What follows belongs to an exercise in optimizing a design on an open flow for small area; a production flow would make more cautious choices. In this exercise RTL edits were held to simulation tests only and were not proved equivalent to the original. The series may have gaps, and a smaller design here may also do less where the tests do not look. Power figures rest on the tool's default switching activity, not on a simulated workload.

**design.v**
```verilog
module Systolic_Array_with_Controller(init,clk,A0,A1,A2,A3,A4,B0,B1,B2,B3,B4,
  A0_out,A1_out,A2_out,A3_out,A4_out,B0_out,B1_out,B2_out,B3_out,B4_out);
parameter N=16;
input [N-1:0] A0,A1,A2,A3,A4,B0,B1,B2,B3,B4;
output [N-1:0] A0_out,A1_out,A2_out,A3_out,A4_out,B0_out,B1_out,B2_out,B3_out,B4_out;
input init,clk;
reg [4:0] k;
always @(posedge clk) begin
  if (k == 5'd31) k <= init ? 5'd0 : 5'd31;
  else if (k >= 5'd21) k <= 5'd31;
  else k <= k + 5'd1;
end
wire [4:0] v;
assign v[0] = (k >= 5'd1) & (k <= 5'd14);
assign v[1] = (k >= 5'd2) & (k <= 5'd14);
assign v[2] = (k >= 5'd3) & (k <= 5'd14);
assign v[3] = (k >= 5'd4) & (k <= 5'd14);
assign v[4] = (k >= 5'd5) & (k <= 5'd14);
wire sh   = (k >= 5'd15) & (k <= 5'd17);    
wire ra_s = (k == 5'd14);                    
wire ra_3 = (k >= 5'd15) & (k <= 5'd18);    
wire rb   = ((k >= 5'd4) & (k <= 5'd13)) | ((k >= 5'd19) & (k <= 5'd21));
wire oa   = (k >= 5'd4) & (k <= 5'd13);     
wire oh   = (k >= 5'd14) & (k <= 5'd21);    
wire [5*N-1:0] Ain = {A4,A3,A2,A1,A0};
wire [5*N-1:0] Bin = {B4,B3,B2,B1,B0};
reg  [20*N-1:0] as;     
reg  [20*N-1:0] bs;     
reg  [5*N-1:0]  ao;
reg  [5*N-1:0]  bo;
reg  [25*N-1:0] acc;    
wire [25*N-1:0] sum;
genvar i, j;
generate
  for (i = 0; i < 5; i = i + 1) begin : row
    always @(posedge clk) begin
      as[(i*4+0)*N +: N] <= Ain[i*N +: N];
      as[(i*4+1)*N +: N] <= as[(i*4+0)*N +: N];
      as[(i*4+2)*N +: N] <= as[(i*4+1)*N +: N];
      as[(i*4+3)*N +: N] <= as[(i*4+2)*N +: N];
      ao[i*N +: N] <= ({N{oa}} & as[(i*4+3)*N +: N]) | ({N{oh}} & ao[i*N +: N]);
    end
  end
  for (j = 0; j < 5; j = j + 1) begin : col
    always @(posedge clk) begin
      bs[(0*5+j)*N +: N] <= Bin[j*N +: N];
      bs[(1*5+j)*N +: N] <= bs[(0*5+j)*N +: N];
      bs[(2*5+j)*N +: N] <= bs[(1*5+j)*N +: N];
      bs[(3*5+j)*N +: N] <= bs[(2*5+j)*N +: N];
      bo[j*N +: N] <= ({N{ra_s}} & sum[(4*5+j)*N +: N]) | ({N{ra_3}} & acc[(3*5+j)*N +: N])
                    | ({N{rb}} & bs[(3*5+j)*N +: N]);
    end
  end
  for (i = 0; i < 5; i = i + 1) begin : pr
    for (j = 0; j < 5; j = j + 1) begin : pc
      wire [N-1:0] a_op;
      wire [N-1:0] b_op;
      if (j < 4) begin : ai
        assign a_op = as[(i*4+j)*N +: N];
      end else begin : ao4
        assign a_op = ao[i*N +: N];
      end
      if (i < 4) begin : bi
        assign b_op = bs[(i*5+j)*N +: N];
      end else begin : bo4
        assign b_op = bo[j*N +: N];
      end
      wire en = v[(i > j) ? i : j];
      mac16 m (.a(a_op), .b(b_op), .c(acc[(i*5+j)*N +: N]), .y(sum[(i*5+j)*N +: N]));
      if (i >= 1 && i <= 3) begin : mid
        always @(posedge clk)
          acc[(i*5+j)*N +: N] <= ({N{en}} & sum[(i*5+j)*N +: N]) | ({N{sh}} & acc[((i-1)*5+j)*N +: N]);
      end else begin : rim
        always @(posedge clk)
          acc[(i*5+j)*N +: N] <= {N{en}} & sum[(i*5+j)*N +: N];
      end
    end
  end
endgenerate
assign {A4_out,A3_out,A2_out,A1_out,A0_out} = ao;
assign {B4_out,B3_out,B2_out,B1_out,B0_out} = bo;
endmodule
module mac16(input [15:0] a, input [15:0] b, input [15:0] c, output [15:0] y);
  wire n1 = a[0] & b[0];
  wire n2 = a[1] & b[0];
  wire n3 = a[2] & b[0];
  wire n4 = a[3] & b[0];
  wire n5 = a[4] & b[0];
  wire n6 = a[5] & b[0];
  wire n7 = a[6] & b[0];
  wire n8 = a[7] & b[0];
  wire n9 = a[8] & b[0];
  wire n10 = a[9] & b[0];
  wire n11 = a[10] & b[0];
  wire n12 = a[11] & b[0];
  wire n13 = a[12] & b[0];
  wire n14 = a[13] & b[0];
  wire n15 = a[14] & b[0];
  wire n16 = a[15] & b[0];
  wire n17 = a[0] & b[1];
  wire n18 = a[1] & b[1];
  wire n19 = a[2] & b[1];
  wire n20 = a[3] & b[1];
  wire n21 = a[4] & b[1];
  wire n22 = a[5] & b[1];
  wire n23 = a[6] & b[1];
  wire n24 = a[7] & b[1];
  wire n25 = a[8] & b[1];
  wire n26 = a[9] & b[1];
  wire n27 = a[10] & b[1];
  wire n28 = a[11] & b[1];
  wire n29 = a[12] & b[1];
  wire n30 = a[13] & b[1];
  wire n31 = a[14] & b[1];
  wire n32 = a[0] & b[2];
  wire n33 = a[1] & b[2];
  wire n34 = a[2] & b[2];
  wire n35 = a[3] & b[2];
  wire n36 = a[4] & b[2];
  wire n37 = a[5] & b[2];
  wire n38 = a[6] & b[2];
  wire n39 = a[7] & b[2];
  wire n40 = a[8] & b[2];
  wire n41 = a[9] & b[2];
  wire n42 = a[10] & b[2];
  wire n43 = a[11] & b[2];
  wire n44 = a[12] & b[2];
  wire n45 = a[13] & b[2];
  wire n46 = a[0] & b[3];
  wire n47 = a[1] & b[3];
  wire n48 = a[2] & b[3];
  wire n49 = a[3] & b[3];
  wire n50 = a[4] & b[3];
  wire n51 = a[5] & b[3];
  wire n52 = a[6] & b[3];
  wire n53 = a[7] & b[3];
  wire n54 = a[8] & b[3];
  wire n55 = a[9] & b[3];
  wire n56 = a[10] & b[3];
  wire n57 = a[11] & b[3];
  wire n58 = a[12] & b[3];
  wire n59 = a[0] & b[4];
  wire n60 = a[1] & b[4];
  wire n61 = a[2] & b[4];
  wire n62 = a[3] & b[4];
  wire n63 = a[4] & b[4];
  wire n64 = a[5] & b[4];
  wire n65 = a[6] & b[4];
  wire n66 = a[7] & b[4];
  wire n67 = a[8] & b[4];
  wire n68 = a[9] & b[4];
  wire n69 = a[10] & b[4];
  wire n70 = a[11] & b[4];
  wire n71 = a[0] & b[5];
  wire n72 = a[1] & b[5];
  wire n73 = a[2] & b[5];
  wire n74 = a[3] & b[5];
  wire n75 = a[4] & b[5];
  wire n76 = a[5] & b[5];
  wire n77 = a[6] & b[5];
  wire n78 = a[7] & b[5];
  wire n79 = a[8] & b[5];
  wire n80 = a[9] & b[5];
  wire n81 = a[10] & b[5];
  wire n82 = a[0] & b[6];
  wire n83 = a[1] & b[6];
  wire n84 = a[2] & b[6];
  wire n85 = a[3] & b[6];
  wire n86 = a[4] & b[6];
  wire n87 = a[5] & b[6];
  wire n88 = a[6] & b[6];
  wire n89 = a[7] & b[6];
  wire n90 = a[8] & b[6];
  wire n91 = a[9] & b[6];
  wire n92 = a[0] & b[7];
  wire n93 = a[1] & b[7];
  wire n94 = a[2] & b[7];
  wire n95 = a[3] & b[7];
  wire n96 = a[4] & b[7];
  wire n97 = a[5] & b[7];
  wire n98 = a[6] & b[7];
  wire n99 = a[7] & b[7];
  wire n100 = a[8] & b[7];
  wire n101 = a[0] & b[8];
  wire n102 = a[1] & b[8];
  wire n103 = a[2] & b[8];
  wire n104 = a[3] & b[8];
  wire n105 = a[4] & b[8];
  wire n106 = a[5] & b[8];
  wire n107 = a[6] & b[8];
  wire n108 = a[7] & b[8];
  wire n109 = a[0] & b[9];
  wire n110 = a[1] & b[9];
  wire n111 = a[2] & b[9];
  wire n112 = a[3] & b[9];
  wire n113 = a[4] & b[9];
  wire n114 = a[5] & b[9];
  wire n115 = a[6] & b[9];
  wire n116 = a[0] & b[10];
  wire n117 = a[1] & b[10];
  wire n118 = a[2] & b[10];
  wire n119 = a[3] & b[10];
  wire n120 = a[4] & b[10];
  wire n121 = a[5] & b[10];
  wire n122 = a[0] & b[11];
  wire n123 = a[1] & b[11];
  wire n124 = a[2] & b[11];
  wire n125 = a[3] & b[11];
  wire n126 = a[4] & b[11];
  wire n127 = a[0] & b[12];
  wire n128 = a[1] & b[12];
  wire n129 = a[2] & b[12];
  wire n130 = a[3] & b[12];
  wire n131 = a[0] & b[13];
  wire n132 = a[1] & b[13];
  wire n133 = a[2] & b[13];
  wire n134 = a[0] & b[14];
  wire n135 = a[1] & b[14];
  wire n136 = a[0] & b[15];
  wire n137 = n13 ^ n28;
  wire n138 = n13 & n28;
  wire n139 = n14 ^ n29 ^ n43;
  wire n140 = (n14 & n29) | (n14 & n43) | (n29 & n43);
  wire n141 = n56 ^ n68;
  wire n142 = n56 & n68;
  wire n143 = n15 ^ n30 ^ n44;
  wire n144 = (n15 & n30) | (n15 & n44) | (n30 & n44);
  wire n145 = n57 ^ n69 ^ n80;
  wire n146 = (n57 & n69) | (n57 & n80) | (n69 & n80);
  wire n147 = n90 ^ n99;
  wire n148 = n90 & n99;
  wire n149 = n16 ^ n31 ^ n45;
  wire n150 = n58 ^ n70 ^ n81;
  wire n151 = n91 ^ n100 ^ n108;
  wire n152 = n115 ^ n121;
  wire n153 = n9 ^ n24;
  wire n154 = n9 & n24;
  wire n155 = n10 ^ n25 ^ n39;
  wire n156 = (n10 & n25) | (n10 & n39) | (n25 & n39);
  wire n157 = n52 ^ n64;
  wire n158 = n52 & n64;
  wire n159 = n11 ^ n26 ^ n40;
  wire n160 = (n11 & n26) | (n11 & n40) | (n26 & n40);
  wire n161 = n53 ^ n65 ^ n76;
  wire n162 = (n53 & n65) | (n53 & n76) | (n65 & n76);
  wire n163 = n86 ^ n95;
  wire n164 = n86 & n95;
  wire n165 = n12 ^ n27 ^ n41;
  wire n166 = (n12 & n27) | (n12 & n41) | (n27 & n41);
  wire n167 = n54 ^ n66 ^ n77;
  wire n168 = (n54 & n66) | (n54 & n77) | (n66 & n77);
  wire n169 = n87 ^ n96 ^ n104;
  wire n170 = (n87 & n96) | (n87 & n104) | (n96 & n104);
  wire n171 = n111 ^ n117;
  wire n172 = n111 & n117;
  wire n173 = n42 ^ n55 ^ n67;
  wire n174 = (n42 & n55) | (n42 & n67) | (n55 & n67);
  wire n175 = n78 ^ n88 ^ n97;
  wire n176 = (n78 & n88) | (n78 & n97) | (n88 & n97);
  wire n177 = n105 ^ n112 ^ n118;
  wire n178 = (n105 & n112) | (n105 & n118) | (n112 & n118);
  wire n179 = n123 ^ n127 ^ c[12];
  wire n180 = (n123 & n127) | (n123 & c[12]) | (n127 & c[12]);
  wire n181 = n79 ^ n89 ^ n98;
  wire n182 = (n79 & n89) | (n79 & n98) | (n89 & n98);
  wire n183 = n106 ^ n113 ^ n119;
  wire n184 = (n106 & n113) | (n106 & n119) | (n113 & n119);
  wire n185 = n124 ^ n128 ^ n131;
  wire n186 = (n124 & n128) | (n124 & n131) | (n128 & n131);
  wire n187 = c[13] ^ n139 ^ n141;
  wire n188 = (c[13] & n139) | (c[13] & n141) | (n139 & n141);
  wire n189 = n107 ^ n114 ^ n120;
  wire n190 = (n107 & n114) | (n107 & n120) | (n114 & n120);
  wire n191 = n125 ^ n129 ^ n132;
  wire n192 = (n125 & n129) | (n125 & n132) | (n129 & n132);
  wire n193 = n134 ^ c[14] ^ n143;
  wire n194 = (n134 & c[14]) | (n134 & n143) | (c[14] & n143);
  wire n195 = n145 ^ n147 ^ n140;
  wire n196 = (n145 & n147) | (n145 & n140) | (n147 & n140);
  wire n197 = n126 ^ n130 ^ n133;
  wire n198 = n135 ^ n136 ^ c[15];
  wire n199 = n149 ^ n150 ^ n151;
  wire n200 = n152 ^ n144 ^ n146;
  wire n201 = n6 ^ n21;
  wire n202 = n6 & n21;
  wire n203 = n7 ^ n22 ^ n36;
  wire n204 = (n7 & n22) | (n7 & n36) | (n22 & n36);
  wire n205 = n49 ^ n61;
  wire n206 = n49 & n61;
  wire n207 = n8 ^ n23 ^ n37;
  wire n208 = (n8 & n23) | (n8 & n37) | (n23 & n37);
  wire n209 = n50 ^ n62 ^ n73;
  wire n210 = (n50 & n62) | (n50 & n73) | (n62 & n73);
  wire n211 = n83 ^ n92;
  wire n212 = n83 & n92;
  wire n213 = n38 ^ n51 ^ n63;
  wire n214 = (n38 & n51) | (n38 & n63) | (n51 & n63);
  wire n215 = n74 ^ n84 ^ n93;
  wire n216 = (n74 & n84) | (n74 & n93) | (n84 & n93);
  wire n217 = n101 ^ c[8] ^ n153;
  wire n218 = (n101 & c[8]) | (n101 & n153) | (c[8] & n153);
  wire n219 = n75 ^ n85 ^ n94;
  wire n220 = (n75 & n85) | (n75 & n94) | (n85 & n94);
  wire n221 = n102 ^ n109 ^ c[9];
  wire n222 = (n102 & n109) | (n102 & c[9]) | (n109 & c[9]);
  wire n223 = n155 ^ n157 ^ n154;
  wire n224 = (n155 & n157) | (n155 & n154) | (n157 & n154);
  wire n225 = n103 ^ n110 ^ n116;
  wire n226 = (n103 & n110) | (n103 & n116) | (n110 & n116);
  wire n227 = c[10] ^ n159 ^ n161;
  wire n228 = (c[10] & n159) | (c[10] & n161) | (n159 & n161);
  wire n229 = n163 ^ n156 ^ n158;
  wire n230 = (n163 & n156) | (n163 & n158) | (n156 & n158);
  wire n231 = n122 ^ c[11] ^ n165;
  wire n232 = (n122 & c[11]) | (n122 & n165) | (c[11] & n165);
  wire n233 = n167 ^ n169 ^ n171;
  wire n234 = (n167 & n169) | (n167 & n171) | (n169 & n171);
  wire n235 = n160 ^ n162 ^ n164;
  wire n236 = (n160 & n162) | (n160 & n164) | (n162 & n164);
  wire n237 = n137 ^ n173 ^ n175;
  wire n238 = (n137 & n173) | (n137 & n175) | (n173 & n175);
  wire n239 = n177 ^ n179 ^ n166;
  wire n240 = (n177 & n179) | (n177 & n166) | (n179 & n166);
  wire n241 = n168 ^ n170 ^ n172;
  wire n242 = (n168 & n170) | (n168 & n172) | (n170 & n172);
  wire n243 = n138 ^ n181 ^ n183;
  wire n244 = (n138 & n181) | (n138 & n183) | (n181 & n183);
  wire n245 = n185 ^ n187 ^ n174;
  wire n246 = (n185 & n187) | (n185 & n174) | (n187 & n174);
  wire n247 = n176 ^ n178 ^ n180;
  wire n248 = (n176 & n178) | (n176 & n180) | (n178 & n180);
  wire n249 = n142 ^ n189 ^ n191;
  wire n250 = (n142 & n189) | (n142 & n191) | (n189 & n191);
  wire n251 = n193 ^ n195 ^ n182;
  wire n252 = (n193 & n195) | (n193 & n182) | (n195 & n182);
  wire n253 = n184 ^ n186 ^ n188;
  wire n254 = (n184 & n186) | (n184 & n188) | (n186 & n188);
  wire n255 = n148 ^ n197 ^ n198;
  wire n256 = n199 ^ n200 ^ n190;
  wire n257 = n192 ^ n194 ^ n196;
  wire n258 = n4 ^ n19;
  wire n259 = n4 & n19;
  wire n260 = n5 ^ n20 ^ n34;
  wire n261 = (n5 & n20) | (n5 & n34) | (n20 & n34);
  wire n262 = n47 ^ n59;
  wire n263 = n47 & n59;
  wire n264 = n35 ^ n48 ^ n60;
  wire n265 = (n35 & n48) | (n35 & n60) | (n48 & n60);
  wire n266 = n71 ^ c[5] ^ n201;
  wire n267 = (n71 & c[5]) | (n71 & n201) | (c[5] & n201);
  wire n268 = n72 ^ n82 ^ c[6];
  wire n269 = (n72 & n82) | (n72 & c[6]) | (n82 & c[6]);
  wire n270 = n203 ^ n205 ^ n202;
  wire n271 = (n203 & n205) | (n203 & n202) | (n205 & n202);
  wire n272 = c[7] ^ n207 ^ n209;
  wire n273 = (c[7] & n207) | (c[7] & n209) | (n207 & n209);
  wire n274 = n211 ^ n204 ^ n206;
  wire n275 = (n211 & n204) | (n211 & n206) | (n204 & n206);
  wire n276 = n213 ^ n215 ^ n217;
  wire n277 = (n213 & n215) | (n213 & n217) | (n215 & n217);
  wire n278 = n208 ^ n210 ^ n212;
  wire n279 = (n208 & n210) | (n208 & n212) | (n210 & n212);
  wire n280 = n219 ^ n221 ^ n223;
  wire n281 = (n219 & n221) | (n219 & n223) | (n221 & n223);
  wire n282 = n214 ^ n216 ^ n218;
  wire n283 = (n214 & n216) | (n214 & n218) | (n216 & n218);
  wire n284 = n225 ^ n227 ^ n229;
  wire n285 = (n225 & n227) | (n225 & n229) | (n227 & n229);
  wire n286 = n220 ^ n222 ^ n224;
  wire n287 = (n220 & n222) | (n220 & n224) | (n222 & n224);
  wire n288 = n231 ^ n233 ^ n235;
  wire n289 = (n231 & n233) | (n231 & n235) | (n233 & n235);
  wire n290 = n226 ^ n228 ^ n230;
  wire n291 = (n226 & n228) | (n226 & n230) | (n228 & n230);
  wire n292 = n237 ^ n239 ^ n241;
  wire n293 = (n237 & n239) | (n237 & n241) | (n239 & n241);
  wire n294 = n232 ^ n234 ^ n236;
  wire n295 = (n232 & n234) | (n232 & n236) | (n234 & n236);
  wire n296 = n243 ^ n245 ^ n247;
  wire n297 = (n243 & n245) | (n243 & n247) | (n245 & n247);
  wire n298 = n238 ^ n240 ^ n242;
  wire n299 = (n238 & n240) | (n238 & n242) | (n240 & n242);
  wire n300 = n249 ^ n251 ^ n253;
  wire n301 = (n249 & n251) | (n249 & n253) | (n251 & n253);
  wire n302 = n244 ^ n246 ^ n248;
  wire n303 = (n244 & n246) | (n244 & n248) | (n246 & n248);
  wire n304 = n255 ^ n256 ^ n257;
  wire n305 = n250 ^ n252 ^ n254;
  wire n306 = n3 ^ n18;
  wire n307 = n3 & n18;
  wire n308 = n33 ^ n46 ^ c[3];
  wire n309 = (n33 & n46) | (n33 & c[3]) | (n46 & c[3]);
  wire n310 = c[4] ^ n260 ^ n262;
  wire n311 = (c[4] & n260) | (c[4] & n262) | (n260 & n262);
  wire n312 = n264 ^ n266 ^ n261;
  wire n313 = (n264 & n266) | (n264 & n261) | (n266 & n261);
  wire n314 = n268 ^ n270 ^ n265;
  wire n315 = (n268 & n270) | (n268 & n265) | (n270 & n265);
  wire n316 = n272 ^ n274 ^ n269;
  wire n317 = (n272 & n274) | (n272 & n269) | (n274 & n269);
  wire n318 = n276 ^ n278 ^ n273;
  wire n319 = (n276 & n278) | (n276 & n273) | (n278 & n273);
  wire n320 = n280 ^ n282 ^ n277;
  wire n321 = (n280 & n282) | (n280 & n277) | (n282 & n277);
  wire n322 = n284 ^ n286 ^ n281;
  wire n323 = (n284 & n286) | (n284 & n281) | (n286 & n281);
  wire n324 = n288 ^ n290 ^ n285;
  wire n325 = (n288 & n290) | (n288 & n285) | (n290 & n285);
  wire n326 = n292 ^ n294 ^ n289;
  wire n327 = (n292 & n294) | (n292 & n289) | (n294 & n289);
  wire n328 = n296 ^ n298 ^ n293;
  wire n329 = (n296 & n298) | (n296 & n293) | (n298 & n293);
  wire n330 = n300 ^ n302 ^ n297;
  wire n331 = (n300 & n302) | (n300 & n297) | (n302 & n297);
  wire n332 = n304 ^ n305 ^ n301;
  wire n333 = n2 ^ n17;
  wire n334 = n2 & n17;
  wire n335 = n32 ^ c[2] ^ n306;
  wire n336 = (n32 & c[2]) | (n32 & n306) | (c[2] & n306);
  wire n337 = n258 ^ n308 ^ n307;
  wire n338 = (n258 & n308) | (n258 & n307) | (n308 & n307);
  wire n339 = n259 ^ n310 ^ n309;
  wire n340 = (n259 & n310) | (n259 & n309) | (n310 & n309);
  wire n341 = n263 ^ n312 ^ n311;
  wire n342 = (n263 & n312) | (n263 & n311) | (n312 & n311);
  wire n343 = n267 ^ n314 ^ n313;
  wire n344 = (n267 & n314) | (n267 & n313) | (n314 & n313);
  wire n345 = n271 ^ n316 ^ n315;
  wire n346 = (n271 & n316) | (n271 & n315) | (n316 & n315);
  wire n347 = n275 ^ n318 ^ n317;
  wire n348 = (n275 & n318) | (n275 & n317) | (n318 & n317);
  wire n349 = n279 ^ n320 ^ n319;
  wire n350 = (n279 & n320) | (n279 & n319) | (n320 & n319);
  wire n351 = n283 ^ n322 ^ n321;
  wire n352 = (n283 & n322) | (n283 & n321) | (n322 & n321);
  wire n353 = n287 ^ n324 ^ n323;
  wire n354 = (n287 & n324) | (n287 & n323) | (n324 & n323);
  wire n355 = n291 ^ n326 ^ n325;
  wire n356 = (n291 & n326) | (n291 & n325) | (n326 & n325);
  wire n357 = n295 ^ n328 ^ n327;
  wire n358 = (n295 & n328) | (n295 & n327) | (n328 & n327);
  wire n359 = n299 ^ n330 ^ n329;
  wire n360 = (n299 & n330) | (n299 & n329) | (n330 & n329);
  wire n361 = n303 ^ n332 ^ n331;
  wire n362 = n1 ^ c[0];
  wire n363 = n1 & c[0];
  wire n364 = c[1] ^ n333 ^ n363;
  wire n365 = (c[1] & n333) | (c[1] & n363) | (n333 & n363);
  wire n366 = n335 ^ n334 ^ n365;
  wire n367 = (n335 & n334) | (n335 & n365) | (n334 & n365);
  wire n368 = n337 ^ n336 ^ n367;
  wire n369 = (n337 & n336) | (n337 & n367) | (n336 & n367);
  wire n370 = n339 ^ n338 ^ n369;
  wire n371 = (n339 & n338) | (n339 & n369) | (n338 & n369);
  wire n372 = n341 ^ n340 ^ n371;
  wire n373 = (n341 & n340) | (n341 & n371) | (n340 & n371);
  wire n374 = n343 ^ n342 ^ n373;
  wire n375 = (n343 & n342) | (n343 & n373) | (n342 & n373);
  wire n376 = n345 ^ n344 ^ n375;
  wire n377 = (n345 & n344) | (n345 & n375) | (n344 & n375);
  wire n378 = n347 ^ n346 ^ n377;
  wire n379 = (n347 & n346) | (n347 & n377) | (n346 & n377);
  wire n380 = n349 ^ n348 ^ n379;
  wire n381 = (n349 & n348) | (n349 & n379) | (n348 & n379);
  wire n382 = n351 ^ n350 ^ n381;
  wire n383 = (n351 & n350) | (n351 & n381) | (n350 & n381);
  wire n384 = n353 ^ n352 ^ n383;
  wire n385 = (n353 & n352) | (n353 & n383) | (n352 & n383);
  wire n386 = n355 ^ n354 ^ n385;
  wire n387 = (n355 & n354) | (n355 & n385) | (n354 & n385);
  wire n388 = n357 ^ n356 ^ n387;
  wire n389 = (n357 & n356) | (n357 & n387) | (n356 & n387);
  wire n390 = n359 ^ n358 ^ n389;
  wire n391 = (n359 & n358) | (n359 & n389) | (n358 & n389);
  wire n392 = n361 ^ n360 ^ n391;
  assign y = {n392, n390, n388, n386, n384, n382, n380, n378, n376, n374, n372, n370, n368, n366, n364, n362};
endmodule
```
**run.sh**
```bash
#!/bin/bash
# synth_recipe.tcl (not shown) runs the flow's synth.tcl, then flattens the netlist and writes it again
# the make line also repeats each setting of config.mk as NAME=value (left out here)
make -C /OpenROAD-flow-scripts/flow DESIGN_CONFIG=/design/flow/config.mk WORK_HOME=/design/flow/orfs CLKGATE_MAP_FILE= SYNTH_SCRIPT=/design/flow/synth_recipe.tcl finish
```
**config.mk**
```make
export PLATFORM = sky130hd
export DESIGN_NAME = Systolic_Array_with_Controller
export DESIGN_NICKNAME = Systolic_Array_with_Controller
export VERILOG_FILES = /design/flow/design.v
export SDC_FILE = /design/flow/constraint.sdc
export NUM_CORES = 4
export LEC_CHECK = 0
export CAP_MARGIN = 20
export CORE_MARGIN = 2
export CORE_UTILIZATION = 40
export SLEW_MARGIN = 20
```
**constraint.sdc**
```tcl
create_clock -name core_clock -period 10.0 [get_ports {clk}]
set_input_delay 2.0000 -clock core_clock [delete_from_list [all_inputs] [get_ports {clk}]]
set_output_delay 2.0000 -clock core_clock [all_outputs]
set_load 0.01 [all_outputs]
```
run_1/pinout.png
Pins as bars across the die edge, other pins in grey.
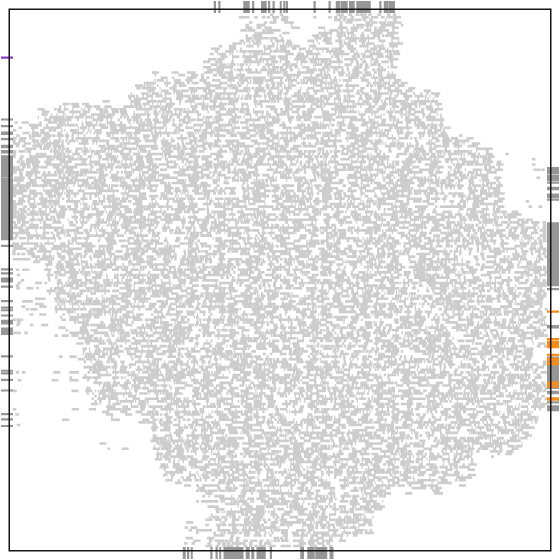
B3_out -> orange  # pins 16, direction output, edge east
clk -> purple  # pins 1, direction input, edge west
all pins by edge = 108 east, 100 west, 61 south, 53 north
Die Wd: 558 um
number of port buffers: 321
die extent in y: 558 um

run_1/ir_map.png
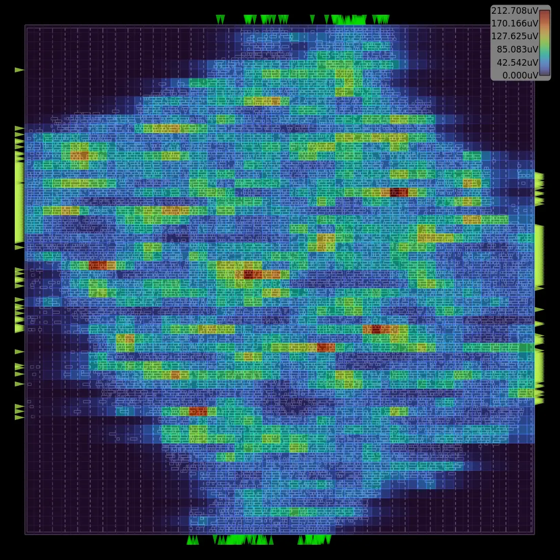
overall power after layout: 37.9 mW
switching component of the power: 17.1 mW
internal cell power: 20.8 mW
pwr dens: 278 nW/um2

==> impl_summary.txt, run 1 <==
----------------------------------------------------
[Status]
  Status ... no timing/DRC/antenna violations

[Logic synthesis]
  Commonest cells in the netlist ... 2,625 x fa_1, 2,532 x inv_1, 2,314 x and2_1
  Number of warnings issued by yosys ... 1
  Mapped Avg Cell Area ... 10.2 um2
  Number of cells produced by synthesis ... 12,017
  Post-Synth Adder-Cell Area ... 0.466
  Combinational family with the most area after synthesis ... adder cells
  Mux cell area share after synthesis ... 0
  Flip-flop and latch count after synthesis ... 1,205
  Synth Area in Simple Gates ... 0.160
  Sequential area share after synthesis ... 0.196
  Distinct cells, synth ... 34
  Number of synthesized flops with an enable pin ... 0
  Share of Yosys cell area claimed by the top area cell type ... 0.428
  Main flop type after synthesis ... dfxtp_1
  Cells taking the most area after synthesis ... fa_1 43%, dfxtp_1 20%, and2_1 12%
  Post-synthesis cell area ... 123,000 um2
  Post-synthesis cell type with the largest combined area ... fa_1
  Post-Synth XOR/XNOR Area ... 0.0563
  Async S/R FF share, synth ... 0

[Cells and area]
  Number of sequential storage elements ... 1,205
  Buffers excl. clock ... 513
  Leading cell types in the layout, fill and taps excluded ... 2,625 x fa_1, 2,532 x inv_1, 2,314 x and2_1
  Registers with the most flip-flops ... acc x400, as x320, bs x320
  Cell class with the largest area share ... multi-input combinational cells
  Flip-flop count of the largest register, all copies and words added ... 400
  Layout overhead on the synthesized area ... 10.9%
  Nets ... 15,392
  Inverters ... 2,533
  Ratio of cells with drive above 1 in the final layout ... 0.0382
  Most common library cell in the layout ignoring fill and taps ... fa_1
  Multi-input gate area in the final layout ... 87,600 um2
  Count of clock-net buffers in the final layout ... 195
  Largest register by flop count ... acc
  Count of multi-input gates ... 7,818
  Number of standard cells in the final layout excluding fillers ... 16,454
  Layout buffering overhead excluding clock cells ... 0.0344
  Ant diodes ... 9
  Fraction of standard cell area in multi-input logic ... 0.642
  Clock buffers and inverters, area share ... 0.0388

[Clocking]
  TritonCTS buffer count ... 154
  Post-cts resize count ... 0
  Clock-pin slew on the worst setup and hold paths ... 70 ps
  Root buffer selected by CTS ... clkbuf_16
  Number of buffers between clock root and the deepest sink ... 4
  Worst-Skew Late Latency ... 850 ps
  Post-CTS setup buffer count ... 0
  CTS tree ... built
  Level count of the clock H-tree ... 4
  Sinks on Clock Net ... 1,205
  Post-CTS Hold Buffers ... 0

[Route]
  Antenna-violating nets left ... 0
  DRC viols ... 0
  Total met2 wirelength after detailed routing ... 164,000 um
  Top metal layer carrying routed signals ... met5
  Number of detailed-routing iterations run before antenna repair ... 8
  Post-detailed-route wirelength per cell ... 21.7 um
  Vias/cell ... 4.89
  Routed length on met1 ... 160,000 um
  Met3 Wirelength ... 24,200 um

[Worst setup path]
  Maximum fanout along the worst path ... 16
  Kind of critical path ... register to register
  Crit path to ... bo[47]
  Endpoint class of the critical path ... register
  Worst setup path startpoint ... as[289]
  Peak per-stage delay on the critical path ... 690 ps
  CP Data Arrival Time ... 9550 ps
  Critical path launch point type ... register
  Critical-path cell with the highest stage delay ... dfxtp_1
  Number of buffer and inverter stages on the critical path ... 3
  Required time at the endpoint of the critical path ... 10,780 ps
  Reg2reg setup slack ... 1230 ps
  Worst-case reg-to-reg path depth ... 25
  Top Family by Delay on Critical Path ... adder cells
  Start of the worst register-to-register path ... as[289]
  Cell mode on critical path ... fa_1
  Number of cells on the critical path ... 25

[Place]
  Cell area after placement ... 131,000 um2
  Detailed Place HPWL ... 274,000 um
  Post-Place Setup Slack ... 1160 ps
  Placer Congestion ... 0.907

[Floorplan]
  Die footprint ... 312,000 um2
  Num ports ... 322
  Number of well taps ... 4,100
  Area of the core ... 306,000 um2
  Initial core utilization ... 0.402

[GRT]
  Initial antenna violation count ... 18
  GR Layer Usage met2 ... 0.375
  Global-route wire length before repair ... 558,000 um
  Global route overflow ... 0
  Global-route total usage across every layer ... 0.236
  Via count of the first global-routing pass ... 87,585
  Met3 Resource Use GR ... 0.0350

[Worst hold path]
  Startpoint of the worst hold path ... as[143]
  Kind of path behind the tightest hold check ... register to register
  Depth of the worst hold-timing path ... 0

[Power]
  Power share of the combinational group ... 0.654
  Largest power group ... combinational cells
  Peak ir drop on the vdd network ... 0.000183 V
  Part of the power in registers ... 0.190
  Sw Ratio ... 0.451
  Clock distribution power ... 5.94 mW
  Power in combinational cells ... 24.7 mW
  Lkg Pwr ... 58.8 nW
  Share of power burned in the clock network ... 0.157

[Timing]
  Setup-failing EPs final ... 0
  Total count of hold-check failures in the final report ... 0
  Setup repair after global routing missed its margin ... false
  TNS Setup ... 0 ps
  Clock period minus final worst setup slack ... 8770 ps
  Maximum clock skew at final layout ... 47.8 ps
  Final worst hold slack ... 378 ps
  Final worst path period share ... 0.877
  Worst Slack Setup Final ... 1230 ps
  Highest Clock Rate ... 114 MHz

----------------------------------------------------
run_1/ff_map.png
(1 px per um) Other sequential cells in the stronger grey, the rest of the logic in the fainter grey.
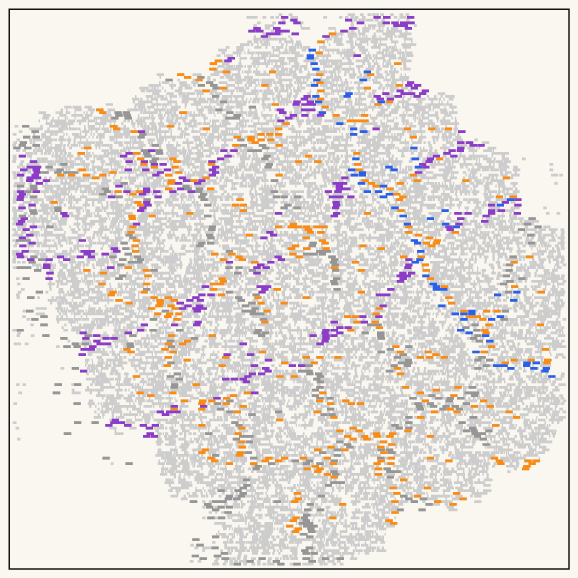
bo -> blue  # sequential cells 80
acc -> orange  # sequential cells 400
as -> purple  # sequential cells 320
Final Core Density: 0.446
fraction of area in registers: 0.177
storage element area: 24,100 um2
power dissipated in sequential cells: 7.18 mW

==> run 1 -> run 2 <==
--- a/config.mk
+++ b/config.mk
@@ -9,3 +9,4 @@
 export CORE_MARGIN = 2
 export CORE_UTILIZATION = 40
+export CTS_BUF_LIST = sky130_fd_sc_hd__clkbuf_4
 export SLEW_MARGIN = 20
run_2/class_map.png
(1.5 px per um)
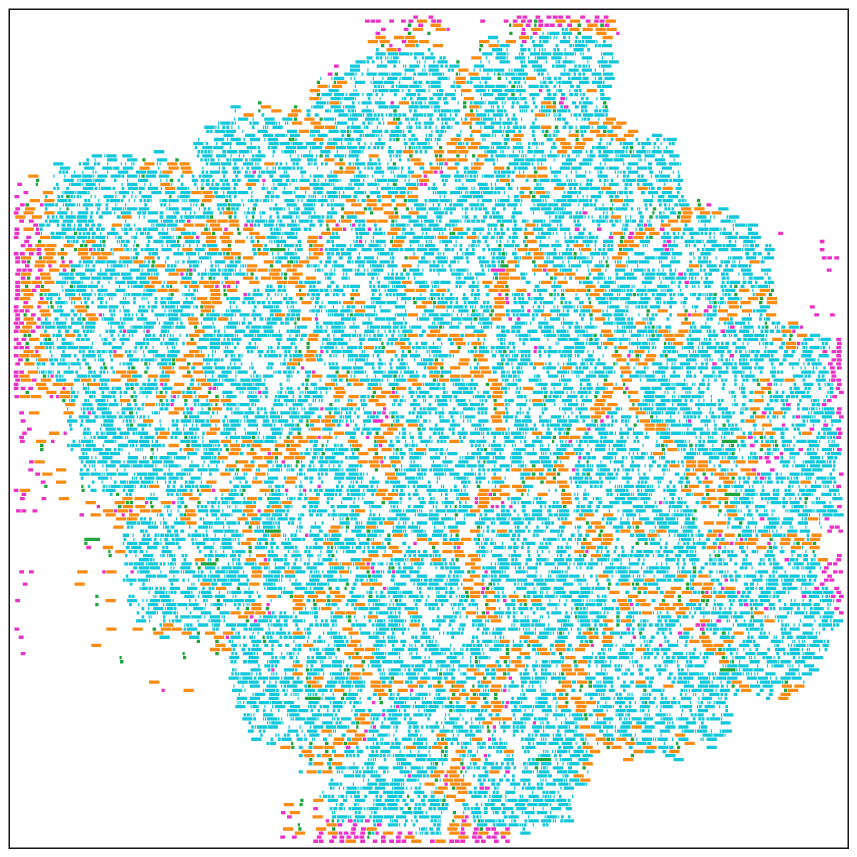
remaining logic cells -> cyan  # cells 10,351
registers -> orange  # cells 1,205
clock drivers and dummy loads -> green  # cells 638
remaining buffers and delay cells -> magenta  # cells 513
FP Rows: 203
cell area after layout: 136,000 um2
Final Core Density: 0.444
fraction of area in registers: 0.178

==> impl_summary.txt, run 2 <==
----------------------------------------------------
[Status]
  Status ... no timing/DRC/antenna violations

[Route]
  Met3 Wirelength ... 26,200 um (+8.1%)
  Antenna-violating nets left ... 0 (unchanged)
  Total met2 wirelength after detailed routing ... 164,000 um (+0.14%)
  DRC marker count from the first detailed-route iteration ... 5,762
  Number of vias after detailed routing ... 81,951
  Routed Wire Length ... 358,000 um
  Post-detailed-route wirelength per cell ... 21.3 um (-1.9%)
  Number of detailed-routing iterations run before antenna repair ... 9 (+1)
  Routed length on met1 ... 159,000 um (-0.97%)
  Vias/cell ... 4.87 (-0.37%)
  DRC viols ... 0 (unchanged)
  Top metal layer carrying routed signals ... met5

[Logic synthesis]
  Main flop type after synthesis ... dfxtp_1
  Mapped Avg Cell Area ... 10.2 um2 (unchanged)
  Number of cells produced by synthesis ... 12,017 (unchanged)
  Flip-flop and latch count after synthesis ... 1,205 (unchanged)
  Cell with the most instances after synthesis ... fa_1
  Cells taking the most area after synthesis ... fa_1 43%, dfxtp_1 20%, and2_1 12%
  Post-synthesis cell area ... 123,000 um2 (unchanged)
  Combinational family with the most area after synthesis ... adder cells
  Commonest cells in the netlist ... 2,625 x fa_1, 2,532 x inv_1, 2,314 x and2_1
  Post-Synth Adder-Cell Area ... 0.466 (unchanged)
  Post-synthesis compound-gate area fraction ... 0.0293
  Sequential area share after synthesis ... 0.196 (unchanged)
  Post-Synth XOR/XNOR Area ... 0.0563 (unchanged)
  Share of Yosys cell area claimed by the top area cell type ... 0.428 (unchanged)
  Synth Area in Simple Gates ... 0.160 (unchanged)
  Async S/R FF share, synth ... 0 (unchanged)
  Number of warnings issued by yosys ... 1 (unchanged)
  Distinct cells, synth ... 34 (unchanged)
  Mux cell area share after synthesis ... 0 (unchanged)
  Post-synthesis cell type with the largest combined area ... fa_1
  Synthesized netlist net count ... 15,184
  Number of synthesized flops with an enable pin ... 0 (unchanged)

[Place]
  Number of port buffers ... 321 (unchanged)
  Placer Congestion ... 0.907 (unchanged)
  Detailed Place HPWL ... 274,000 um (unchanged)
  Number of placed cells counting well taps ... 16,168
  Cell area after placement ... 131,000 um2 (unchanged)
  Post-Place Setup Slack ... 1160 ps (unchanged)

[Cells and area]
  Clock buffers and inverters, area share ... 0.0339 (-0.00498)
  Buffers excl. clock ... 513 (unchanged)
  Count of multi-input gates ... 7,818 (unchanged)
  Largest register by flop count ... acc
  Cell class with the largest area share ... multi-input combinational cells
  Layout buffering overhead excluding clock cells ... 0.0346 (+0.000175)
  Registers with the most flip-flops ... acc x400, as x320, bs x320
  Fill count ... 29,512
  Ratio of cells with drive above 1 in the final layout ... 0.0598 (+0.0217)
  Count of clock-net buffers in the final layout ... 480 (+150%)
  Number of standard cells in the final layout excluding fillers ... 16,821 (+2.2%)
  Storage element area ... 24,100 um2 (unchanged)
  Number of sequential storage elements ... 1,205 (unchanged)
  Flip-flop count of the largest register, all copies and words added ... 400 (unchanged)
  Ant diodes ... 14 (+5)
  Leading cell types in the layout, fill and taps excluded ... 2,625 x fa_1, 2,532 x inv_1, 2,314 x and2_1
  Nets ... 15,594 (+1.3%)
  Most common library cell in the layout ignoring fill and taps ... fa_1
  Layout overhead on the synthesized area ... 10.4%
  Inverters ... 2,533 (unchanged)
  Fraction of standard cell area in multi-input logic ... 0.646 (+0.00327)
  Multi-input gate area in the final layout ... 87,600 um2 (unchanged)

[Worst setup path]
  Worst setup path startpoint ... bo[66]
  Kind of critical path ... register to register
  Top Family by Delay on Critical Path ... adder cells
  Endpoint class of the critical path ... register
  Required time at the endpoint of the critical path ... 11,210 ps (+430 ps)
  Crit path to ... bo[79]
  Number of cells on the critical path ... 25 (unchanged)
  Reg2reg setup slack ... 1250 ps (+20 ps)
  Worst-case reg-to-reg path depth ... 25 (unchanged)
  CP Data Arrival Time ... 9960 ps (+410 ps)
  Peak per-stage delay on the critical path ... 700 ps (about the same)
  Critical-path cell with the highest stage delay ... dfxtp_1
  Start of the worst register-to-register path ... bo[66]
  Cell mode on critical path ... fa_1
  Number of buffer and inverter stages on the critical path ... 4 (+1)
  Critical path launch point type ... register
  Maximum fanout along the worst path ... 15 (-1)
  Reg2Reg Capture Point ... bo[79]

[Clocking]
  Post-cts resize count ... 0 (unchanged)
  Level count of the clock H-tree ... 5 (+1)
  Clock-pin slew on the worst setup and hold paths ... 70 ps (about the same)
  TritonCTS buffer count ... 356 (+130%)
  Worst-Skew Late Latency ... 1360 ps (+510 ps)
  Post-CTS setup buffer count ... 0 (unchanged)
  Post-CTS Hold Buffers ... 0 (unchanged)
  Root buffer selected by CTS ... clkbuf_4
  CTS tree ... built
  Sinks on Clock Net ... 1,205 (unchanged)
  Number of buffers between clock root and the deepest sink ... 4 (unchanged)

[Power]
  Power dissipated in sequential cells ... 7.17 mW (about the same)
  Clock distribution power ... 4.95 mW (-17%)
  Peak ir drop on the vdd network ... 0.000184 V (+0.32%)
  Largest power group ... combinational cells
  Sw Ratio ... 0.463 (+0.0124)
  Lkg Pwr ... 58.9 nW (+0.25%)
  Power in combinational cells ... 24.7 mW (about the same)
  Power share of the combinational group ... 0.671 (+0.017)
  Part of the power in registers ... 0.195 (+0.005)
  Share of power burned in the clock network ... 0.134 (-0.023)

[GRT]
  Global-route wire length before repair ... 560,000 um (+0.48%)
  Met3 Resource Use GR ... 0.0409 (+0.00597)
  Maximum number of pins on one net before global-route repair ... 125
  Global-route total usage across every layer ... 0.237 (+0.000869)
  Via count of the first global-routing pass ... 89,216 (+1.9%)
  Met1 demand-to-capacity share in global routing ... 0.338
  Initial antenna violation count ... 27 (+9)
  Global route overflow ... 0 (unchanged)
  Peak-usage layer in the global routing report ... met2
  GR Layer Usage met2 ... 0.375 (about the same)

[Floorplan]
  Num ports ... 322 (unchanged)
  Die footprint ... 312,000 um2 (unchanged)
  Number of well taps ... 4,100 (unchanged)
  Area of the core ... 306,000 um2 (unchanged)
  Die extent in y ... 558 um (unchanged)
  Die Wd ... 558 um (unchanged)
  Initial core utilization ... 0.402 (unchanged)

[Worst hold path]
  Depth of the worst hold-timing path ... 0 (unchanged)
  Kind of path behind the tightest hold check ... register to register
  Startpoint of the worst hold path ... as[303]
  Destination of the worst hold path ... as[319]

[Timing]
  Final worst path period share ... 0.875 (-0.00213)
  Setup repair after global routing missed its margin ... false
  TNS Setup ... 0 ps (unchanged)
  Actual transition at the worst max-transition pin ... 1140 ps
  Clock period minus final worst setup slack ... 8750 ps (-21.3 ps)
  Worst Slack Setup Final ... 1250 ps (+21.3 ps)
  Maximum clock skew at final layout ... 112 ps (+63.8 ps)
  Setup-failing EPs final ... 0 (unchanged)
  Total count of hold-check failures in the final report ... 0 (unchanged)
  Rel. slew slack ... 0.240
  Highest Clock Rate ... 114 MHz (+0.24%)
  Final Max Slew Viols ... 0
  Final worst hold slack ... 325 ps (-52.5 ps)

[Job]
  Max Cap Viol ... 0

----------------------------------------------------
run_2/ir_map.png
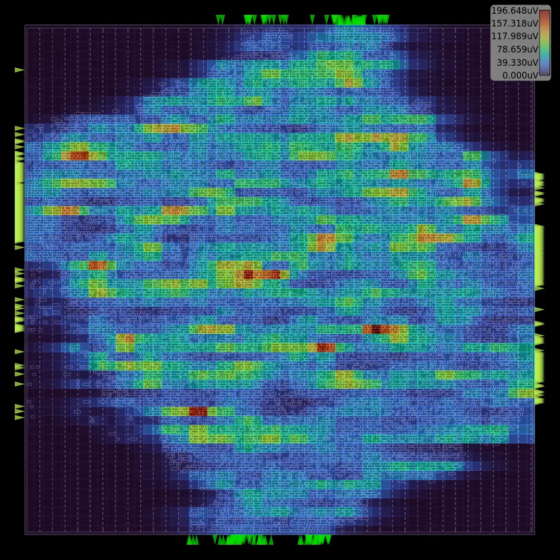
overall power after layout: 36.8 mW
internal cell power: 19.8 mW
switching component of the power: 17.1 mW
pwr dens: 272 nW/um2

==> run 2 -> run 3 <==
==> flow/run.sh (new file) <==
#!/bin/bash
# Standard ORFS layout, with one extra step between synthesis and floorplan: polopt.py
# re-chooses the polarity of full adders and simple gates in the synthesized netlist to
# drop needless inverters (registers untouched).  Each tool's output goes to its own log.
set -euo pipefail
W=$(pwd)
R=$W/orfs/results/${FLOW_PLATFORM}/Systolic_Array_with_Controller/base
bash standard.sh synth > "$W/log_synth.txt" 2>&1
cp "$R/1_2_yosys.v" "$W/1_2_yosys.standard.v"
python3 "$W/flow/polopt.py" "$W/1_2_yosys.standard.v" "$R/1_2_yosys.v" > "$W/log_polopt.txt" 2>&1
touch "$R/1_2_yosys.v"
bash standard.sh finish > "$W/log_layout.txt" 2>&1
==> flow/polopt.py (new file) <==
#!/usr/bin/env python3
"""Polarity optimisation of a Yosys-written sky130hd gate netlist.

Full adders are self-dual: FA(~a,~b,~c) = (~sum, ~cout).  Yosys' extract_fa picks each
adder's polarity on its own, which leaves inverters between adders.  This pass chooses, for
every fa_1, whether it works on true or complemented signals; re-types 2-input AND/OR-type
gates (and2 nand2 or2 nor2 and2b nor2b nand2b or2b), xor/xnor gates and half adders so that
they take their inputs at whatever polarity is at hand and give the output polarity that is
wanted; and drops the inverters this makes needless.  Registers and all other cells are kept.

usage: polopt.py in.v out.v
"""
import re
import sys
import math
import random
from collections import defaultdict

OUTPINS = {"X", "Y", "Q", "Q_N", "SUM", "COUT", "HI", "LO"}
INV = 3.7536
A_AND = 6.256
A_NAND = 3.7536
A_XOR = 8.7584
A_HA = 12.5120

cell_re = re.compile(r"^\s*(sky130_fd_sc_hd__\w+)\s+(\S+)\s*\((.*?)\);", re.S | re.M)
pin_re = re.compile(r"\.(\w+)\(\s*((?:\\\S+)|[^()\s]+(?:\s*\[[^\]]*\])?)\s*\)")

# 2-input and-type gates: (pin1, pin2, out, inv1, inv2, invout): out = (p1^i1 & p2^i2) ^ io
ANDTYPE = {
    "and2_1": ("A", "B", "X", 0, 0, 0),
    "nand2_1": ("A", "B", "Y", 0, 0, 1),
    "or2_1": ("A", "B", "X", 1, 1, 1),
    "nor2_1": ("A", "B", "Y", 1, 1, 0),
    "and2b_1": ("A_N", "B", "X", 1, 0, 0),
    "nor2b_1": ("A", "B_N", "Y", 1, 0, 0),
    "nand2b_1": ("A_N", "B", "Y", 1, 0, 1),
    "or2b_1": ("B_N", "A", "X", 1, 0, 1),
}


def and_cell(i1, i2, io):
    """cheapest cell for out = (x1^i1 & x2^i2) ^ io: (type, cost, pins for x1, x2, out)"""
    if (i1, i2) == (0, 0):
        return ("nand2_1", A_NAND, "A", "B", "Y") if io else ("and2_1", A_AND, "A", "B", "X")
    if (i1, i2) == (1, 1):
        return ("or2_1", A_AND, "A", "B", "X") if io else ("nor2_1", A_NAND, "A", "B", "Y")
    if (i1, i2) == (1, 0):
        return ("nand2b_1", A_AND, "A_N", "B", "Y") if io else ("nor2b_1", A_AND, "A", "B_N", "Y")
    return ("nand2b_1", A_AND, "B", "A_N", "Y") if io else ("nor2b_1", A_AND, "B_N", "A", "Y")


def main(inp, outp):
    text = open(inp).read()
    first = text.index("sky130_fd_sc_hd__")
    first = text.rfind("\n", 0, first) + 1
    endm = text.rindex("endmodule")
    header, body, footer = text[:first], text[first:endm], text[endm:]
    cells = []
    pos = 0
    rest = []
    for m in cell_re.finditer(body):
        gap = body[pos:m.start()]
        if gap.strip():
            rest.append(gap)
        pos = m.end()
        typ = m.group(1)[len("sky130_fd_sc_hd__"):]
        pins = [(p, n.strip()) for p, n in pin_re.findall(m.group(3))]
        cells.append([typ, m.group(2), pins])
    if body[pos:].strip():
        rest.append(body[pos:])
    for r in rest:
        print("polopt: warning: unparsed text kept:", r.strip()[:200], file=sys.stderr)

    ports = set()
    for m in re.finditer(r"^\s*(input|output)\s+(\[[^\]]*\])?\s*(\S+);", header, re.M):
        name = m.group(3)
        if m.group(2):
            hi, lo = [int(x) for x in m.group(2)[1:-1].split(":")]
            for b in range(min(hi, lo), max(hi, lo) + 1):
                ports.add(f"{name}[{b}]")
        else:
            ports.add(name)

    driver = {}
    for ci, (typ, name, pins) in enumerate(cells):
        for p, n in pins:
            if p in OUTPINS:
                driver[n] = (ci, p)

    inv = set()
    for ci, (typ, name, pins) in enumerate(cells):
        if typ in ("inv_1", "inv_2", "clkinv_1") and dict(pins)["Y"] not in ports:
            inv.add(ci)

    def root(n):
        par = 0
        while n in driver and driver[n][0] in inv:
            n = dict(cells[driver[n][0]][2])["A"]
            par ^= 1
        return n, par

    # kinds: FA (var = flip), AND (var = out flip), XOR (var = out flip), HA (vars on sum/cout)
    kind = {}
    for ci, (typ, name, pins) in enumerate(cells):
        if ci in inv:
            continue
        if typ == "fa_1":
            kind[ci] = "fa"
        elif typ in ANDTYPE:
            kind[ci] = "and"
        elif typ in ("xor2_1", "xnor2_1"):
            kind[ci] = "xor"
        elif typ == "ha_1":
            kind[ci] = "ha"
    # a cell that drives a port keeps its output polarity (the port net keeps its name)
    fixedout = set()
    for n in ports:
        if n in driver and driver[n][0] in kind:
            fixedout.add(driver[n][0])

    # output-net variable: provided polarity of each root net relative to its original signal
    prov = defaultdict(int)
    # per-cell data
    ins = {}      # ci -> list of (pin, root, par)
    for ci, (typ, name, pins) in enumerate(cells):
        if ci in inv:
            continue
        ins[ci] = [(p,) + root(n) for p, n in pins if p not in OUTPINS]
    outs = {ci: [(p, n) for p, n in cells[ci][2] if p in OUTPINS] for ci in ins}

    # consumers of each root: (ci, pin, par); ci None for a port
    cons = defaultdict(list)
    for ci in ins:
        for p, r, par in ins[ci]:
            cons[r].append((ci, p, par))
    for n in ports:
        if n in driver:
            r, par = root(n)
            if r != n or True:
                cons[r].append((None, None, par))

    fa_flip = {ci: 0 for ci, k in kind.items() if k == "fa"}

    def need(ci, par):
        if ci is None:
            return par
        k = kind.get(ci)
        if k == "fa":
            return par ^ fa_flip[ci]
        if k in ("and", "xor", "ha"):
            return None
        return par

    def root_cost(r):
        pv = prov[r]
        for ci, p, par in cons[r]:
            q = need(ci, par)
            if q is not None and q != pv:
                return INV
        return 0.0

    def in_inv(ci, p, r, par):
        # inversion a cell input must apply, relative to the cell's original input net
        return par ^ prov[r]

    def cell_cost(ci):
        k = kind.get(ci)
        typ = cells[ci][0]
        if k == "and":
            p1, p2, po, i1, i2, io = ANDTYPE[typ]
            d = {p: (r, par) for p, r, par in ins[ci]}
            (r1, a1), (r2, a2) = d[p1], d[p2]
            out_n = dict(outs[ci])[po]
            return and_cell(i1 ^ a1 ^ prov[r1], i2 ^ a2 ^ prov[r2], io ^ prov[out_n])[1]
        if k == "ha":
            d = {p: (r, par) for p, r, par in ins[ci]}
            o = dict(outs[ci])
            a = d["A"][1] ^ prov[d["A"][0]]
            b = d["B"][1] ^ prov[d["B"][0]]
            if a == 0 and b == 0 and prov[o["COUT"]] == 0 and prov[o["SUM"]] == 0:
                return A_HA
            return A_XOR + and_cell(a, b, prov[o["COUT"]])[1]
        return 0.0

    # variables: list of (name, cells whose output polarity flips together)
    var_out = {}   # var id -> list of output root nets
    var_kind = {}
    for ci, k in kind.items():
        if ci in fixedout:
            continue
        if k == "fa":
            var_out[("fa", ci)] = [n for p, n in outs[ci]]
            var_kind[("fa", ci)] = ci
        elif k in ("and", "xor"):
            var_out[("o", ci)] = [n for p, n in outs[ci]]
        elif k == "ha":
            for p, n in outs[ci]:
                var_out[("o", ci, p)] = [n]

    def affected(v):
        rs = set(var_out[v])
        cs = set()
        if v[0] == "fa":
            ci = v[1]
            rs |= {r for p, r, par in ins[ci]}
        for r in var_out[v]:
            for ci, p, par in cons[r]:
                if ci is not None and kind.get(ci) in ("and", "ha"):
                    cs.add(ci)
        return rs, cs

    aff = {v: affected(v) for v in var_out}

    def local(v):
        rs, cs = aff[v]
        c = sum(root_cost(r) for r in rs) + sum(cell_cost(ci) for ci in cs)
        if v[0] == "o":
            c += cell_cost(v[1])
        return c

    def flip(v):
        for n in var_out[v]:
            prov[n] ^= 1
        if v[0] == "fa":
            fa_flip[v[1]] ^= 1

    def total():
        return sum(root_cost(r) for r in list(cons.keys())) + sum(cell_cost(ci) for ci in kind)

    start = total()
    vars_ = list(var_out.keys())
    rnd = random.Random(1)
    # neighbours for compound moves: vars whose outputs feed an FA
    feeders = defaultdict(list)
    for v in vars_:
        if v[0] == "fa":
            for p, r, par in ins[v[1]]:
                for w in (("o", driver[r][0]) if r in driver else None,
                          ("fa", driver[r][0]) if r in driver else None,
                          ("o", driver[r][0], driver[r][1]) if r in driver else None):
                    if w in var_out:
                        feeders[v].append(w)
    T = 2.0
    cur = start
    for it in range(60):
        rnd.shuffle(vars_)
        changed = 0
        for v in vars_:
            grp = [v]
            before = local(v)
            flip(v)
            after = local(v)
            d = after - before
            # compound: also re-choose the feeders of a flipped FA
            if v[0] == "fa":
                for w in feeders[v]:
                    b2 = local(w)
                    flip(w)
                    a2 = local(w)
                    if a2 < b2 - 1e-9:
                        d += a2 - b2
                        grp.append(w)
                    else:
                        flip(w)
            if d < -1e-9 or (T > 0.05 and rnd.random() < math.exp(-d / T) and d > 0):
                cur += d
                changed += 1
            else:
                for w in reversed(grp):
                    flip(w)
        T *= 0.85
        if T < 0.05 and changed == 0:
            break
    # final greedy polish
    for _ in range(10):
        ch = 0
        for v in vars_:
            b = local(v)
            flip(v)
            if local(v) < b - 1e-9:
                ch += 1
            else:
                flip(v)
        if not ch:
            break
    end = total()
    print(f"polopt: polarity-dependent area {start:.1f} -> {end:.1f}", file=sys.stderr)

    # rebuild
    newwires = []
    invnet = {}
    out_cells = []

    def comp(r):
        if r not in invnet:
            nm = f"_polinv{len(invnet)}_"
            invnet[r] = nm
            newwires.append(nm)
            out_cells.append(("inv_1", f"_polinvc{len(invnet)}_", [("A", r), ("Y", nm)]))
        return invnet[r]

    def pick(r, want):
        return r if prov[r] == want else comp(r)

    for ci, (typ, name, pins) in enumerate(cells):
        if ci in inv:
            continue
        k = kind.get(ci)
        o = dict(outs[ci])
        d = {p: (r, par) for p, r, par in ins[ci]}
        if k == "and":
            p1, p2, po, i1, i2, io = ANDTYPE[typ]
            (r1, a1), (r2, a2) = d[p1], d[p2]
            t, c, q1, q2, qo = and_cell(i1 ^ a1 ^ prov[r1], i2 ^ a2 ^ prov[r2], io ^ prov[o[po]])
            out_cells.append((t, name, [(q1, r1), (q2, r2), (qo, o[po])]))
            continue
        if k == "xor":
            (ra, aa), (rb, ab) = d["A"], d["B"]
            po = "X" if "X" in o else "Y"
            x = (1 if typ.startswith("xnor") else 0) ^ aa ^ prov[ra] ^ ab ^ prov[rb] ^ prov[o[po]]
            out_cells.append(("xnor2_1", name, [("A", ra), ("B", rb), ("Y", o[po])]) if x else
                             ("xor2_1", name, [("A", ra), ("B", rb), ("X", o[po])]))
            continue
        if k == "ha":
            (ra, aa), (rb, ab) = d["A"], d["B"]
            a = aa ^ prov[ra]
            b = ab ^ prov[rb]
            if a == 0 and b == 0 and prov[o["COUT"]] == 0 and prov[o["SUM"]] == 0:
                out_cells.append(("ha_1", name, [("A", ra), ("B", rb), ("COUT", o["COUT"]), ("SUM", o["SUM"])]))
            else:
                x = a ^ b ^ prov[o["SUM"]]
                out_cells.append(("xnor2_1", name + "_s", [("A", ra), ("B", rb), ("Y", o["SUM"])]) if x else
                                 ("xor2_1", name + "_s", [("A", ra), ("B", rb), ("X", o["SUM"])]))
                t, c, q1, q2, qo = and_cell(a, b, prov[o["COUT"]])
                out_cells.append((t, name + "_c", [(q1, ra), (q2, rb), (qo, o["COUT"])]))
            continue
        newpins = []
        for p, n in pins:
            if p in OUTPINS:
                newpins.append((p, n))
            else:
                r, par = root(n)
                newpins.append((p, pick(r, need(ci, par))))
        out_cells.append((typ, name, newpins))
    # ports driven through absorbed inverters keep their polarity via root consumers: a port
    # net that was the output of an absorbed inverter must still be driven
    for n in ports:
        if n in driver and driver[n][0] in inv:
            raise SystemExit("polopt: port driven by absorbed inverter")

    lines = [header.rstrip("\n") + "\n"]
    for w in newwires:
        lines.append(f"  wire {w};\n")
    for typ, name, pins in out_cells:
        conn = ",\n".join(f"    .{p}({n}{' ' if n.startswith(chr(92)) else ''})" for p, n in pins)
        lines.append(f"  sky130_fd_sc_hd__{typ} {name} (\n{conn}\n  );\n")
    for r in rest:
        lines.append(r)
    lines.append(footer)
    open(outp, "w").write("".join(lines))
    cnt = defaultdict(int)
    for typ, _, _ in out_cells:
        cnt[typ] += 1
    print("polopt: " + " ".join(f"{k} {v}" for k, v in sorted(cnt.items()) if v > 50), file=sys.stderr)


if __name__ == "__main__":
    main(sys.argv[1], sys.argv[2])
==> standard.sh (new file) <==
#!/bin/bash
# synth_recipe.tcl (not shown) runs the flow's synth.tcl, then flattens the netlist and writes it again
# the make line also repeats each setting of config.mk as NAME=value (left out here)
make -C /OpenROAD-flow-scripts/flow DESIGN_CONFIG=/design/flow/config.mk WORK_HOME=/design/flow/orfs CLKGATE_MAP_FILE= SYNTH_SCRIPT=/design/flow/synth_recipe.tcl "${@:-finish}"
--- a/config.mk
+++ b/config.mk
@@ -9,4 +9,3 @@
 export CORE_MARGIN = 2
 export CORE_UTILIZATION = 40
-export CTS_BUF_LIST = sky130_fd_sc_hd__clkbuf_4
 export SLEW_MARGIN = 20
removed: run.sh
run_3/ff_map.png
(1 px per um) Other sequential cells in the stronger grey, the rest of the logic in the fainter grey.
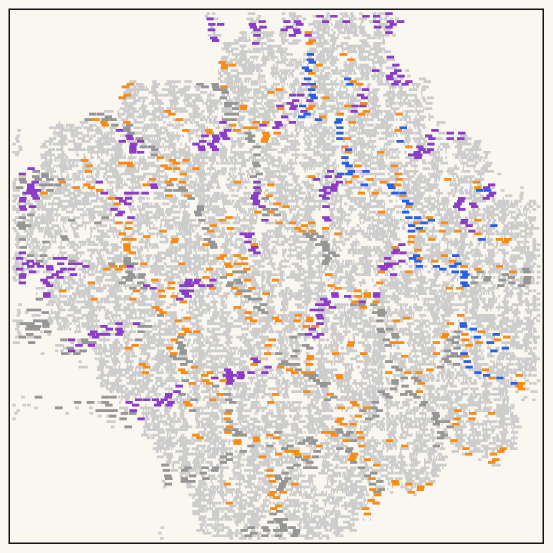
acc -> orange  # sequential cells 400, where widely spread
as -> purple  # sequential cells 320
bo -> blue  # sequential cells 80

==> impl_summary.txt, run 3 <==
----------------------------------------------------
[Cells and area]
  Buffers excl. clock ... 418 (-19%)
  Clock buffers and inverters, area share ... 0.0416 (+0.00772)
  Final Core Density ... 0.444 (+0.000871)
  Cell area after layout ... 124,000 um2 (-8.7%)
  Ratio of cells with drive above 1 in the final layout ... 0.0344 (-0.0254)
  Count of clock-net buffers in the final layout ... 194 (-60%)
  Multi-input gate area in the final layout ... 83,600 um2 (-4.5%)
  Layout overhead on the synthesized area ... 10.8%
  Flip-flop count of the largest register, all copies and words added ... 400 (unchanged)
  Leading cell types in the layout, fill and taps excluded ... 2,993 x nand2_1, 2,625 x fa_1, 1,205 x dfxtp_1
  Cell class with the largest area share ... multi-input combinational cells
  Ant diodes ... 6 (-8)
  Inverters ... 626 (-75%)
  Nets ... 13,388 (-14%)
  Layout buffering overhead excluding clock cells ... 0.0319 (-0.00263)
  Storage element area ... 24,100 um2 (unchanged)
  Largest register by flop count ... acc
  Fill count ... 25,882 (-12%)

[Route]
  Vias/cell ... 5.33 (+9.5%)
  Routed Wire Length ... 339,000 um (-5.3%)
  DRC marker count from the first detailed-route iteration ... 6,728 (+17%)
  Top metal layer carrying routed signals ... met5
  Number of detailed-routing iterations run before antenna repair ... 8 (-1)
  Antenna-violating nets left ... 0 (unchanged)
  Total met2 wirelength after detailed routing ... 156,000 um (-4.6%)

[Place]
  Post-Place Setup Slack ... 1470 ps (+318 ps)
  Cell area after placement ... 119,000 um2 (-9.4%)

[Power]
  Power dissipated in sequential cells ... 7.36 mW (+3%)
  Overall power after layout ... 37.5 mW (+1.7%)
  Part of the power in registers ... 0.197 (+0.002)
  Lkg Pwr ... 43.4 nW (-26%)
  Largest power group ... combinational cells
  Power in combinational cells ... 24.3 mW (-2%)
  Switching component of the power ... 16.7 mW (-2.4%)
  Power share of the combinational group ... 0.650 (-0.021)

[Timing]
  Final worst hold slack ... 363 ps (+37.7 ps)
  Rel. slew slack ... 0.343 (+0.103)
  Final Max Slew Viols ... 0 (unchanged)
  Actual transition at the worst max-transition pin ... 985 ps (-154 ps)
  Total count of hold-check failures in the final report ... 0 (unchanged)
  Setup-failing EPs final ... 0 (unchanged)
  Worst Slack Setup Final ... 1560 ps (+314 ps)
  Maximum clock skew at final layout ... 52.7 ps (-58.9 ps)

[Worst setup path]
  Worst setup path startpoint ... bs[1]
  Peak per-stage delay on the critical path ... 660 ps (-40 ps)
  Reg2Reg Capture Point ... acc[15]
  Critical path launch point type ... register
  Number of buffer and inverter stages on the critical path ... 2 (-2)
  Number of cells on the critical path ... 23 (-8.0%)
  Start of the worst register-to-register path ... bs[1]
  CP Data Arrival Time ... 9170 ps (-790 ps)
  Crit path to ... acc[15]
  Top Family by Delay on Critical Path ... adder cells
  Endpoint class of the critical path ... register
  Worst-case reg-to-reg path depth ... 23 (-8.0%)
  Reg2reg setup slack ... 1560 ps (+310 ps)

[Clocking]
  Post-cts resize count ... 0 (unchanged)
  Post-CTS Hold Buffers ... 0 (unchanged)
  Post-CTS setup buffer count ... 0 (unchanged)
  Level count of the clock H-tree ... 4 (-1)
  Root buffer selected by CTS ... clkbuf_16

[GRT]
  Initial antenna violation count ... 24 (-11%)
  Met1 demand-to-capacity share in global routing ... 0.336 (-0.00216)
  Maximum number of pins on one net before global-route repair ... 137 (+9.6%)
  GR Layer Usage met2 ... 0.383 (+0.00811)
  Global-route wire length before repair ... 533,000 um (-4.9%)
  Via count of the first global-routing pass ... 86,588 (-2.9%)
  Met3 Resource Use GR ... 0.0532 (+0.0123)

[Floorplan]
  Die Wd ... 533 um (-4.6%)
  Number of well taps ... 3,724 (-9.2%)
  Num ports ... 322 (unchanged)
  Die extent in y ... 533 um (-4.6%)

[Status]
  Status ... no timing/DRC/antenna violations

[Logic synthesis]
  Mapped Avg Cell Area ... 10.8 um2 (+5.3%)
  Number of cells produced by synthesis ... 10,382 (-14%)
  Post-synthesis cell area ... 112,000 um2 (-9.1%)

[Worst hold path]
  Kind of path behind the tightest hold check ... register to register
  Destination of the worst hold path ... bs[95]

[Job]
  Max Cap Viol ... 0 (unchanged)

----------------------------------------------------
run_3/ir_map.png
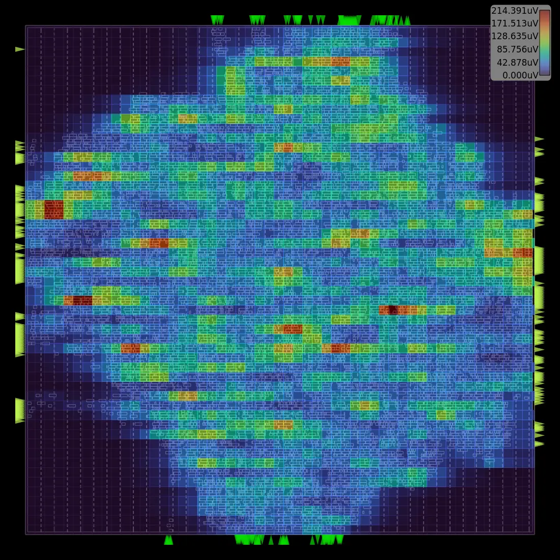
internal cell power: 20.8 mW
pwr dens: 302 nW/um2

==> run 3 -> run 4 <==
--- a/design.v
+++ b/design.v
@@ -29,5 +29,6 @@
 reg  [5*N-1:0]  ao;
 reg  [5*N-1:0]  bo;
-reg  [25*N-1:0] acc;    
+reg  [25*N-1:0] accn;   
+wire [25*N-1:0] acc = ~accn;
 wire [25*N-1:0] sum;
 genvar i, j;
@@ -70,8 +71,8 @@
       if (i >= 1 && i <= 3) begin : mid
         always @(posedge clk)
-          acc[(i*5+j)*N +: N] <= ({N{en}} & sum[(i*5+j)*N +: N]) | ({N{sh}} & acc[((i-1)*5+j)*N +: N]);
+          accn[(i*5+j)*N +: N] <= ~(({N{en}} & sum[(i*5+j)*N +: N]) | ({N{sh}} & acc[((i-1)*5+j)*N +: N]));
       end else begin : rim
         always @(posedge clk)
-          acc[(i*5+j)*N +: N] <= {N{en}} & sum[(i*5+j)*N +: N];
+          accn[(i*5+j)*N +: N] <= ~({N{en}} & sum[(i*5+j)*N +: N]);
       end
     end
==> flow/run.sh (replaced) <==
#!/bin/bash
# Standard ORFS layout with these changes:
#  - between synthesis and floorplan, three rounds of: polopt.py re-chooses the polarity of
#    full adders and simple gates to drop needless inverters, then remap.ys re-maps the logic
#    around the adders and flip-flops with ABC (registers untouched);
#  - port buffers are buf_1 cells;
#  - the clock tree uses clkbuf_8 with sink clusters of 12 and no dummy loads.
# Each tool's output goes to a log file of its own in this folder.
set -euo pipefail
W=$(pwd)
R=$W/orfs/results/${FLOW_PLATFORM}/Systolic_Array_with_Controller/base
LIB=$FLOW_HOME/platforms/${FLOW_PLATFORM}/lib/sky130_fd_sc_hd__tt_025C_1v80.lib
YOSYS=$FLOW_HOME/../tools/install/yosys/bin/yosys
export BUFFER_PORTS_ARGS="-buffer_cell sky130_fd_sc_hd__buf_1"
export CTS_ARGS="-sink_clustering_enable -repair_clock_nets -dont_use_dummy_load -buf_list sky130_fd_sc_hd__clkbuf_8 -sink_clustering_size 12 -sink_clustering_max_diameter 60"
bash standard.sh synth > "$W/log_synth.txt" 2>&1
cp "$R/1_2_yosys.v" "$W/net_0.v"
for i in 1 2 3; do
  python3 "$W/flow/polopt.py" "$W/net_$((i-1)).v" "$W/net_${i}_polopt.v" > "$W/log_polopt_$i.txt" 2>&1
  sed -e "s#LIB#$LIB#g" -e "s#IN#$W/net_${i}_polopt.v#" -e "s#OUT#$W/net_$i.v#" \
      -e "s#TOP#$FLOW_TOP#g" "$W/flow/remap.ys" > "$W/remap_$i.ys"
  "$YOSYS" -s "$W/remap_$i.ys" > "$W/log_remap_$i.txt" 2>&1
done
cp "$W/net_3.v" "$R/1_2_yosys.v"
touch "$R/1_2_yosys.v"
bash standard.sh finish > "$W/log_layout.txt" 2>&1
--- a/flow/polopt.py
+++ b/flow/polopt.py
@@ -71,5 +71,6 @@
         rest.append(body[pos:])
     for r in rest:
-        print("polopt: warning: unparsed text kept:", r.strip()[:200], file=sys.stderr)
+        if not re.fullmatch(r"(\s*assign\s[^;]*;)*\s*", r):
+            raise SystemExit("polopt: cannot parse: " + r.strip()[:200])
 
     ports = set()
@@ -83,4 +84,34 @@
             ports.add(name)
 
+    # nets named in assign statements keep their polarity, like ports
+    widths = {}
+    for m in re.finditer(r"^\s*(?:wire|input|output|reg)\s+(?:\[(\d+):(\d+)\]\s*)?(\\\S+|[\w$]+)\s*;", header, re.M):
+        if m.group(1) is not None:
+            widths[m.group(3)] = (int(m.group(1)), int(m.group(2)))
+
+    def expand(term):
+        term = term.strip()
+        m = re.match(r"^(\\\S+|[\w$]+)\s*\[(\d+):(\d+)\]$", term)
+        if m:
+            a, b = int(m.group(2)), int(m.group(3))
+            return [f"{m.group(1)}[{i}]" for i in range(min(a, b), max(a, b) + 1)]
+        m = re.match(r"^(\\\S+|[\w$]+)\s*\[(\d+)\]$", term)
+        if m:
+            return [f"{m.group(1)}[{m.group(2)}]"]
+        if term in widths:
+            a, b = widths[term]
+            return [f"{term}[{i}]" for i in range(min(a, b), max(a, b) + 1)]
+        return [term]
+
+    for r in rest:
+        for m in re.finditer(r"assign\s+(.*?)\s*=\s*(.*?);", r, re.S):
+            for side in (m.group(1), m.group(2)):
+                side = side.strip()
+                if side.startswith("{"):
+                    side = side[1:-1]
+                for term in re.split(r",(?![^\[]*\])", side):
+                    for n in expand(term):
+                        ports.add(n)
+
     driver = {}
     for ci, (typ, name, pins) in enumerate(cells):
==> flow/remap.ys (new file) <==
# Re-map the logic around the full adders, half adders and flip-flops (kept as they are)
# after polopt.py has fixed the adders' polarities, so inverters fold into other gates.
read_liberty -ignore_miss_func LIB
read_verilog -sv IN
hierarchy -top TOP
setattr -mod -set keep_hierarchy 1 sky130_fd_sc_hd__fa_1 sky130_fd_sc_hd__ha_1 sky130_fd_sc_hd__dfxtp_1
flatten
rename -hide w:*.*
opt_clean -purge
abc -liberty LIB -dont_use *lpflow* -dont_use *probe* -dont_use *clk* -D 10000
opt_clean -purge
splitnets
opt_clean -purge
insbuf -buf sky130_fd_sc_hd__buf_1 A X
opt_clean -purge
select -module TOP
write_verilog -noattr -noexpr -selected OUT
run_4/ir_map.png
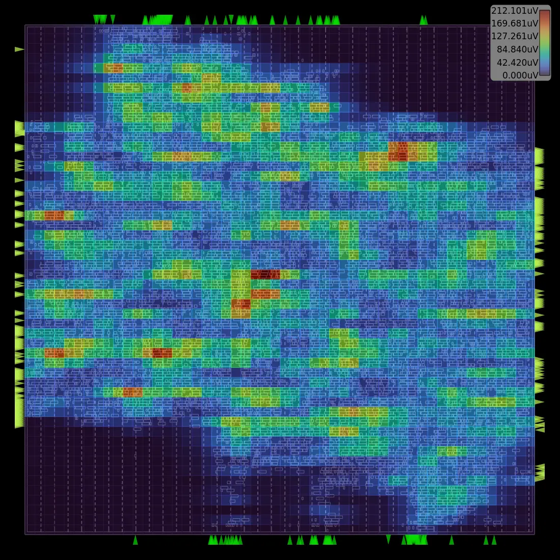
overall power after layout: 37.1 mW
internal cell power: 19.8 mW
pwr dens: 321 nW/um2
switching component of the power: 17.3 mW

==> impl_summary.txt, run 4 <==
----------------------------------------------------
[Route]
  Total met2 wirelength after detailed routing ... 156,000 um (about the same)
  Number of detailed-routing iterations run before antenna repair ... 6 (-2)
  Routed Wire Length ... 323,000 um (-4.6%)
  DRC marker count from the first detailed-route iteration ... 6,117 (-9.1%)
  Antenna-violating nets left ... 0 (unchanged)
  Vias/cell ... 5.66 (+6.1%)
  Top metal layer carrying routed signals ... met5

[Cells and area]
  Inverters ... 59 (-91%)
  Final Core Density ... 0.437 (-0.00774)
  Ant diodes ... 6 (unchanged)
  Cell class with the largest area share ... multi-input combinational cells
  Layout overhead on the synthesized area ... 8.89%
  Count of clock-net buffers in the final layout ... 167 (-14%)
  Largest register by flop count ... accn
  Multi-input gate area in the final layout ... 81,500 um2 (-2.5%)
  Ratio of cells with drive above 1 in the final layout ... 0.0401 (+0.00565)
  Flip-flop count of the largest register, all copies and words added ... 400 (unchanged)
  Layout buffering overhead excluding clock cells ... 0.0247 (-0.00723)
  Cell area after layout ... 115,000 um2 (-6.8%)
  Nets ... 12,708 (-5.1%)
  Clock buffers and inverters, area share ... 0.0199 (-0.0217)
  Number of standard cells in the final layout excluding fillers ... 13,447
  Storage element area ... 24,100 um2 (unchanged)
  Buffers excl. clock ... 536 (+28%)
  Fill count ... 24,830 (-4.1%)
  Leading cell types in the layout, fill and taps excluded ... 3,136 x nand2_1, 2,625 x fa_1, 1,205 x dfxtp_1
  Fraction of standard cell area in multi-input logic ... 0.706

[Worst setup path]
  Crit path cell chain ... nand2_1, or2_0, fa_1, fa_1, fa_1, fa_1, fa_1, fa_1, fa_1, fa_1, fa_1, fa_1, fa_1, fa_1, fa_1, fa_1, xnor2_1, xnor2_1, xnor2_1, xnor2_1, xnor2_1, o21a_1, a21oi_1
  Worst setup path startpoint ... bs[144]
  CP Data Arrival Time ... 9980 ps (+810 ps)
  Critical path launch point type ... register
  Crit path to ... accn[159]
  Top Family by Delay on Critical Path ... adder cells
  Reg2Reg Capture Point ... accn[159]
  Endpoint class of the critical path ... register
  Number of buffer and inverter stages on the critical path ... 0 (-2)
  Required time at the endpoint of the critical path ... 10,880 ps
  Reg2reg setup slack ... 900 ps (-660 ps)
  Start of the worst register-to-register path ... bs[144]
  Number of cells on the critical path ... 23 (unchanged)
  Worst-case reg-to-reg path depth ... 23 (unchanged)
  Peak per-stage delay on the critical path ... 870 ps (+210 ps)

[Logic synthesis]
  Post-synthesis cell area ... 106,000 um2 (-5.1%)
  Number of cells produced by synthesis ... 9,275 (-11%)
  Mapped Avg Cell Area ... 11.4 um2 (+6.2%)

[Power]
  Power in combinational cells ... 26.3 mW (+8.2%)
  Power dissipated in sequential cells ... 7.49 mW (+2%)
  Part of the power in registers ... 0.202 (+0.005)
  Lkg Pwr ... 35.4 nW (-18%)
  Sw Ratio ... 0.466
  Power share of the combinational group ... 0.708 (+0.058)
  Largest power group ... combinational cells

[GRT]
  Global-route wire length before repair ... 515,000 um (-3.4%)
  Via count of the first global-routing pass ... 84,516 (-2.4%)
  Initial antenna violation count ... 15 (-38%)
  Maximum number of pins on one net before global-route repair ... 130 (-5.1%)
  Met1 demand-to-capacity share in global routing ... 0.326 (-0.00993)
  Global route overflow ... 0
  GR Layer Usage met2 ... 0.402 (+0.0184)
  Met3 Resource Use GR ... 0.0462 (-0.00705)

[Timing]
  Setup-failing EPs final ... 0 (unchanged)
  Rel. slew slack ... 0.301 (-0.0425)
  Final worst hold slack ... 365 ps (+1.94 ps)
  Actual transition at the worst max-transition pin ... 1050 ps (+63.7 ps)
  Maximum clock skew at final layout ... 93.1 ps (+40.4 ps)
  Worst Slack Setup Final ... 901 ps (-661 ps)
  Total count of hold-check failures in the final report ... 0 (unchanged)
  Final Max Slew Viols ... 0 (unchanged)

[Clocking]
  Root buffer selected by CTS ... clkbuf_8
  Level count of the clock H-tree ... 4 (unchanged)
  CTS tree ... built
  Post-CTS setup buffer count ... 0 (unchanged)
  Sinks on Clock Net ... 1,205
  Post-CTS Hold Buffers ... 0 (unchanged)
  Post-cts resize count ... 0 (unchanged)

[Worst hold path]
  Kind of path behind the tightest hold check ... register to register
  Startpoint of the worst hold path ... as[15]
  Destination of the worst hold path ... as[31]

[Floorplan]
  Num ports ... 322 (unchanged)
  Die Wd ... 519 um (-2.6%)
  Number of well taps ... 3,533 (-5.1%)
  Initial core utilization ... 0.401
  Die extent in y ... 519 um (-2.6%)

[Place]
  Cell area after placement ... 113,000 um2 (-4.7%)
  Post-Place Setup Slack ... 979 ps (-495 ps)

[Status]
  Status ... no timing/DRC/antenna violations

[Job]
  Max Cap Viol ... 0 (unchanged)

----------------------------------------------------
run_4/pinout.png
(1 px per um) Pins as bars across the die edge, other pins in grey.
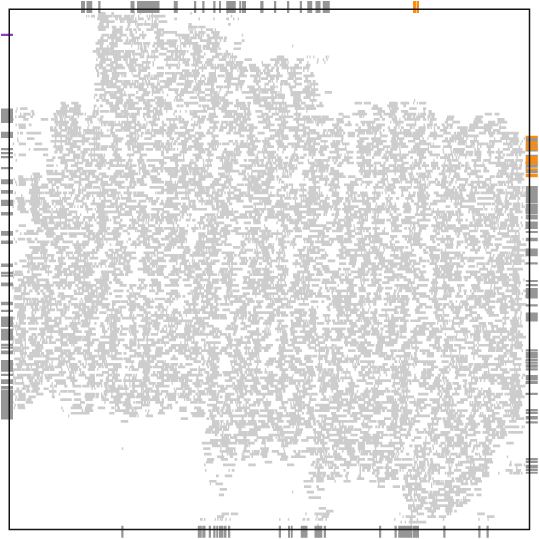
clk -> purple  # pins 1, direction input, edge west
B3_out -> orange  # pins 16, direction output, edge 13 east, 3 north
all pins by edge = 104 east, 98 west, 66 north, 54 south

==> run 4 -> run 5 <==
==> flow/run.sh (replaced) <==
#!/bin/bash
# Standard ORFS layout with these changes:
#  - between synthesis and floorplan, polopt.py re-chooses the polarity of full adders and
#    simple gates in the synthesized netlist to drop needless inverters, and remap.ys then
#    re-maps the logic around the adders and flip-flops with ABC (registers untouched);
#  - port buffers are buf_1 cells;
#  - the clock tree uses clkbuf_8 with sink clusters of 12 and no dummy loads.
# Each tool's output goes to a log file of its own in this folder.
set -euo pipefail
W=$(pwd)
R=$W/orfs/results/${FLOW_PLATFORM}/Systolic_Array_with_Controller/base
LIB=$FLOW_HOME/platforms/${FLOW_PLATFORM}/lib/sky130_fd_sc_hd__tt_025C_1v80.lib
YOSYS=$FLOW_HOME/../tools/install/yosys/bin/yosys
export BUFFER_PORTS_ARGS="-buffer_cell sky130_fd_sc_hd__buf_1"
export CTS_ARGS="-sink_clustering_enable -repair_clock_nets -dont_use_dummy_load -buf_list sky130_fd_sc_hd__clkbuf_8 -sink_clustering_size 12 -sink_clustering_max_diameter 60"
bash standard.sh synth > "$W/log_synth.txt" 2>&1
cp "$R/1_2_yosys.v" "$W/1_2_yosys.standard.v"
python3 "$W/flow/polopt.py" "$W/1_2_yosys.standard.v" "$W/1_2_yosys.polopt.v" > "$W/log_polopt.txt" 2>&1
sed -e "s#LIB#$LIB#g" -e "s#IN#$W/1_2_yosys.polopt.v#" -e "s#OUT#$W/1_2_yosys.remap.v#" \
    -e "s#TOP#$FLOW_TOP#g" "$W/flow/remap.ys" > "$W/remap_run.ys"
"$YOSYS" -s "$W/remap_run.ys" > "$W/log_remap.txt" 2>&1
cp "$W/1_2_yosys.remap.v" "$R/1_2_yosys.v"
touch "$R/1_2_yosys.v"
bash standard.sh finish > "$W/log_layout.txt" 2>&1
run_5/routed.png
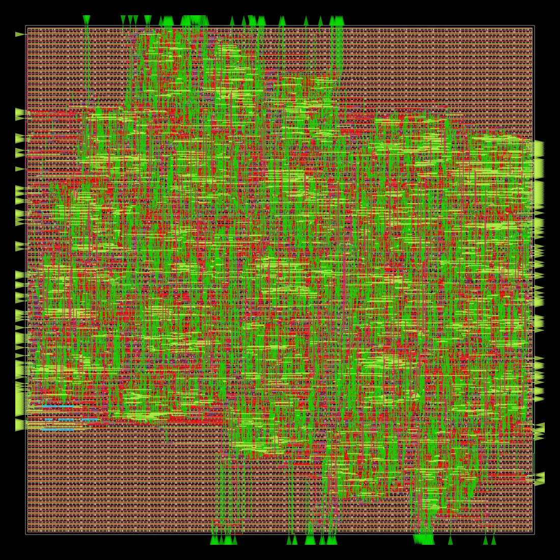
total met2 wirelength after detailed routing: 156,000 um
top metal layer carrying routed signals: met5
post-detailed-route wirelength per cell: 24.0 um
number of vias after detailed routing: 76,249
routed length on met1: 126,000 um

==> impl_summary.txt, run 5 <==
----------------------------------------------------
[Cells and area]
  Layout buffering overhead excluding clock cells ... 0.0220 (-0.00274)
  Multi-input gate area in the final layout ... 81,500 um2 (about the same)
  Ratio of cells with drive above 1 in the final layout ... 0.0354 (-0.00472)
  Fill count ... 24,692 (-0.56%)
  Layout overhead on the synthesized area ... 8.49%
  Buffers excl. clock ... 496 (-7.5%)
  Ant diodes ... 5 (-1)
  Largest register by flop count ... accn
  Clock buffers and inverters, area share ... 0.0193 (-0.000569)
  Cell class with the largest area share ... multi-input combinational cells
  Inverters ... 120 (+100%)
  Flip-flop count of the largest register, all copies and words added ... 400 (unchanged)
  Storage element area ... 24,100 um2 (unchanged)
  Leading cell types in the layout, fill and taps excluded ... 3,120 x nand2_1, 2,625 x fa_1, 1,205 x dfxtp_1
  Fraction of standard cell area in multi-input logic ... 0.707 (+0.000988)

[Route]
  Antenna-violating nets left ... 0 (unchanged)
  Vias/cell ... 5.65 (-0.16%)
  DRC marker count from the first detailed-route iteration ... 6,327 (+3.4%)
  Number of detailed-routing iterations run before antenna repair ... 6 (unchanged)

[Timing]
  Rel. slew slack ... 0.285 (-0.0154)
  Final Max Slew Viols ... 0 (unchanged)
  Total count of hold-check failures in the final report ... 0 (unchanged)
  Worst Slack Setup Final ... 799 ps (-102 ps)
  Maximum clock skew at final layout ... 109 ps (+15.9 ps)
  Final worst hold slack ... 349 ps (-16.1 ps)
  Actual transition at the worst max-transition pin ... 1070 ps (+23.2 ps)

[Floorplan]
  Num ports ... 322 (unchanged)
  Area of the core ... 265,000 um2
  Die Wd ... 519 um (+0.11%)

[GRT]
  Global-route wire length before repair ... 513,000 um (-0.25%)
  Met3 Resource Use GR ... 0.0453 (-0.000863)
  Initial antenna violation count ... 15 (unchanged)
  Met1 demand-to-capacity share in global routing ... 0.322 (-0.00385)
  GR Layer Usage met2 ... 0.402 (+0.000419)
  Global route overflow ... 0 (unchanged)

[Clocking]
  Post-cts resize count ... 0 (unchanged)
  Root buffer selected by CTS ... clkbuf_8
  Post-CTS setup buffer count ... 0 (unchanged)
  Level count of the clock H-tree ... 4 (unchanged)
  Post-CTS Hold Buffers ... 0 (unchanged)
  Sinks on Clock Net ... 1,205 (unchanged)
  CTS tree ... built

[Worst setup path]
  CP Data Arrival Time ... 10,070 ps (+90 ps)
  Number of buffer and inverter stages on the critical path ... 0 (unchanged)
  Start of the worst register-to-register path ... as[240]
  Reg2reg setup slack ... 800 ps (-100 ps)
  Number of cells on the critical path ... 23 (unchanged)
  Endpoint class of the critical path ... register
  Top Family by Delay on Critical Path ... adder cells
  Crit path to ... accn[303]

[Power]
  Sw Ratio ... 0.450 (-0.0161)
  Power dissipated in sequential cells ... 6.82 mW (-8.9%)
  Power in combinational cells ... 19.3 mW (-27%)
  Part of the power in registers ... 0.232 (+0.030)

[Job]
  Max Cap Viol ... 0 (unchanged)

[Worst hold path]
  Kind of path behind the tightest hold check ... register to register
  Startpoint of the worst hold path ... as[15]
  Destination of the worst hold path ... as[31]

[Logic synthesis]
  Post-synthesis cell area ... 106,000 um2 (+0.23%)
  Number of cells produced by synthesis ... 9,369 (+1.0%)
  Mapped Avg Cell Area ... 11.3 um2 (-0.78%)

[Status]
  Status ... no timing/DRC/antenna violations

----------------------------------------------------
run_5/ir_map.png
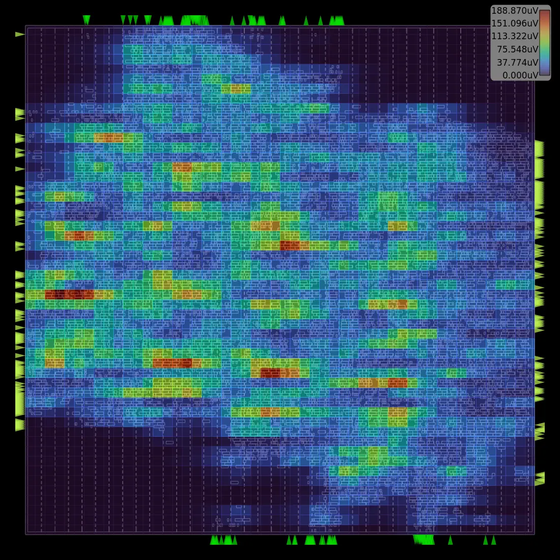
overall power after layout: 29.4 mW
internal cell power: 16.1 mW
switching component of the power: 13.2 mW
pwr dens: 255 nW/um2

==> run 6: a larger rewrite; changed files in full <==
==> design.v <==
module Systolic_Array_with_Controller(init,clk,A0,A1,A2,A3,A4,B0,B1,B2,B3,B4,
  A0_out,A1_out,A2_out,A3_out,A4_out,B0_out,B1_out,B2_out,B3_out,B4_out);
parameter N=16;
input [N-1:0] A0,A1,A2,A3,A4,B0,B1,B2,B3,B4;
output [N-1:0] A0_out,A1_out,A2_out,A3_out,A4_out,B0_out,B1_out,B2_out,B3_out,B4_out;
input init,clk;
reg [4:0] k;
always @(posedge clk) begin
  if (k == 5'd31) k <= init ? 5'd0 : 5'd31;
  else if (k >= 5'd21) k <= 5'd31;
  else k <= k + 5'd1;
end
wire [4:0] v;
assign v[0] = (k >= 5'd1) & (k <= 5'd14);
assign v[1] = (k >= 5'd2) & (k <= 5'd14);
assign v[2] = (k >= 5'd3) & (k <= 5'd14);
assign v[3] = (k >= 5'd4) & (k <= 5'd14);
assign v[4] = (k >= 5'd5) & (k <= 5'd14);
wire sh   = (k >= 5'd15) & (k <= 5'd17);    
wire ra_s = (k == 5'd14);                    
wire ra_3 = (k >= 5'd15) & (k <= 5'd18);    
wire rb   = ((k >= 5'd4) & (k <= 5'd13)) | ((k >= 5'd19) & (k <= 5'd21));
wire oa   = (k >= 5'd4) & (k <= 5'd13);     
wire oh   = (k >= 5'd14) & (k <= 5'd21);    
wire [5*N-1:0] Ain = {A4,A3,A2,A1,A0};
wire [5*N-1:0] Bin = {B4,B3,B2,B1,B0};
reg  [20*N-1:0] as;     
reg  [20*N-1:0] bs;     
reg  [5*N-1:0]  ao;
reg  [5*N-1:0]  bo;
reg  [25*N-1:0] accn;   
wire [25*N-1:0] acc = ~accn;
wire [25*N-1:0] sum;
genvar i, j;
generate
  for (i = 0; i < 5; i = i + 1) begin : row
    always @(posedge clk) begin
      as[(i*4+0)*N +: N] <= Ain[i*N +: N];
      as[(i*4+1)*N +: N] <= as[(i*4+0)*N +: N];
      as[(i*4+2)*N +: N] <= as[(i*4+1)*N +: N];
      as[(i*4+3)*N +: N] <= as[(i*4+2)*N +: N];
      ao[i*N +: N] <= ({N{oa}} & as[(i*4+3)*N +: N]) | ({N{oh}} & ao[i*N +: N]);
    end
  end
  for (j = 0; j < 5; j = j + 1) begin : col
    always @(posedge clk) begin
      bs[(0*5+j)*N +: N] <= Bin[j*N +: N];
      bs[(1*5+j)*N +: N] <= bs[(0*5+j)*N +: N];
      bs[(2*5+j)*N +: N] <= bs[(1*5+j)*N +: N];
      bs[(3*5+j)*N +: N] <= bs[(2*5+j)*N +: N];
      bo[j*N +: N] <= ({N{ra_s}} & sum[(4*5+j)*N +: N]) | ({N{ra_3}} & acc[(3*5+j)*N +: N])
                    | ({N{rb}} & bs[(3*5+j)*N +: N]);
    end
  end
  for (i = 0; i < 5; i = i + 1) begin : pr
    for (j = 0; j < 5; j = j + 1) begin : pc
      wire [N-1:0] a_op;
      wire [N-1:0] b_op;
      if (j < 4) begin : ai
        assign a_op = as[(i*4+j)*N +: N];
      end else begin : ao4
        assign a_op = ao[i*N +: N];
      end
      if (i < 4) begin : bi
        assign b_op = bs[(i*5+j)*N +: N];
      end else begin : bo4
        assign b_op = bo[j*N +: N];
      end
      wire en = v[(i > j) ? i : j];
      mac16 m (.a(a_op), .b(b_op), .c(acc[(i*5+j)*N +: N]), .y(sum[(i*5+j)*N +: N]));
      if (i >= 1 && i <= 3) begin : mid
        always @(posedge clk)
          accn[(i*5+j)*N +: N] <= ~(({N{en}} & sum[(i*5+j)*N +: N]) | ({N{sh}} & acc[((i-1)*5+j)*N +: N]));
      end else begin : rim
        always @(posedge clk)
          accn[(i*5+j)*N +: N] <= ~({N{en}} & sum[(i*5+j)*N +: N]);
      end
    end
  end
endgenerate
assign {A4_out,A3_out,A2_out,A1_out,A0_out} = ao;
assign {B4_out,B3_out,B2_out,B1_out,B0_out} = bo;
endmodule
module mac_fa(input x, input y, input z, output s, output co);
  assign s = x ^ y ^ z;
  assign co = (x & y) | (x & z) | (y & z);
endmodule
module mac_ha(input x, input y, output s, output co);
  assign s = x ^ y;
  assign co = x & y;
endmodule
module mac_bsel(input a1, input a0, input one, input two, input neg, output p);
  assign p = ((a1 & one) | (a0 & two)) ^ neg;
endmodule
module mac16(input [15:0] a, input [15:0] b, input [15:0] c, output [15:0] y);
  wire n1 = b[0] ^ 1'b0;
  wire n2 = (b[1] & ~b[0] & ~1'b0) | (~b[1] & b[0] & 1'b0);
  wire n3;
  mac_bsel u1 (a[0], 1'b0, n1, n2, b[1], n3);
  wire n4;
  mac_bsel u2 (a[1], a[0], n1, n2, b[1], n4);
  wire n5;
  mac_bsel u3 (a[2], a[1], n1, n2, b[1], n5);
  wire n6;
  mac_bsel u4 (a[3], a[2], n1, n2, b[1], n6);
  wire n7;
  mac_bsel u5 (a[4], a[3], n1, n2, b[1], n7);
  wire n8;
  mac_bsel u6 (a[5], a[4], n1, n2, b[1], n8);
  wire n9;
  mac_bsel u7 (a[6], a[5], n1, n2, b[1], n9);
  wire n10;
  mac_bsel u8 (a[7], a[6], n1, n2, b[1], n10);
  wire n11;
  mac_bsel u9 (a[8], a[7], n1, n2, b[1], n11);
  wire n12;
  mac_bsel u10 (a[9], a[8], n1, n2, b[1], n12);
  wire n13;
  mac_bsel u11 (a[10], a[9], n1, n2, b[1], n13);
  wire n14;
  mac_bsel u12 (a[11], a[10], n1, n2, b[1], n14);
  wire n15;
  mac_bsel u13 (a[12], a[11], n1, n2, b[1], n15);
  wire n16;
  mac_bsel u14 (a[13], a[12], n1, n2, b[1], n16);
  wire n17;
  mac_bsel u15 (a[14], a[13], n1, n2, b[1], n17);
  wire n18;
  mac_bsel u16 (a[15], a[14], n1, n2, b[1], n18);
  wire n19 = b[2] ^ b[1];
  wire n20 = (b[3] & ~b[2] & ~b[1]) | (~b[3] & b[2] & b[1]);
  wire n21;
  mac_bsel u17 (a[0], 1'b0, n19, n20, b[3], n21);
  wire n22;
  mac_bsel u18 (a[1], a[0], n19, n20, b[3], n22);
  wire n23;
  mac_bsel u19 (a[2], a[1], n19, n20, b[3], n23);
  wire n24;
  mac_bsel u20 (a[3], a[2], n19, n20, b[3], n24);
  wire n25;
  mac_bsel u21 (a[4], a[3], n19, n20, b[3], n25);
  wire n26;
  mac_bsel u22 (a[5], a[4], n19, n20, b[3], n26);
  wire n27;
  mac_bsel u23 (a[6], a[5], n19, n20, b[3], n27);
  wire n28;
  mac_bsel u24 (a[7], a[6], n19, n20, b[3], n28);
  wire n29;
  mac_bsel u25 (a[8], a[7], n19, n20, b[3], n29);
  wire n30;
  mac_bsel u26 (a[9], a[8], n19, n20, b[3], n30);
  wire n31;
  mac_bsel u27 (a[10], a[9], n19, n20, b[3], n31);
  wire n32;
  mac_bsel u28 (a[11], a[10], n19, n20, b[3], n32);
  wire n33;
  mac_bsel u29 (a[12], a[11], n19, n20, b[3], n33);
  wire n34;
  mac_bsel u30 (a[13], a[12], n19, n20, b[3], n34);
  wire n35 = b[4] ^ b[3];
  wire n36 = (b[5] & ~b[4] & ~b[3]) | (~b[5] & b[4] & b[3]);
  wire n37;
  mac_bsel u31 (a[0], 1'b0, n35, n36, b[5], n37);
  wire n38;
  mac_bsel u32 (a[1], a[0], n35, n36, b[5], n38);
  wire n39;
  mac_bsel u33 (a[2], a[1], n35, n36, b[5], n39);
  wire n40;
  mac_bsel u34 (a[3], a[2], n35, n36, b[5], n40);
  wire n41;
  mac_bsel u35 (a[4], a[3], n35, n36, b[5], n41);
  wire n42;
  mac_bsel u36 (a[5], a[4], n35, n36, b[5], n42);
  wire n43;
  mac_bsel u37 (a[6], a[5], n35, n36, b[5], n43);
  wire n44;
  mac_bsel u38 (a[7], a[6], n35, n36, b[5], n44);
  wire n45;
  mac_bsel u39 (a[8], a[7], n35, n36, b[5], n45);
  wire n46;
  mac_bsel u40 (a[9], a[8], n35, n36, b[5], n46);
  wire n47;
  mac_bsel u41 (a[10], a[9], n35, n36, b[5], n47);
  wire n48;
  mac_bsel u42 (a[11], a[10], n35, n36, b[5], n48);
  wire n49 = b[6] ^ b[5];
  wire n50 = (b[7] & ~b[6] & ~b[5]) | (~b[7] & b[6] & b[5]);
  wire n51;
  mac_bsel u43 (a[0], 1'b0, n49, n50, b[7], n51);
  wire n52;
  mac_bsel u44 (a[1], a[0], n49, n50, b[7], n52);
  wire n53;
  mac_bsel u45 (a[2], a[1], n49, n50, b[7], n53);
  wire n54;
  mac_bsel u46 (a[3], a[2], n49, n50, b[7], n54);
  wire n55;
  mac_bsel u47 (a[4], a[3], n49, n50, b[7], n55);
  wire n56;
  mac_bsel u48 (a[5], a[4], n49, n50, b[7], n56);
  wire n57;
  mac_bsel u49 (a[6], a[5], n49, n50, b[7], n57);
  wire n58;
  mac_bsel u50 (a[7], a[6], n49, n50, b[7], n58);
  wire n59;
  mac_bsel u51 (a[8], a[7], n49, n50, b[7], n59);
  wire n60;
  mac_bsel u52 (a[9], a[8], n49, n50, b[7], n60);
  wire n61 = b[8] ^ b[7];
  wire n62 = (b[9] & ~b[8] & ~b[7]) | (~b[9] & b[8] & b[7]);
  wire n63;
  mac_bsel u53 (a[0], 1'b0, n61, n62, b[9], n63);
  wire n64;
  mac_bsel u54 (a[1], a[0], n61, n62, b[9], n64);
  wire n65;
  mac_bsel u55 (a[2], a[1], n61, n62, b[9], n65);
  wire n66;
  mac_bsel u56 (a[3], a[2], n61, n62, b[9], n66);
  wire n67;
  mac_bsel u57 (a[4], a[3], n61, n62, b[9], n67);
  wire n68;
  mac_bsel u58 (a[5], a[4], n61, n62, b[9], n68);
  wire n69;
  mac_bsel u59 (a[6], a[5], n61, n62, b[9], n69);
  wire n70;
  mac_bsel u60 (a[7], a[6], n61, n62, b[9], n70);
  wire n71 = b[10] ^ b[9];
  wire n72 = (b[11] & ~b[10] & ~b[9]) | (~b[11] & b[10] & b[9]);
  wire n73;
  mac_bsel u61 (a[0], 1'b0, n71, n72, b[11], n73);
  wire n74;
  mac_bsel u62 (a[1], a[0], n71, n72, b[11], n74);
  wire n75;
  mac_bsel u63 (a[2], a[1], n71, n72, b[11], n75);
  wire n76;
  mac_bsel u64 (a[3], a[2], n71, n72, b[11], n76);
  wire n77;
  mac_bsel u65 (a[4], a[3], n71, n72, b[11], n77);
  wire n78;
  mac_bsel u66 (a[5], a[4], n71, n72, b[11], n78);
  wire n79 = b[12] ^ b[11];
  wire n80 = (b[13] & ~b[12] & ~b[11]) | (~b[13] & b[12] & b[11]);
  wire n81;
  mac_bsel u67 (a[0], 1'b0, n79, n80, b[13], n81);
  wire n82;
  mac_bsel u68 (a[1], a[0], n79, n80, b[13], n82);
  wire n83;
  mac_bsel u69 (a[2], a[1], n79, n80, b[13], n83);
  wire n84;
  mac_bsel u70 (a[3], a[2], n79, n80, b[13], n84);
  wire n85 = b[14] ^ b[13];
  wire n86 = (b[15] & ~b[14] & ~b[13]) | (~b[15] & b[14] & b[13]);
  wire n87;
  mac_bsel u71 (a[0], 1'b0, n85, n86, b[15], n87);
  wire n88;
  mac_bsel u72 (a[1], a[0], n85, n86, b[15], n88);
  wire n89, n90;
  mac_ha u73 (n17, n33, n89, n90);
  wire n91 = n18 ^ n34;
  wire n92, n93;
  mac_ha u74 (n11, n27, n92, n93);
  wire n94, n95;
  mac_ha u75 (n12, n28, n94, n95);
  wire n96, n97;
  mac_fa u76 (n13, n29, n43, n96, n97);
  wire n98, n99;
  mac_ha u77 (n55, n65, n98, n99);
  wire n100, n101;
  mac_fa u78 (n14, n30, n44, n100, n101);
  wire n102, n103;
  mac_ha u79 (n56, n66, n102, n103);
  wire n104, n105;
  mac_fa u80 (n15, n31, n45, n104, n105);
  wire n106, n107;
  mac_fa u81 (n57, n67, n75, n106, n107);
  wire n108, n109;
  mac_ha u82 (n81, b[13], n108, n109);
  wire n110, n111;
  mac_fa u83 (n16, n32, n46, n110, n111);
  wire n112, n113;
  mac_fa u84 (n58, n68, n76, n112, n113);
  wire n114, n115;
  mac_ha u85 (n82, c[13], n114, n115);
  wire n116, n117;
  mac_fa u86 (n47, n59, n69, n116, n117);
  wire n118, n119;
  mac_fa u87 (n77, n83, n87, n118, n119);
  wire n120, n121;
  mac_fa u88 (b[15], c[14], n89, n120, n121);
  wire n122 = n48 ^ n60 ^ n70;
  wire n123 = n78 ^ n84 ^ n88;
  wire n124 = c[15] ^ n91 ^ n90;
  wire n125, n126;
  mac_ha u89 (n7, n23, n125, n126);
  wire n127, n128;
  mac_ha u90 (n8, n24, n127, n128);
  wire n129, n130;
  mac_fa u91 (n9, n25, n39, n129, n130);
  wire n131, n132;
  mac_ha u92 (n51, b[7], n131, n132);
  wire n133, n134;
  mac_fa u93 (n10, n26, n40, n133, n134);
  wire n135, n136;
  mac_ha u94 (n52, c[7], n135, n136);
  wire n137, n138;
  mac_fa u95 (n41, n53, n63, n137, n138);
  wire n139, n140;
  mac_fa u96 (b[9], c[8], n92, n139, n140);
  wire n141, n142;
  mac_fa u97 (n42, n54, n64, n141, n142);
  wire n143, n144;
  mac_fa u98 (c[9], n94, n93, n143, n144);
  wire n145, n146;
  mac_fa u99 (n73, b[11], c[10], n145, n146);
  wire n147, n148;
  mac_fa u100 (n96, n98, n95, n147, n148);
  wire n149, n150;
  mac_fa u101 (n74, c[11], n100, n149, n150);
  wire n151, n152;
  mac_fa u102 (n102, n97, n99, n151, n152);
  wire n153, n154;
  mac_fa u103 (c[12], n104, n106, n153, n154);
  wire n155, n156;
  mac_fa u104 (n108, n101, n103, n155, n156);
  wire n157, n158;
  mac_fa u105 (n110, n112, n114, n157, n158);
  wire n159, n160;
  mac_fa u106 (n105, n107, n109, n159, n160);
  wire n161, n162;
  mac_fa u107 (n116, n118, n120, n161, n162);
  wire n163, n164;
  mac_fa u108 (n111, n113, n115, n163, n164);
  wire n165 = n122 ^ n123 ^ n124;
  wire n166 = n117 ^ n119 ^ n121;
  wire n167, n168;
  mac_ha u109 (n5, n21, n167, n168);
  wire n169, n170;
  mac_ha u110 (n6, n22, n169, n170);
  wire n171, n172;
  mac_fa u111 (n37, b[5], c[4], n171, n172);
  wire n173, n174;
  mac_fa u112 (n38, c[5], n127, n173, n174);
  wire n175, n176;
  mac_fa u113 (c[6], n129, n131, n175, n176);
  wire n177, n178;
  mac_fa u114 (n133, n135, n130, n177, n178);
  wire n179, n180;
  mac_fa u115 (n137, n139, n134, n179, n180);
  wire n181, n182;
  mac_fa u116 (n141, n143, n138, n181, n182);
  wire n183, n184;
  mac_fa u117 (n145, n147, n142, n183, n184);
  wire n185, n186;
  mac_fa u118 (n149, n151, n146, n185, n186);
  wire n187, n188;
  mac_fa u119 (n153, n155, n150, n187, n188);
  wire n189, n190;
  mac_fa u120 (n157, n159, n154, n189, n190);
  wire n191, n192;
  mac_fa u121 (n161, n163, n158, n191, n192);
  wire n193 = n165 ^ n166 ^ n162;
  wire n194, n195;
  mac_ha u122 (n3, b[1], n194, n195);
  wire n196, n197;
  mac_ha u123 (n4, c[1], n196, n197);
  wire n198, n199;
  mac_fa u124 (b[3], c[2], n167, n198, n199);
  wire n200, n201;
  mac_fa u125 (c[3], n169, n168, n200, n201);
  wire n202, n203;
  mac_fa u126 (n125, n171, n170, n202, n203);
  wire n204, n205;
  mac_fa u127 (n126, n173, n172, n204, n205);
  wire n206, n207;
  mac_fa u128 (n128, n175, n174, n206, n207);
  wire n208, n209;
  mac_fa u129 (n132, n177, n176, n208, n209);
  wire n210, n211;
  mac_fa u130 (n136, n179, n178, n210, n211);
  wire n212, n213;
  mac_fa u131 (n140, n181, n180, n212, n213);
  wire n214, n215;
  mac_fa u132 (n144, n183, n182, n214, n215);
  wire n216, n217;
  mac_fa u133 (n148, n185, n184, n216, n217);
  wire n218, n219;
  mac_fa u134 (n152, n187, n186, n218, n219);
  wire n220, n221;
  mac_fa u135 (n156, n189, n188, n220, n221);
  wire n222, n223;
  mac_fa u136 (n160, n191, n190, n222, n223);
  wire n224 = n164 ^ n193 ^ n192;
  wire n225, n226;
  mac_ha u137 (c[0], n194, n225, n226);
  wire n227, n228;
  mac_fa u138 (n196, n195, n226, n227, n228);
  wire n229, n230;
  mac_fa u139 (n198, n197, n228, n229, n230);
  wire n231, n232;
  mac_fa u140 (n200, n199, n230, n231, n232);
  wire n233, n234;
  mac_fa u141 (n202, n201, n232, n233, n234);
  wire n235, n236;
  mac_fa u142 (n204, n203, n234, n235, n236);
  wire n237, n238;
  mac_fa u143 (n206, n205, n236, n237, n238);
  wire n239, n240;
  mac_fa u144 (n208, n207, n238, n239, n240);
  wire n241, n242;
  mac_fa u145 (n210, n209, n240, n241, n242);
  wire n243, n244;
  mac_fa u146 (n212, n211, n242, n243, n244);
  wire n245, n246;
  mac_fa u147 (n214, n213, n244, n245, n246);
  wire n247, n248;
  mac_fa u148 (n216, n215, n246, n247, n248);
  wire n249, n250;
  mac_fa u149 (n218, n217, n248, n249, n250);
  wire n251, n252;
  mac_fa u150 (n220, n219, n250, n251, n252);
  wire n253, n254;
  mac_fa u151 (n222, n221, n252, n253, n254);
  wire n255 = n224 ^ n223 ^ n254;
  assign y = {n255, n253, n251, n249, n247, n245, n243, n241, n239, n237, n235, n233, n231, n229, n227, n225};
endmodule
==> flow/run.sh <==
#!/bin/bash
set -euo pipefail
W=$(pwd)
R=$W/orfs/results/${FLOW_PLATFORM}/Systolic_Array_with_Controller/base
LIB=$FLOW_HOME/platforms/${FLOW_PLATFORM}/lib/sky130_fd_sc_hd__tt_025C_1v80.lib
YOSYS=$FLOW_HOME/../tools/install/yosys/bin/yosys
export BUFFER_PORTS_ARGS="-buffer_cell sky130_fd_sc_hd__buf_1"
export CTS_ARGS="-sink_clustering_enable -repair_clock_nets -dont_use_dummy_load -buf_list sky130_fd_sc_hd__clkbuf_8 -sink_clustering_size 12 -sink_clustering_max_diameter 60"
bash standard.sh synth > "$W/log_synth.txt" 2>&1
cp "$R/1_2_yosys.v" "$W/net_standard.v"
python3 "$W/flow/polopt.py" "$W/net_standard.v" "$W/net_polopt.v" > "$W/log_polopt.txt" 2>&1
sed -e "s#LIB#$LIB#g" -e "s#IN#$W/net_polopt.v#" -e "s#OUT#$W/net_remap.v#" \
    -e "s#TOP#$FLOW_TOP#g" -e "s#ABCSCRIPT#$W/flow/amap.abc#" "$W/flow/remap.ys" > "$W/remap_run.ys"
"$YOSYS" -s "$W/remap_run.ys" > "$W/log_remap.txt" 2>&1
cp "$W/net_remap.v" "$R/1_2_yosys.v"
touch "$R/1_2_yosys.v"
bash standard.sh finish > "$W/log_layout.txt" 2>&1
==> flow/amap.abc <==
strash
dch
amap
==> flow/remap.ys <==
# Re-map the logic around the full adders, half adders and flip-flops (kept as they are)
# after polopt.py has fixed the adders' polarities, so inverters fold into other gates.
read_liberty -ignore_miss_func LIB
read_verilog -sv IN
hierarchy -top TOP
setattr -mod -set keep_hierarchy 1 sky130_fd_sc_hd__fa_1 sky130_fd_sc_hd__ha_1 sky130_fd_sc_hd__dfxtp_1
flatten
rename -hide w:*.*
opt_clean -purge
abc -liberty LIB -dont_use *lpflow* -dont_use *probe* -dont_use *clk* -script ABCSCRIPT
opt_clean -purge
splitnets
opt_clean -purge
insbuf -buf sky130_fd_sc_hd__buf_1 A X
opt_clean -purge
select -module TOP
write_verilog -noattr -noexpr -selected OUT
==> config.mk <==
export PLATFORM = sky130hd
export DESIGN_NAME = Systolic_Array_with_Controller
export DESIGN_NICKNAME = Systolic_Array_with_Controller
export VERILOG_FILES = /design/flow/design.v
export SDC_FILE = /design/flow/constraint.sdc
export NUM_CORES = 4
export LEC_CHECK = 0
export CAP_MARGIN = 20
export CORE_MARGIN = 2
export CORE_UTILIZATION = 60
export SLEW_MARGIN = 20
export SYNTH_HIERARCHICAL = 1
export SYNTH_MINIMUM_KEEP_SIZE = 0
run_6/class_map.png
(2 px per um)
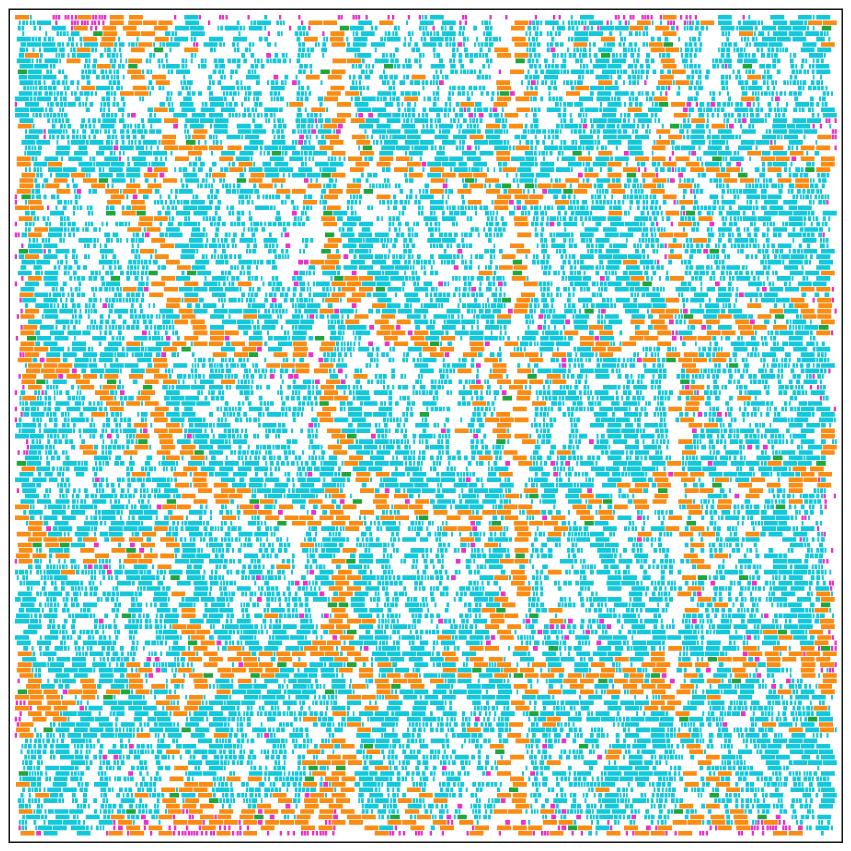
clock-net drivers -> green  # cells 146
remaining buffers and delay cells -> magenta  # cells 572
registers -> orange  # cells 1,205
remaining logic cells -> cyan  # cells 10,523
Final Core Density: 0.650
cell area after layout: 110,000 um2

==> impl_summary.txt, run 6 <==
----------------------------------------------------
[Logic synthesis]
  Number of cells produced by synthesis ... 11,728 (+25%)
  Mapped Avg Cell Area ... 8.67 um2 (-24%)

[Power]
  Sw Ratio ... 0.498 (+0.0482)
  Part of the power in registers ... 0.160 (-0.072)
  Power in combinational cells ... 30.2 mW (+56%)
  Share of power burned in the clock network ... 0.076
  Power dissipated in sequential cells ... 6.34 mW (-7.0%)

[Worst hold path]
  Startpoint of the worst hold path ... as[82]
  Kind of path behind the tightest hold check ... register to register
  Destination of the worst hold path ... as[98]

[Floorplan]
  Num ports ... 322 (unchanged)
  Area of the core ... 169,000 um2 (-36%)
  Die Wd ... 416 um (-20%)
  Die extent in y ... 416 um

[Worst setup path]
  CP Data Arrival Time ... 10,090 ps (+20 ps)
  Top Family by Delay on Critical Path ... adder cells
  Start of the worst register-to-register path ... bs[49]
  Endpoint class of the critical path ... register
  Crit path to ... accn[63]
  Reg2Reg Capture Point ... accn[63]
  Reg2reg setup slack ... 670 ps (-130 ps)
  Number of buffer and inverter stages on the critical path ... 1 (+1)
  Number of cells on the critical path ... 34 (+48%)

[GRT]
  Global route overflow ... 0 (unchanged)
  Met3 Resource Use GR ... 0.0494 (+0.00410)
  GR Layer Usage met2 ... 0.594 (+0.192)
  Met1 demand-to-capacity share in global routing ... 0.482 (+0.159)

[Clocking]
  Post-CTS Hold Buffers ... 0 (unchanged)
  Level count of the clock H-tree ... 4 (unchanged)
  Post-CTS setup buffer count ... 0 (unchanged)
  TritonCTS buffer count ... 146
  Sinks on Clock Net ... 1,205 (unchanged)
  Root buffer selected by CTS ... clkbuf_8
  CTS tree ... built
  Post-cts resize count ... 0 (unchanged)

[Status]
  Status ... no timing/DRC/antenna violations

[Cells and area]
  Ant diodes ... 8 (+3)
  Layout buffering overhead excluding clock cells ... 0.0282 (+0.00620)
  Buffers excl. clock ... 572 (+15%)
  Multi-input gate area in the final layout ... 74,200 um2 (-8.9%)
  Ratio of cells with drive above 1 in the final layout ... 0.0329 (-0.00249)
  Fill count ... 14,528 (-41%)
  Layout overhead on the synthesized area ... 7.88%
  Fraction of standard cell area in multi-input logic ... 0.677 (-0.0305)
  Inverters ... 924 (+670%)
  Cell class with the largest area share ... multi-input combinational cells
  Largest register by flop count ... accn
  Flip-flop count of the largest register, all copies and words added ... 400 (unchanged)
  Leading cell types in the layout, fill and taps excluded ... 2,090 x nor2_1, 1,612 x a21oi_1, 1,575 x fa_1

[Timing]
  Final worst hold slack ... 332 ps (-16.6 ps)
  Final Max Slew Viols ... 0 (unchanged)
  Rel. slew slack ... 0.276 (-0.00913)
  Actual transition at the worst max-transition pin ... 1080 ps (+8.66 ps)
  Highest Clock Rate ... 107 MHz
  Worst Slack Setup Final ... 668 ps (-131 ps)
  Total count of hold-check failures in the final report ... 0 (unchanged)
  Maximum clock skew at final layout ... 89.7 ps (-19.3 ps)

[Route]
  Top metal layer carrying routed signals ... met5
  Antenna-violating nets left ... 0 (unchanged)
  DRC marker count from the first detailed-route iteration ... 10,016 (+58%)
  Post-detailed-route wirelength per cell ... 21.6 um (-10%)
  Routed length on met1 ... 124,000 um (-1.7%)
  Number of detailed-routing iterations run before antenna repair ... 8 (+2)
  Number of vias after detailed routing ... 92,928 (+22%)
  Routed Wire Length ... 317,000 um

[Place]
  Placer Congestion ... 0.971

[Job]
  Max Cap Viol ... 0 (unchanged)

----------------------------------------------------
run_6/ir_map.png
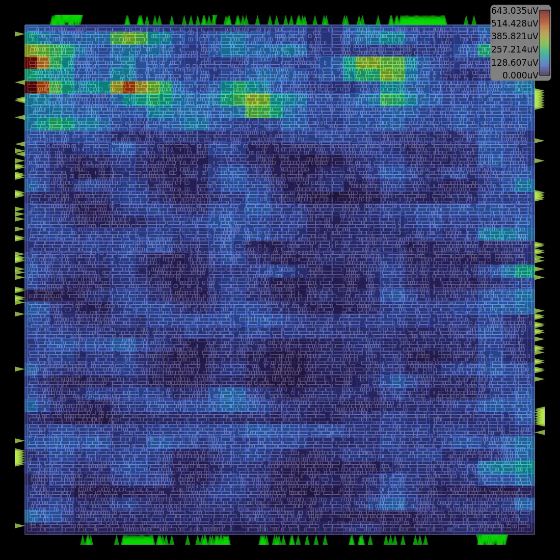
internal cell power: 19.9 mW
pwr dens: 361 nW/um2
overall power after layout: 39.6 mW
switching component of the power: 19.7 mW

==> run 6 -> run 7 <==
--- a/flow/run.sh
+++ b/flow/run.sh
@@ -6,5 +6,5 @@
 YOSYS=$FLOW_HOME/../tools/install/yosys/bin/yosys
 export BUFFER_PORTS_ARGS="-buffer_cell sky130_fd_sc_hd__buf_1"
-export CTS_ARGS="-sink_clustering_enable -repair_clock_nets -dont_use_dummy_load -buf_list sky130_fd_sc_hd__clkbuf_8 -sink_clustering_size 12 -sink_clustering_max_diameter 60"
+export CTS_ARGS="-sink_clustering_enable -repair_clock_nets -dont_use_dummy_load -buf_list sky130_fd_sc_hd__clkbuf_16 -sink_clustering_size 30 -sink_clustering_max_diameter 120"
 bash standard.sh synth > "$W/log_synth.txt" 2>&1
 cp "$R/1_2_yosys.v" "$W/net_standard.v"
--- a/config.mk
+++ b/config.mk
@@ -6,8 +6,8 @@
 export NUM_CORES = 4
 export LEC_CHECK = 0
-export CAP_MARGIN = 20
+export CAP_MARGIN = 0
 export CORE_MARGIN = 2
 export CORE_UTILIZATION = 60
-export SLEW_MARGIN = 20
+export SLEW_MARGIN = 0
 export SYNTH_HIERARCHICAL = 1
 export SYNTH_MINIMUM_KEEP_SIZE = 0
run_7/ir_map.png
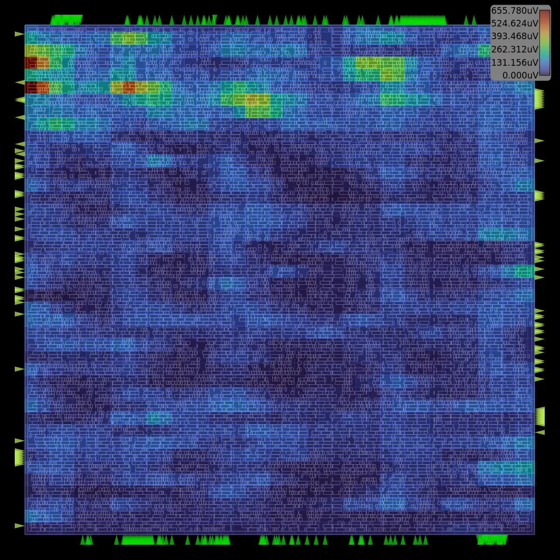
pwr dens: 358 nW/um2
switching component of the power: 19.6 mW
internal cell power: 19.5 mW
overall power after layout: 39.0 mW

==> impl_summary.txt, run 7 <==
----------------------------------------------------
[GRT]
  Initial antenna violation count ... 4
  Global-route total usage across every layer ... 0.363
  Met1 demand-to-capacity share in global routing ... 0.484 (+0.00218)
  GR Layer Usage met2 ... 0.598 (+0.00427)
  Global route overflow ... 0 (unchanged)
  Via count of the first global-routing pass ... 87,032
  Peak-usage layer in the global routing report ... met2
  Global-route wire length before repair ... 497,000 um
  Met3 Resource Use GR ... 0.0409 (-0.00855)
  Maximum number of pins on one net before global-route repair ... 81

[Timing]
  Final worst path period share ... 0.939
  Highest Clock Rate ... 107 MHz (-0.60%)
  TNS Setup ... 0 ps
  Actual transition at the worst max-transition pin ... 1190 ps (+112 ps)
  Maximum clock skew at final layout ... 50.8 ps (-38.9 ps)
  Setup-failing EPs final ... 0
  Clock period minus final worst setup slack ... 9390 ps
  Final Max Slew Viols ... 0 (unchanged)
  Setup repair after global routing missed its margin ... false
  Final worst hold slack ... 355 ps (+22.9 ps)
  Worst Slack Setup Final ... 612 ps (-56.5 ps)
  Rel. slew slack ... 0.196 (-0.0796)
  Total count of hold-check failures in the final report ... 0 (unchanged)

[Floorplan]
  Die extent in y ... 416 um (unchanged)
  FP Rows ... 151
  Initial core utilization ... 0.602
  Num ports ... 322 (unchanged)
  Die Wd ... 416 um (unchanged)
  Area of the core ... 169,000 um2 (unchanged)
  Number of well taps ... 2,218
  Die footprint ... 173,000 um2

[Worst setup path]
  Required time at the endpoint of the critical path ... 10,560 ps
  Cell mode on critical path ... fa_1
  Peak per-stage delay on the critical path ... 470 ps
  Maximum fanout along the worst path ... 27
  Number of cells on the critical path ... 33 (-2.9%)
  Start of the worst register-to-register path ... bs[208]
  Critical-path cell with the highest stage delay ... fa_1
  Reg2Reg Capture Point ... accn[223]
  Crit path to ... accn[223]
  Reg2reg setup slack ... 610 ps (-60 ps)
  Number of buffer and inverter stages on the critical path ... 2 (+1)
  Endpoint class of the critical path ... register
  CP Data Arrival Time ... 9950 ps (-140 ps)
  Critical path launch point type ... register
  Top Family by Delay on Critical Path ... adder cells
  Worst setup path startpoint ... bs[208]
  Worst-case reg-to-reg path depth ... 33
  Kind of critical path ... register to register

[Job]
  Max Cap Viol ... 0 (unchanged)

[Clocking]
  Worst-Skew Late Latency ... 760 ps
  Level count of the clock H-tree ... 2 (-2)
  Post-CTS Hold Buffers ... 0 (unchanged)
  Number of buffers between clock root and the deepest sink ... 3
  Root buffer selected by CTS ... clkbuf_16
  Post-cts resize count ... 0 (unchanged)
  Clock-pin slew on the worst setup and hold paths ... 110 ps
  Sinks on Clock Net ... 1,205 (unchanged)
  TritonCTS buffer count ... 51 (-65%)
  Post-CTS setup buffer count ... 0 (unchanged)
  CTS tree ... built

[Cells and area]
  Multi-input gate area in the final layout ... 74,200 um2 (about the same)
  Ant diodes ... 1 (-7)
  Layout overhead on the synthesized area ... 7.13%
  Buffers excl. clock ... 572 (unchanged)
  Number of sequential storage elements ... 1,205
  Clock buffers and inverters, area share ... 0.0117
  Cell class with the largest area share ... multi-input combinational cells
  Cell area after layout ... 109,000 um2 (-0.69%)
  Ratio of cells with drive above 1 in the final layout ... 0.0253 (-0.00752)
  Final Core Density ... 0.645 (-0.00448)
  Fraction of area in registers ... 0.221
  Most common library cell in the layout ignoring fill and taps ... nor2_1
  Storage element area ... 24,100 um2
  Number of standard cells in the final layout excluding fillers ... 14,570
  Count of multi-input gates ... 9,599
  Layout buffering overhead excluding clock cells ... 0.0283 (+0.000195)
  Inverters ... 924 (unchanged)
  Flip-flop count of the largest register, all copies and words added ... 400 (unchanged)
  Largest register by flop count ... accn
  Leading cell types in the layout, fill and taps excluded ... 2,090 x nor2_1, 1,612 x a21oi_1, 1,575 x fa_1
  Nets ... 14,262
  Registers with the most flip-flops ... accn x400, as x320, bs x320
  Fill count ... 14,569 (+0.28%)
  Fraction of standard cell area in multi-input logic ... 0.681 (+0.00464)
  Count of clock-net buffers in the final layout ... 51

[Route]
  Routed Wire Length ... 316,000 um (-0.32%)
  Top metal layer carrying routed signals ... met5
  Vias/cell ... 6.35
  DRC viols ... 0
  DRC marker count from the first detailed-route iteration ... 10,185 (+1.7%)
  Total met2 wirelength after detailed routing ... 150,000 um
  Antenna-violating nets left ... 0 (unchanged)
  Number of vias after detailed routing ... 92,537 (-0.42%)
  Number of detailed-routing iterations run before antenna repair ... 7 (-1)
  Routed length on met1 ... 125,000 um (+0.67%)
  Met3 Wirelength ... 23,200 um
  Post-detailed-route wirelength per cell ... 21.7 um (+0.38%)

[Power]
  Sw Ratio ... 0.501 (+0.00278)
  Largest power group ... combinational cells
  Lkg Pwr ... 44.7 nW
  Peak ir drop on the vdd network ... 0.00116 V
  Power share of the combinational group ... 0.774
  Part of the power in registers ... 0.162 (+0.002)
  Power dissipated in sequential cells ... 6.34 mW (about the same)
  Share of power burned in the clock network ... 0.064 (-0.012)
  Power in combinational cells ... 30.2 mW (about the same)
  Clock distribution power ... 2.49 mW

[Worst hold path]
  Startpoint of the worst hold path ... as[65]
  Depth of the worst hold-timing path ... 0
  Kind of path behind the tightest hold check ... register to register
  Destination of the worst hold path ... as[81]

[Place]
  Placer Congestion ... 0.971 (unchanged)
  Number of port buffers ... 321
  Detailed Place HPWL ... 251,000 um
  Number of placed cells counting well taps ... 14,518
  Post-Place Setup Slack ... 643 ps
  Cell area after placement ... 108,000 um2

[Logic synthesis]
  Synthesized netlist net count ... 13,637
  Number of cells produced by synthesis ... 11,728 (unchanged)
  Number of warnings issued by yosys ... 7
  Mapped Avg Cell Area ... 8.67 um2 (unchanged)
  Post-synthesis cell area ... 102,000 um2

[Status]
  Status ... no timing/DRC/antenna violations

----------------------------------------------------
run_7/class_map.png
(2 px per um)
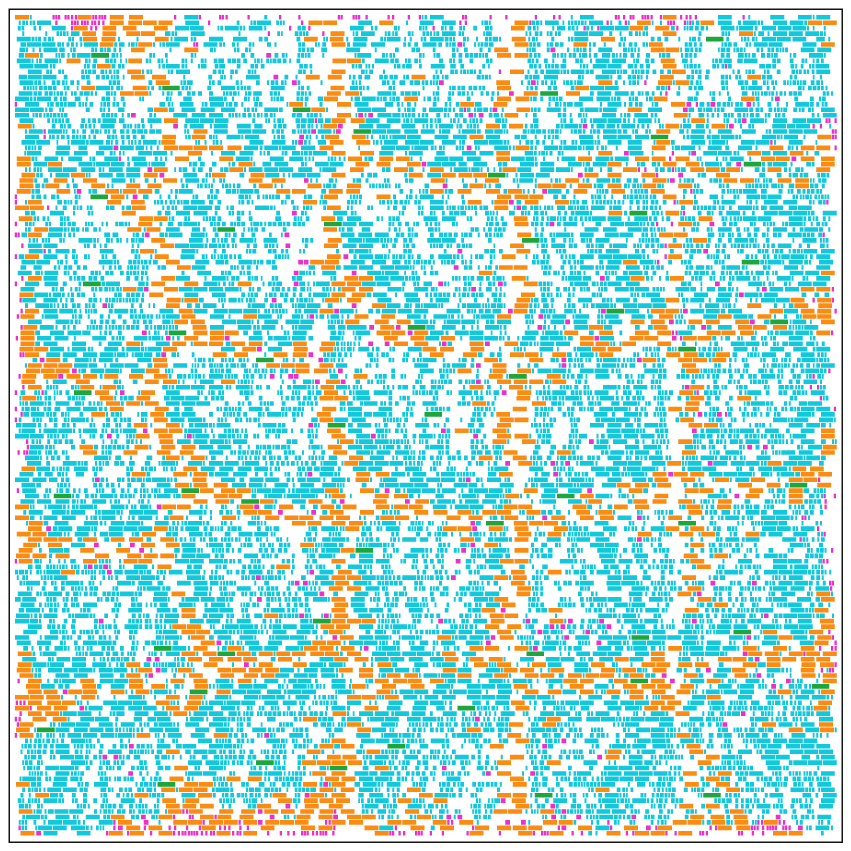
registers -> orange  # cells 1,205
remaining buffers and delay cells -> magenta  # cells 572
clock-net drivers -> green  # cells 51
remaining logic cells -> cyan  # cells 10,523

==> run 7 -> run 8 <==
==> flow/run.sh (replaced) <==
#!/bin/bash
set -euo pipefail
W=$(pwd)
R=$W/orfs/results/${FLOW_PLATFORM}/Systolic_Array_with_Controller/base
LIB=$FLOW_HOME/platforms/${FLOW_PLATFORM}/lib/sky130_fd_sc_hd__tt_025C_1v80.lib
YOSYS=$FLOW_HOME/../tools/install/yosys/bin/yosys
export BUFFER_PORTS_ARGS="-buffer_cell sky130_fd_sc_hd__buf_1"
export CTS_ARGS="-sink_clustering_enable -repair_clock_nets -dont_use_dummy_load -buf_list sky130_fd_sc_hd__clkbuf_8 -sink_clustering_size 12 -sink_clustering_max_diameter 60"
bash standard.sh synth > "$W/log_synth.txt" 2>&1
cp "$R/1_2_yosys.v" "$W/net_standard.v"
if python3 "$W/flow/polopt.py" "$W/net_standard.v" "$W/net_polopt.v" > "$W/log_polopt.txt" 2>&1 &&
   sed -e "s#LIB#$LIB#g" -e "s#IN#$W/net_polopt.v#" -e "s#OUT#$W/net_remap.v#" \
       -e "s#TOP#$FLOW_TOP#g" -e "s#ABCSCRIPT#$W/flow/amap.abc#" "$W/flow/remap.ys" > "$W/remap_run.ys" &&
   "$YOSYS" -s "$W/remap_run.ys" > "$W/log_remap.txt" 2>&1 &&
   python3 "$W/flow/check.py" "$W/net_standard.v" "$W/net_remap.v" "$LIB" > "$W/log_check.txt" 2>&1; then
  cp "$W/net_remap.v" "$R/1_2_yosys.v"
  touch "$R/1_2_yosys.v"
fi
bash standard.sh finish > "$W/log_layout.txt" 2>&1
==> flow/amap.abc (replaced) <==
strash
dch
amap
strash
dch
amap
==> flow/check.py (new file) <==
#!/usr/bin/env python3
"""check.py standard.v candidate.v lib: exit 1 unless the candidate netlist uses only
library cells (none lpflow/probe) and holds exactly the standard netlist's flip-flops
(same instance names and cell types)."""
import re
import sys

inst = re.compile(r"^[ \t]*([A-Za-z_$\\][\w$]*)[ \t]+(\\\S+|[\w$]+)[ \t]*\(", re.M)


def cells(path):
    text = open(path).read()
    body = text[text.index(");") + 2:]
    out = []
    for m in inst.finditer(body):
        t, n = m.group(1), m.group(2)
        if t in ("wire", "input", "output", "assign", "module", "endmodule", "reg"):
            continue
        out.append((t, n))
    return out


std, cand, lib = sys.argv[1:4]
libcells = set(re.findall(r"cell\s*\(\s*\"?(\w+)\"?\s*\)", open(lib).read()))
c = cells(cand)
if re.search(r"^\s*\\\$|#\(", open(cand).read(), re.M):
    sys.exit("check: internal or parameterized cells left")
bad = [t for t, n in c if t not in libcells or "lpflow" in t or "probe" in t]
if bad:
    sys.exit(f"check: unexpected cells {sorted(set(bad))[:10]}")
ff = lambda cs: sorted((n, t) for t, n in cs if "df" in t or "dl" in t)
if ff(cells(std)) != ff(c):
    sys.exit("check: flip-flops differ from the standard synthesis")
print(f"check: ok, {len(c)} cells, {len(ff(c))} flip-flops")
--- a/flow/remap.ys
+++ b/flow/remap.ys
@@ -1,8 +1,8 @@
-# Re-map the logic around the full adders, half adders and flip-flops (kept as they are)
+# Re-map the logic around the full adders and flip-flops (kept as they are)
 # after polopt.py has fixed the adders' polarities, so inverters fold into other gates.
 read_liberty -ignore_miss_func LIB
 read_verilog -sv IN
 hierarchy -top TOP
-setattr -mod -set keep_hierarchy 1 sky130_fd_sc_hd__fa_1 sky130_fd_sc_hd__ha_1 sky130_fd_sc_hd__dfxtp_1
+setattr -mod -set keep_hierarchy 1 sky130_fd_sc_hd__fa_1 sky130_fd_sc_hd__dfxtp_1
 flatten
 rename -hide w:*.*
--- a/config.mk
+++ b/config.mk
@@ -6,8 +6,8 @@
 export NUM_CORES = 4
 export LEC_CHECK = 0
-export CAP_MARGIN = 0
+export CAP_MARGIN = 20
 export CORE_MARGIN = 2
 export CORE_UTILIZATION = 60
-export SLEW_MARGIN = 0
+export SLEW_MARGIN = 20
 export SYNTH_HIERARCHICAL = 1
 export SYNTH_MINIMUM_KEEP_SIZE = 0
run_8/routed.png
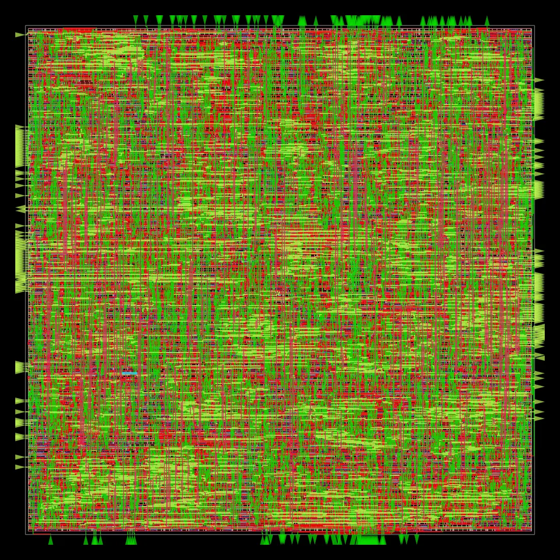
Routed Wire Length: 349,000 um
post-detailed-route wirelength per cell: 23.4 um
Met3 Wirelength: 38,300 um
routed length on met1: 135,000 um
number of vias after detailed routing: 95,508

==> impl_summary.txt, run 8 <==
----------------------------------------------------
[Status]
  Status ... no timing/DRC/antenna violations

[Timing]
  Highest Clock Rate ... 105 MHz (-1.3%)
  Setup-failing EPs final ... 0 (unchanged)
  Total count of hold-check failures in the final report ... 0 (unchanged)
  Final worst hold slack ... 348 ps (-6.58 ps)
  TNS Setup ... 0 ps (unchanged)
  Setup repair after global routing missed its margin ... false
  Final Max Slew Viols ... 0 (unchanged)
  Clock period minus final worst setup slack ... 9510 ps (+121 ps)
  Rel. slew slack ... 0.252 (+0.0560)

[Cells and area]
  Largest register by flop count ... accn
  Count of multi-input gates ... 9,857 (+2.7%)
  Final Core Density ... 0.652 (+0.00644)
  Nets ... 14,448 (+1.3%)
  Fill count ... 14,364 (-1.4%)
  Clock buffers and inverters, area share ... 0.0185 (+0.00679)
  Most common library cell in the layout ignoring fill and taps ... nor2_1
  Layout overhead on the synthesized area ... 8.08%
  Inverters ... 918 (-0.65%)
  Fraction of area in registers ... 0.222 (+0.000801)
  Cell class with the largest area share ... multi-input combinational cells
  Flip-flop count of the largest register, all copies and words added ... 400 (unchanged)
  Number of sequential storage elements ... 1,205 (unchanged)
  Layout buffering overhead excluding clock cells ... 0.0293 (+0.000974)
  Buffers excl. clock ... 583 (+1.9%)
  Cell area after layout ... 109,000 um2 (-0.35%)
  Fraction of standard cell area in multi-input logic ... 0.672 (-0.00871)
  Leading cell types in the layout, fill and taps excluded ... 2,142 x nor2_1, 1,575 x fa_1, 1,378 x o22ai_1

[Floorplan]
  Initial core utilization ... 0.603 (+0.000693)
  Die extent in y ... 413 um (-0.60%)
  Die footprint ... 171,000 um2 (-1.2%)
  Die Wd ... 413 um (-0.60%)
  Number of well taps ... 2,204 (-0.63%)

[Place]
  Post-Place Setup Slack ... 232 ps (-411 ps)
  Number of placed cells counting well taps ... 14,760 (+1.7%)
  Cell area after placement ... 106,000 um2 (-1.1%)
  Number of port buffers ... 321 (unchanged)
  Placer Congestion ... 1.02 (+5.4%)

[Power]
  Clock distribution power ... 3.06 mW (+23%)
  Lkg Pwr ... 44.1 nW (-1.2%)
  Pwr dens ... 347 nW/um2 (-3.2%)
  Switching component of the power ... 19.0 mW (-3.0%)
  Sw Ratio ... 0.504 (+0.00242)
  Share of power burned in the clock network ... 0.081 (+0.017)
  Internal cell power ... 18.7 mW (-4.0%)
  Power in combinational cells ... 28.0 mW (-7.3%)

[Worst setup path]
  Reg2Reg Capture Point ... accn[239]
  Required time at the endpoint of the critical path ... 10,850 ps (+290 ps)
  Peak per-stage delay on the critical path ... 480 ps (about the same)
  Number of cells on the critical path ... 32 (-3.0%)
  Critical path launch point type ... register
  Worst setup path startpoint ... ao[34]
  Endpoint class of the critical path ... register
  Critical-path cell with the highest stage delay ... fa_1
  Cell mode on critical path ... fa_1
  Maximum fanout along the worst path ... 14 (-48%)
  Crit path to ... accn[239]
  Kind of critical path ... register to register
  Number of buffer and inverter stages on the critical path ... 1 (-1)
  Worst-case reg-to-reg path depth ... 32 (-3.0%)
  Top Family by Delay on Critical Path ... adder cells
  Reg2reg setup slack ... 490 ps (-120 ps)
  CP Data Arrival Time ... 10,360 ps (+410 ps)

[Clocking]
  Root buffer selected by CTS ... clkbuf_8
  Clock-pin slew on the worst setup and hold paths ... 80 ps (-30 ps)
  Post-CTS setup buffer count ... 0 (unchanged)
  TritonCTS buffer count ... 146 (+190%)
  Worst-Skew Late Latency ... 960 ps (+200 ps)
  CTS tree ... built
  Post-cts resize count ... 0 (unchanged)

[Job]
  Max Cap Viol ... 0 (unchanged)

[Route]
  Top metal layer carrying routed signals ... met5
  DRC viols ... 0 (unchanged)
  Vias/cell ... 6.40 (+0.76%)
  Total met2 wirelength after detailed routing ... 154,000 um (+2.8%)
  DRC marker count from the first detailed-route iteration ... 11,973 (+18%)
  Antenna-violating nets left ... 0 (unchanged)

[Logic synthesis]
  Number of cells produced by synthesis ... 11,979 (+2.1%)
  Post-synthesis cell area ... 100,000 um2 (-1.2%)
  Number of warnings issued by yosys ... 7 (unchanged)

[Worst hold path]
  Depth of the worst hold-timing path ... 0 (unchanged)
  Destination of the worst hold path ... bs[168]
  Startpoint of the worst hold path ... bs[88]

[GRT]
  Global-route wire length before repair ... 535,000 um (+7.7%)
  Global route overflow ... 0 (unchanged)
  Peak-usage layer in the global routing report ... met2
  Met1 demand-to-capacity share in global routing ... 0.546 (+0.0625)
  Met3 Resource Use GR ... 0.0968 (+0.0560)
  Initial antenna violation count ... 12 (+8)

----------------------------------------------------
run_8/class_map.png
(2 px per um)
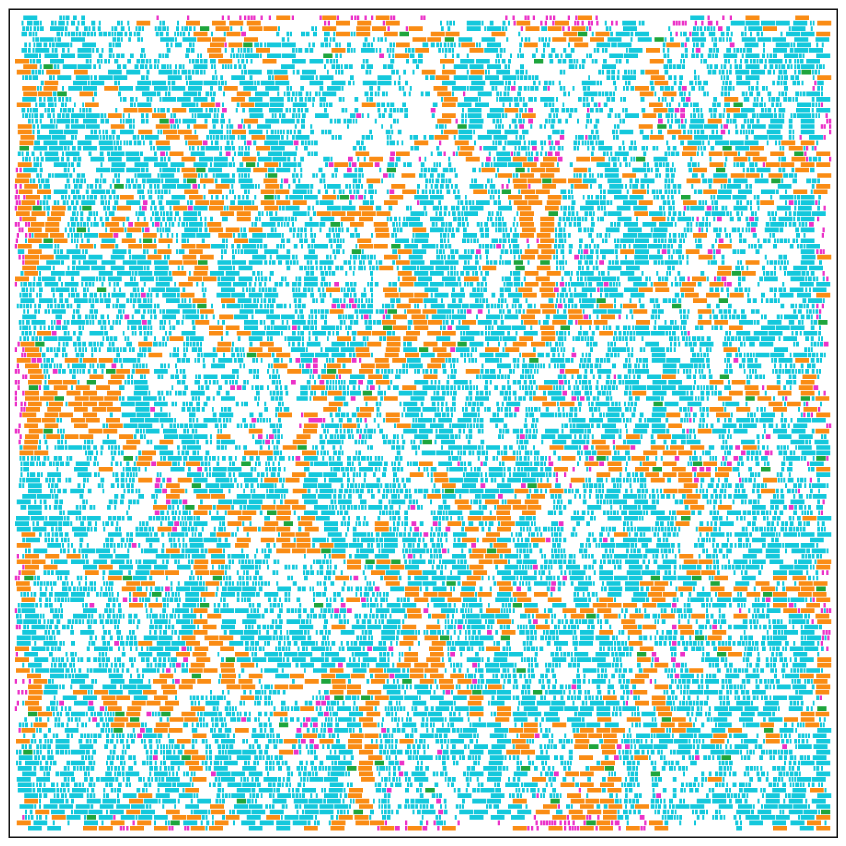
clock-net drivers -> green  # cells 146
remaining buffers and delay cells -> magenta  # cells 583
registers -> orange  # cells 1,205
remaining logic cells -> cyan  # cells 10,775
FP Rows: 150
area of the core: 167,000 um2

re-timing with driven ports:
The flow's constraints put no driver on any port. The routed layouts listed below were extracted and timed again, unchanged, in two steps.
Step 1 assumes that a clkbuf_16 drives the clock port and a buf_2 every other input.
Step 2 times the ports against the registers' clock, not the clock port: input delays grow and output delays shrink by t, the midpoint of the rising clock arrivals with the driver on.
Slacks: no drivers / after step 1 / after step 2; pairs: no drivers / after step 1.
run | shift t [ns] | slack for setup (ns) | worst setup path at the end | worst register clock-pin slew, ns | worst data-port slew with drivers (ns)
run 1 | 0.926 | 1.227 / 1.227 / 1.227 | register to register | 0.07 / 0.07 | 0.07
run 2 | 1.401 | 1.248 / 1.248 / 1.248 | register to register | 0.09 / 0.09 | 0.07
run 3 | 0.924 | 1.562 / 1.562 / 1.562 | register to register | 0.07 / 0.07 | 0.17
run 4 | 1.018 | 0.901 / 0.901 / 0.901 | register to register | 0.09 / 0.09 | 0.25
run 5 | 1.042 | 0.799 / 0.799 / 0.799 | register to register | 0.10 / 0.10 | 0.15
run 6 | 0.979 | 0.668 / 0.668 / 0.668 | register to register | 0.09 / 0.09 | 0.05
run 7 | 0.826 | 0.612 / 0.612 / 0.612 | register to register | 0.12 / 0.12 | 0.05
run 8 | 1.013 | 0.491 / 0.491 / 0.491 | register to register | 0.09 / 0.09 | 0.12
After both steps setup and hold are still met in every run listed.
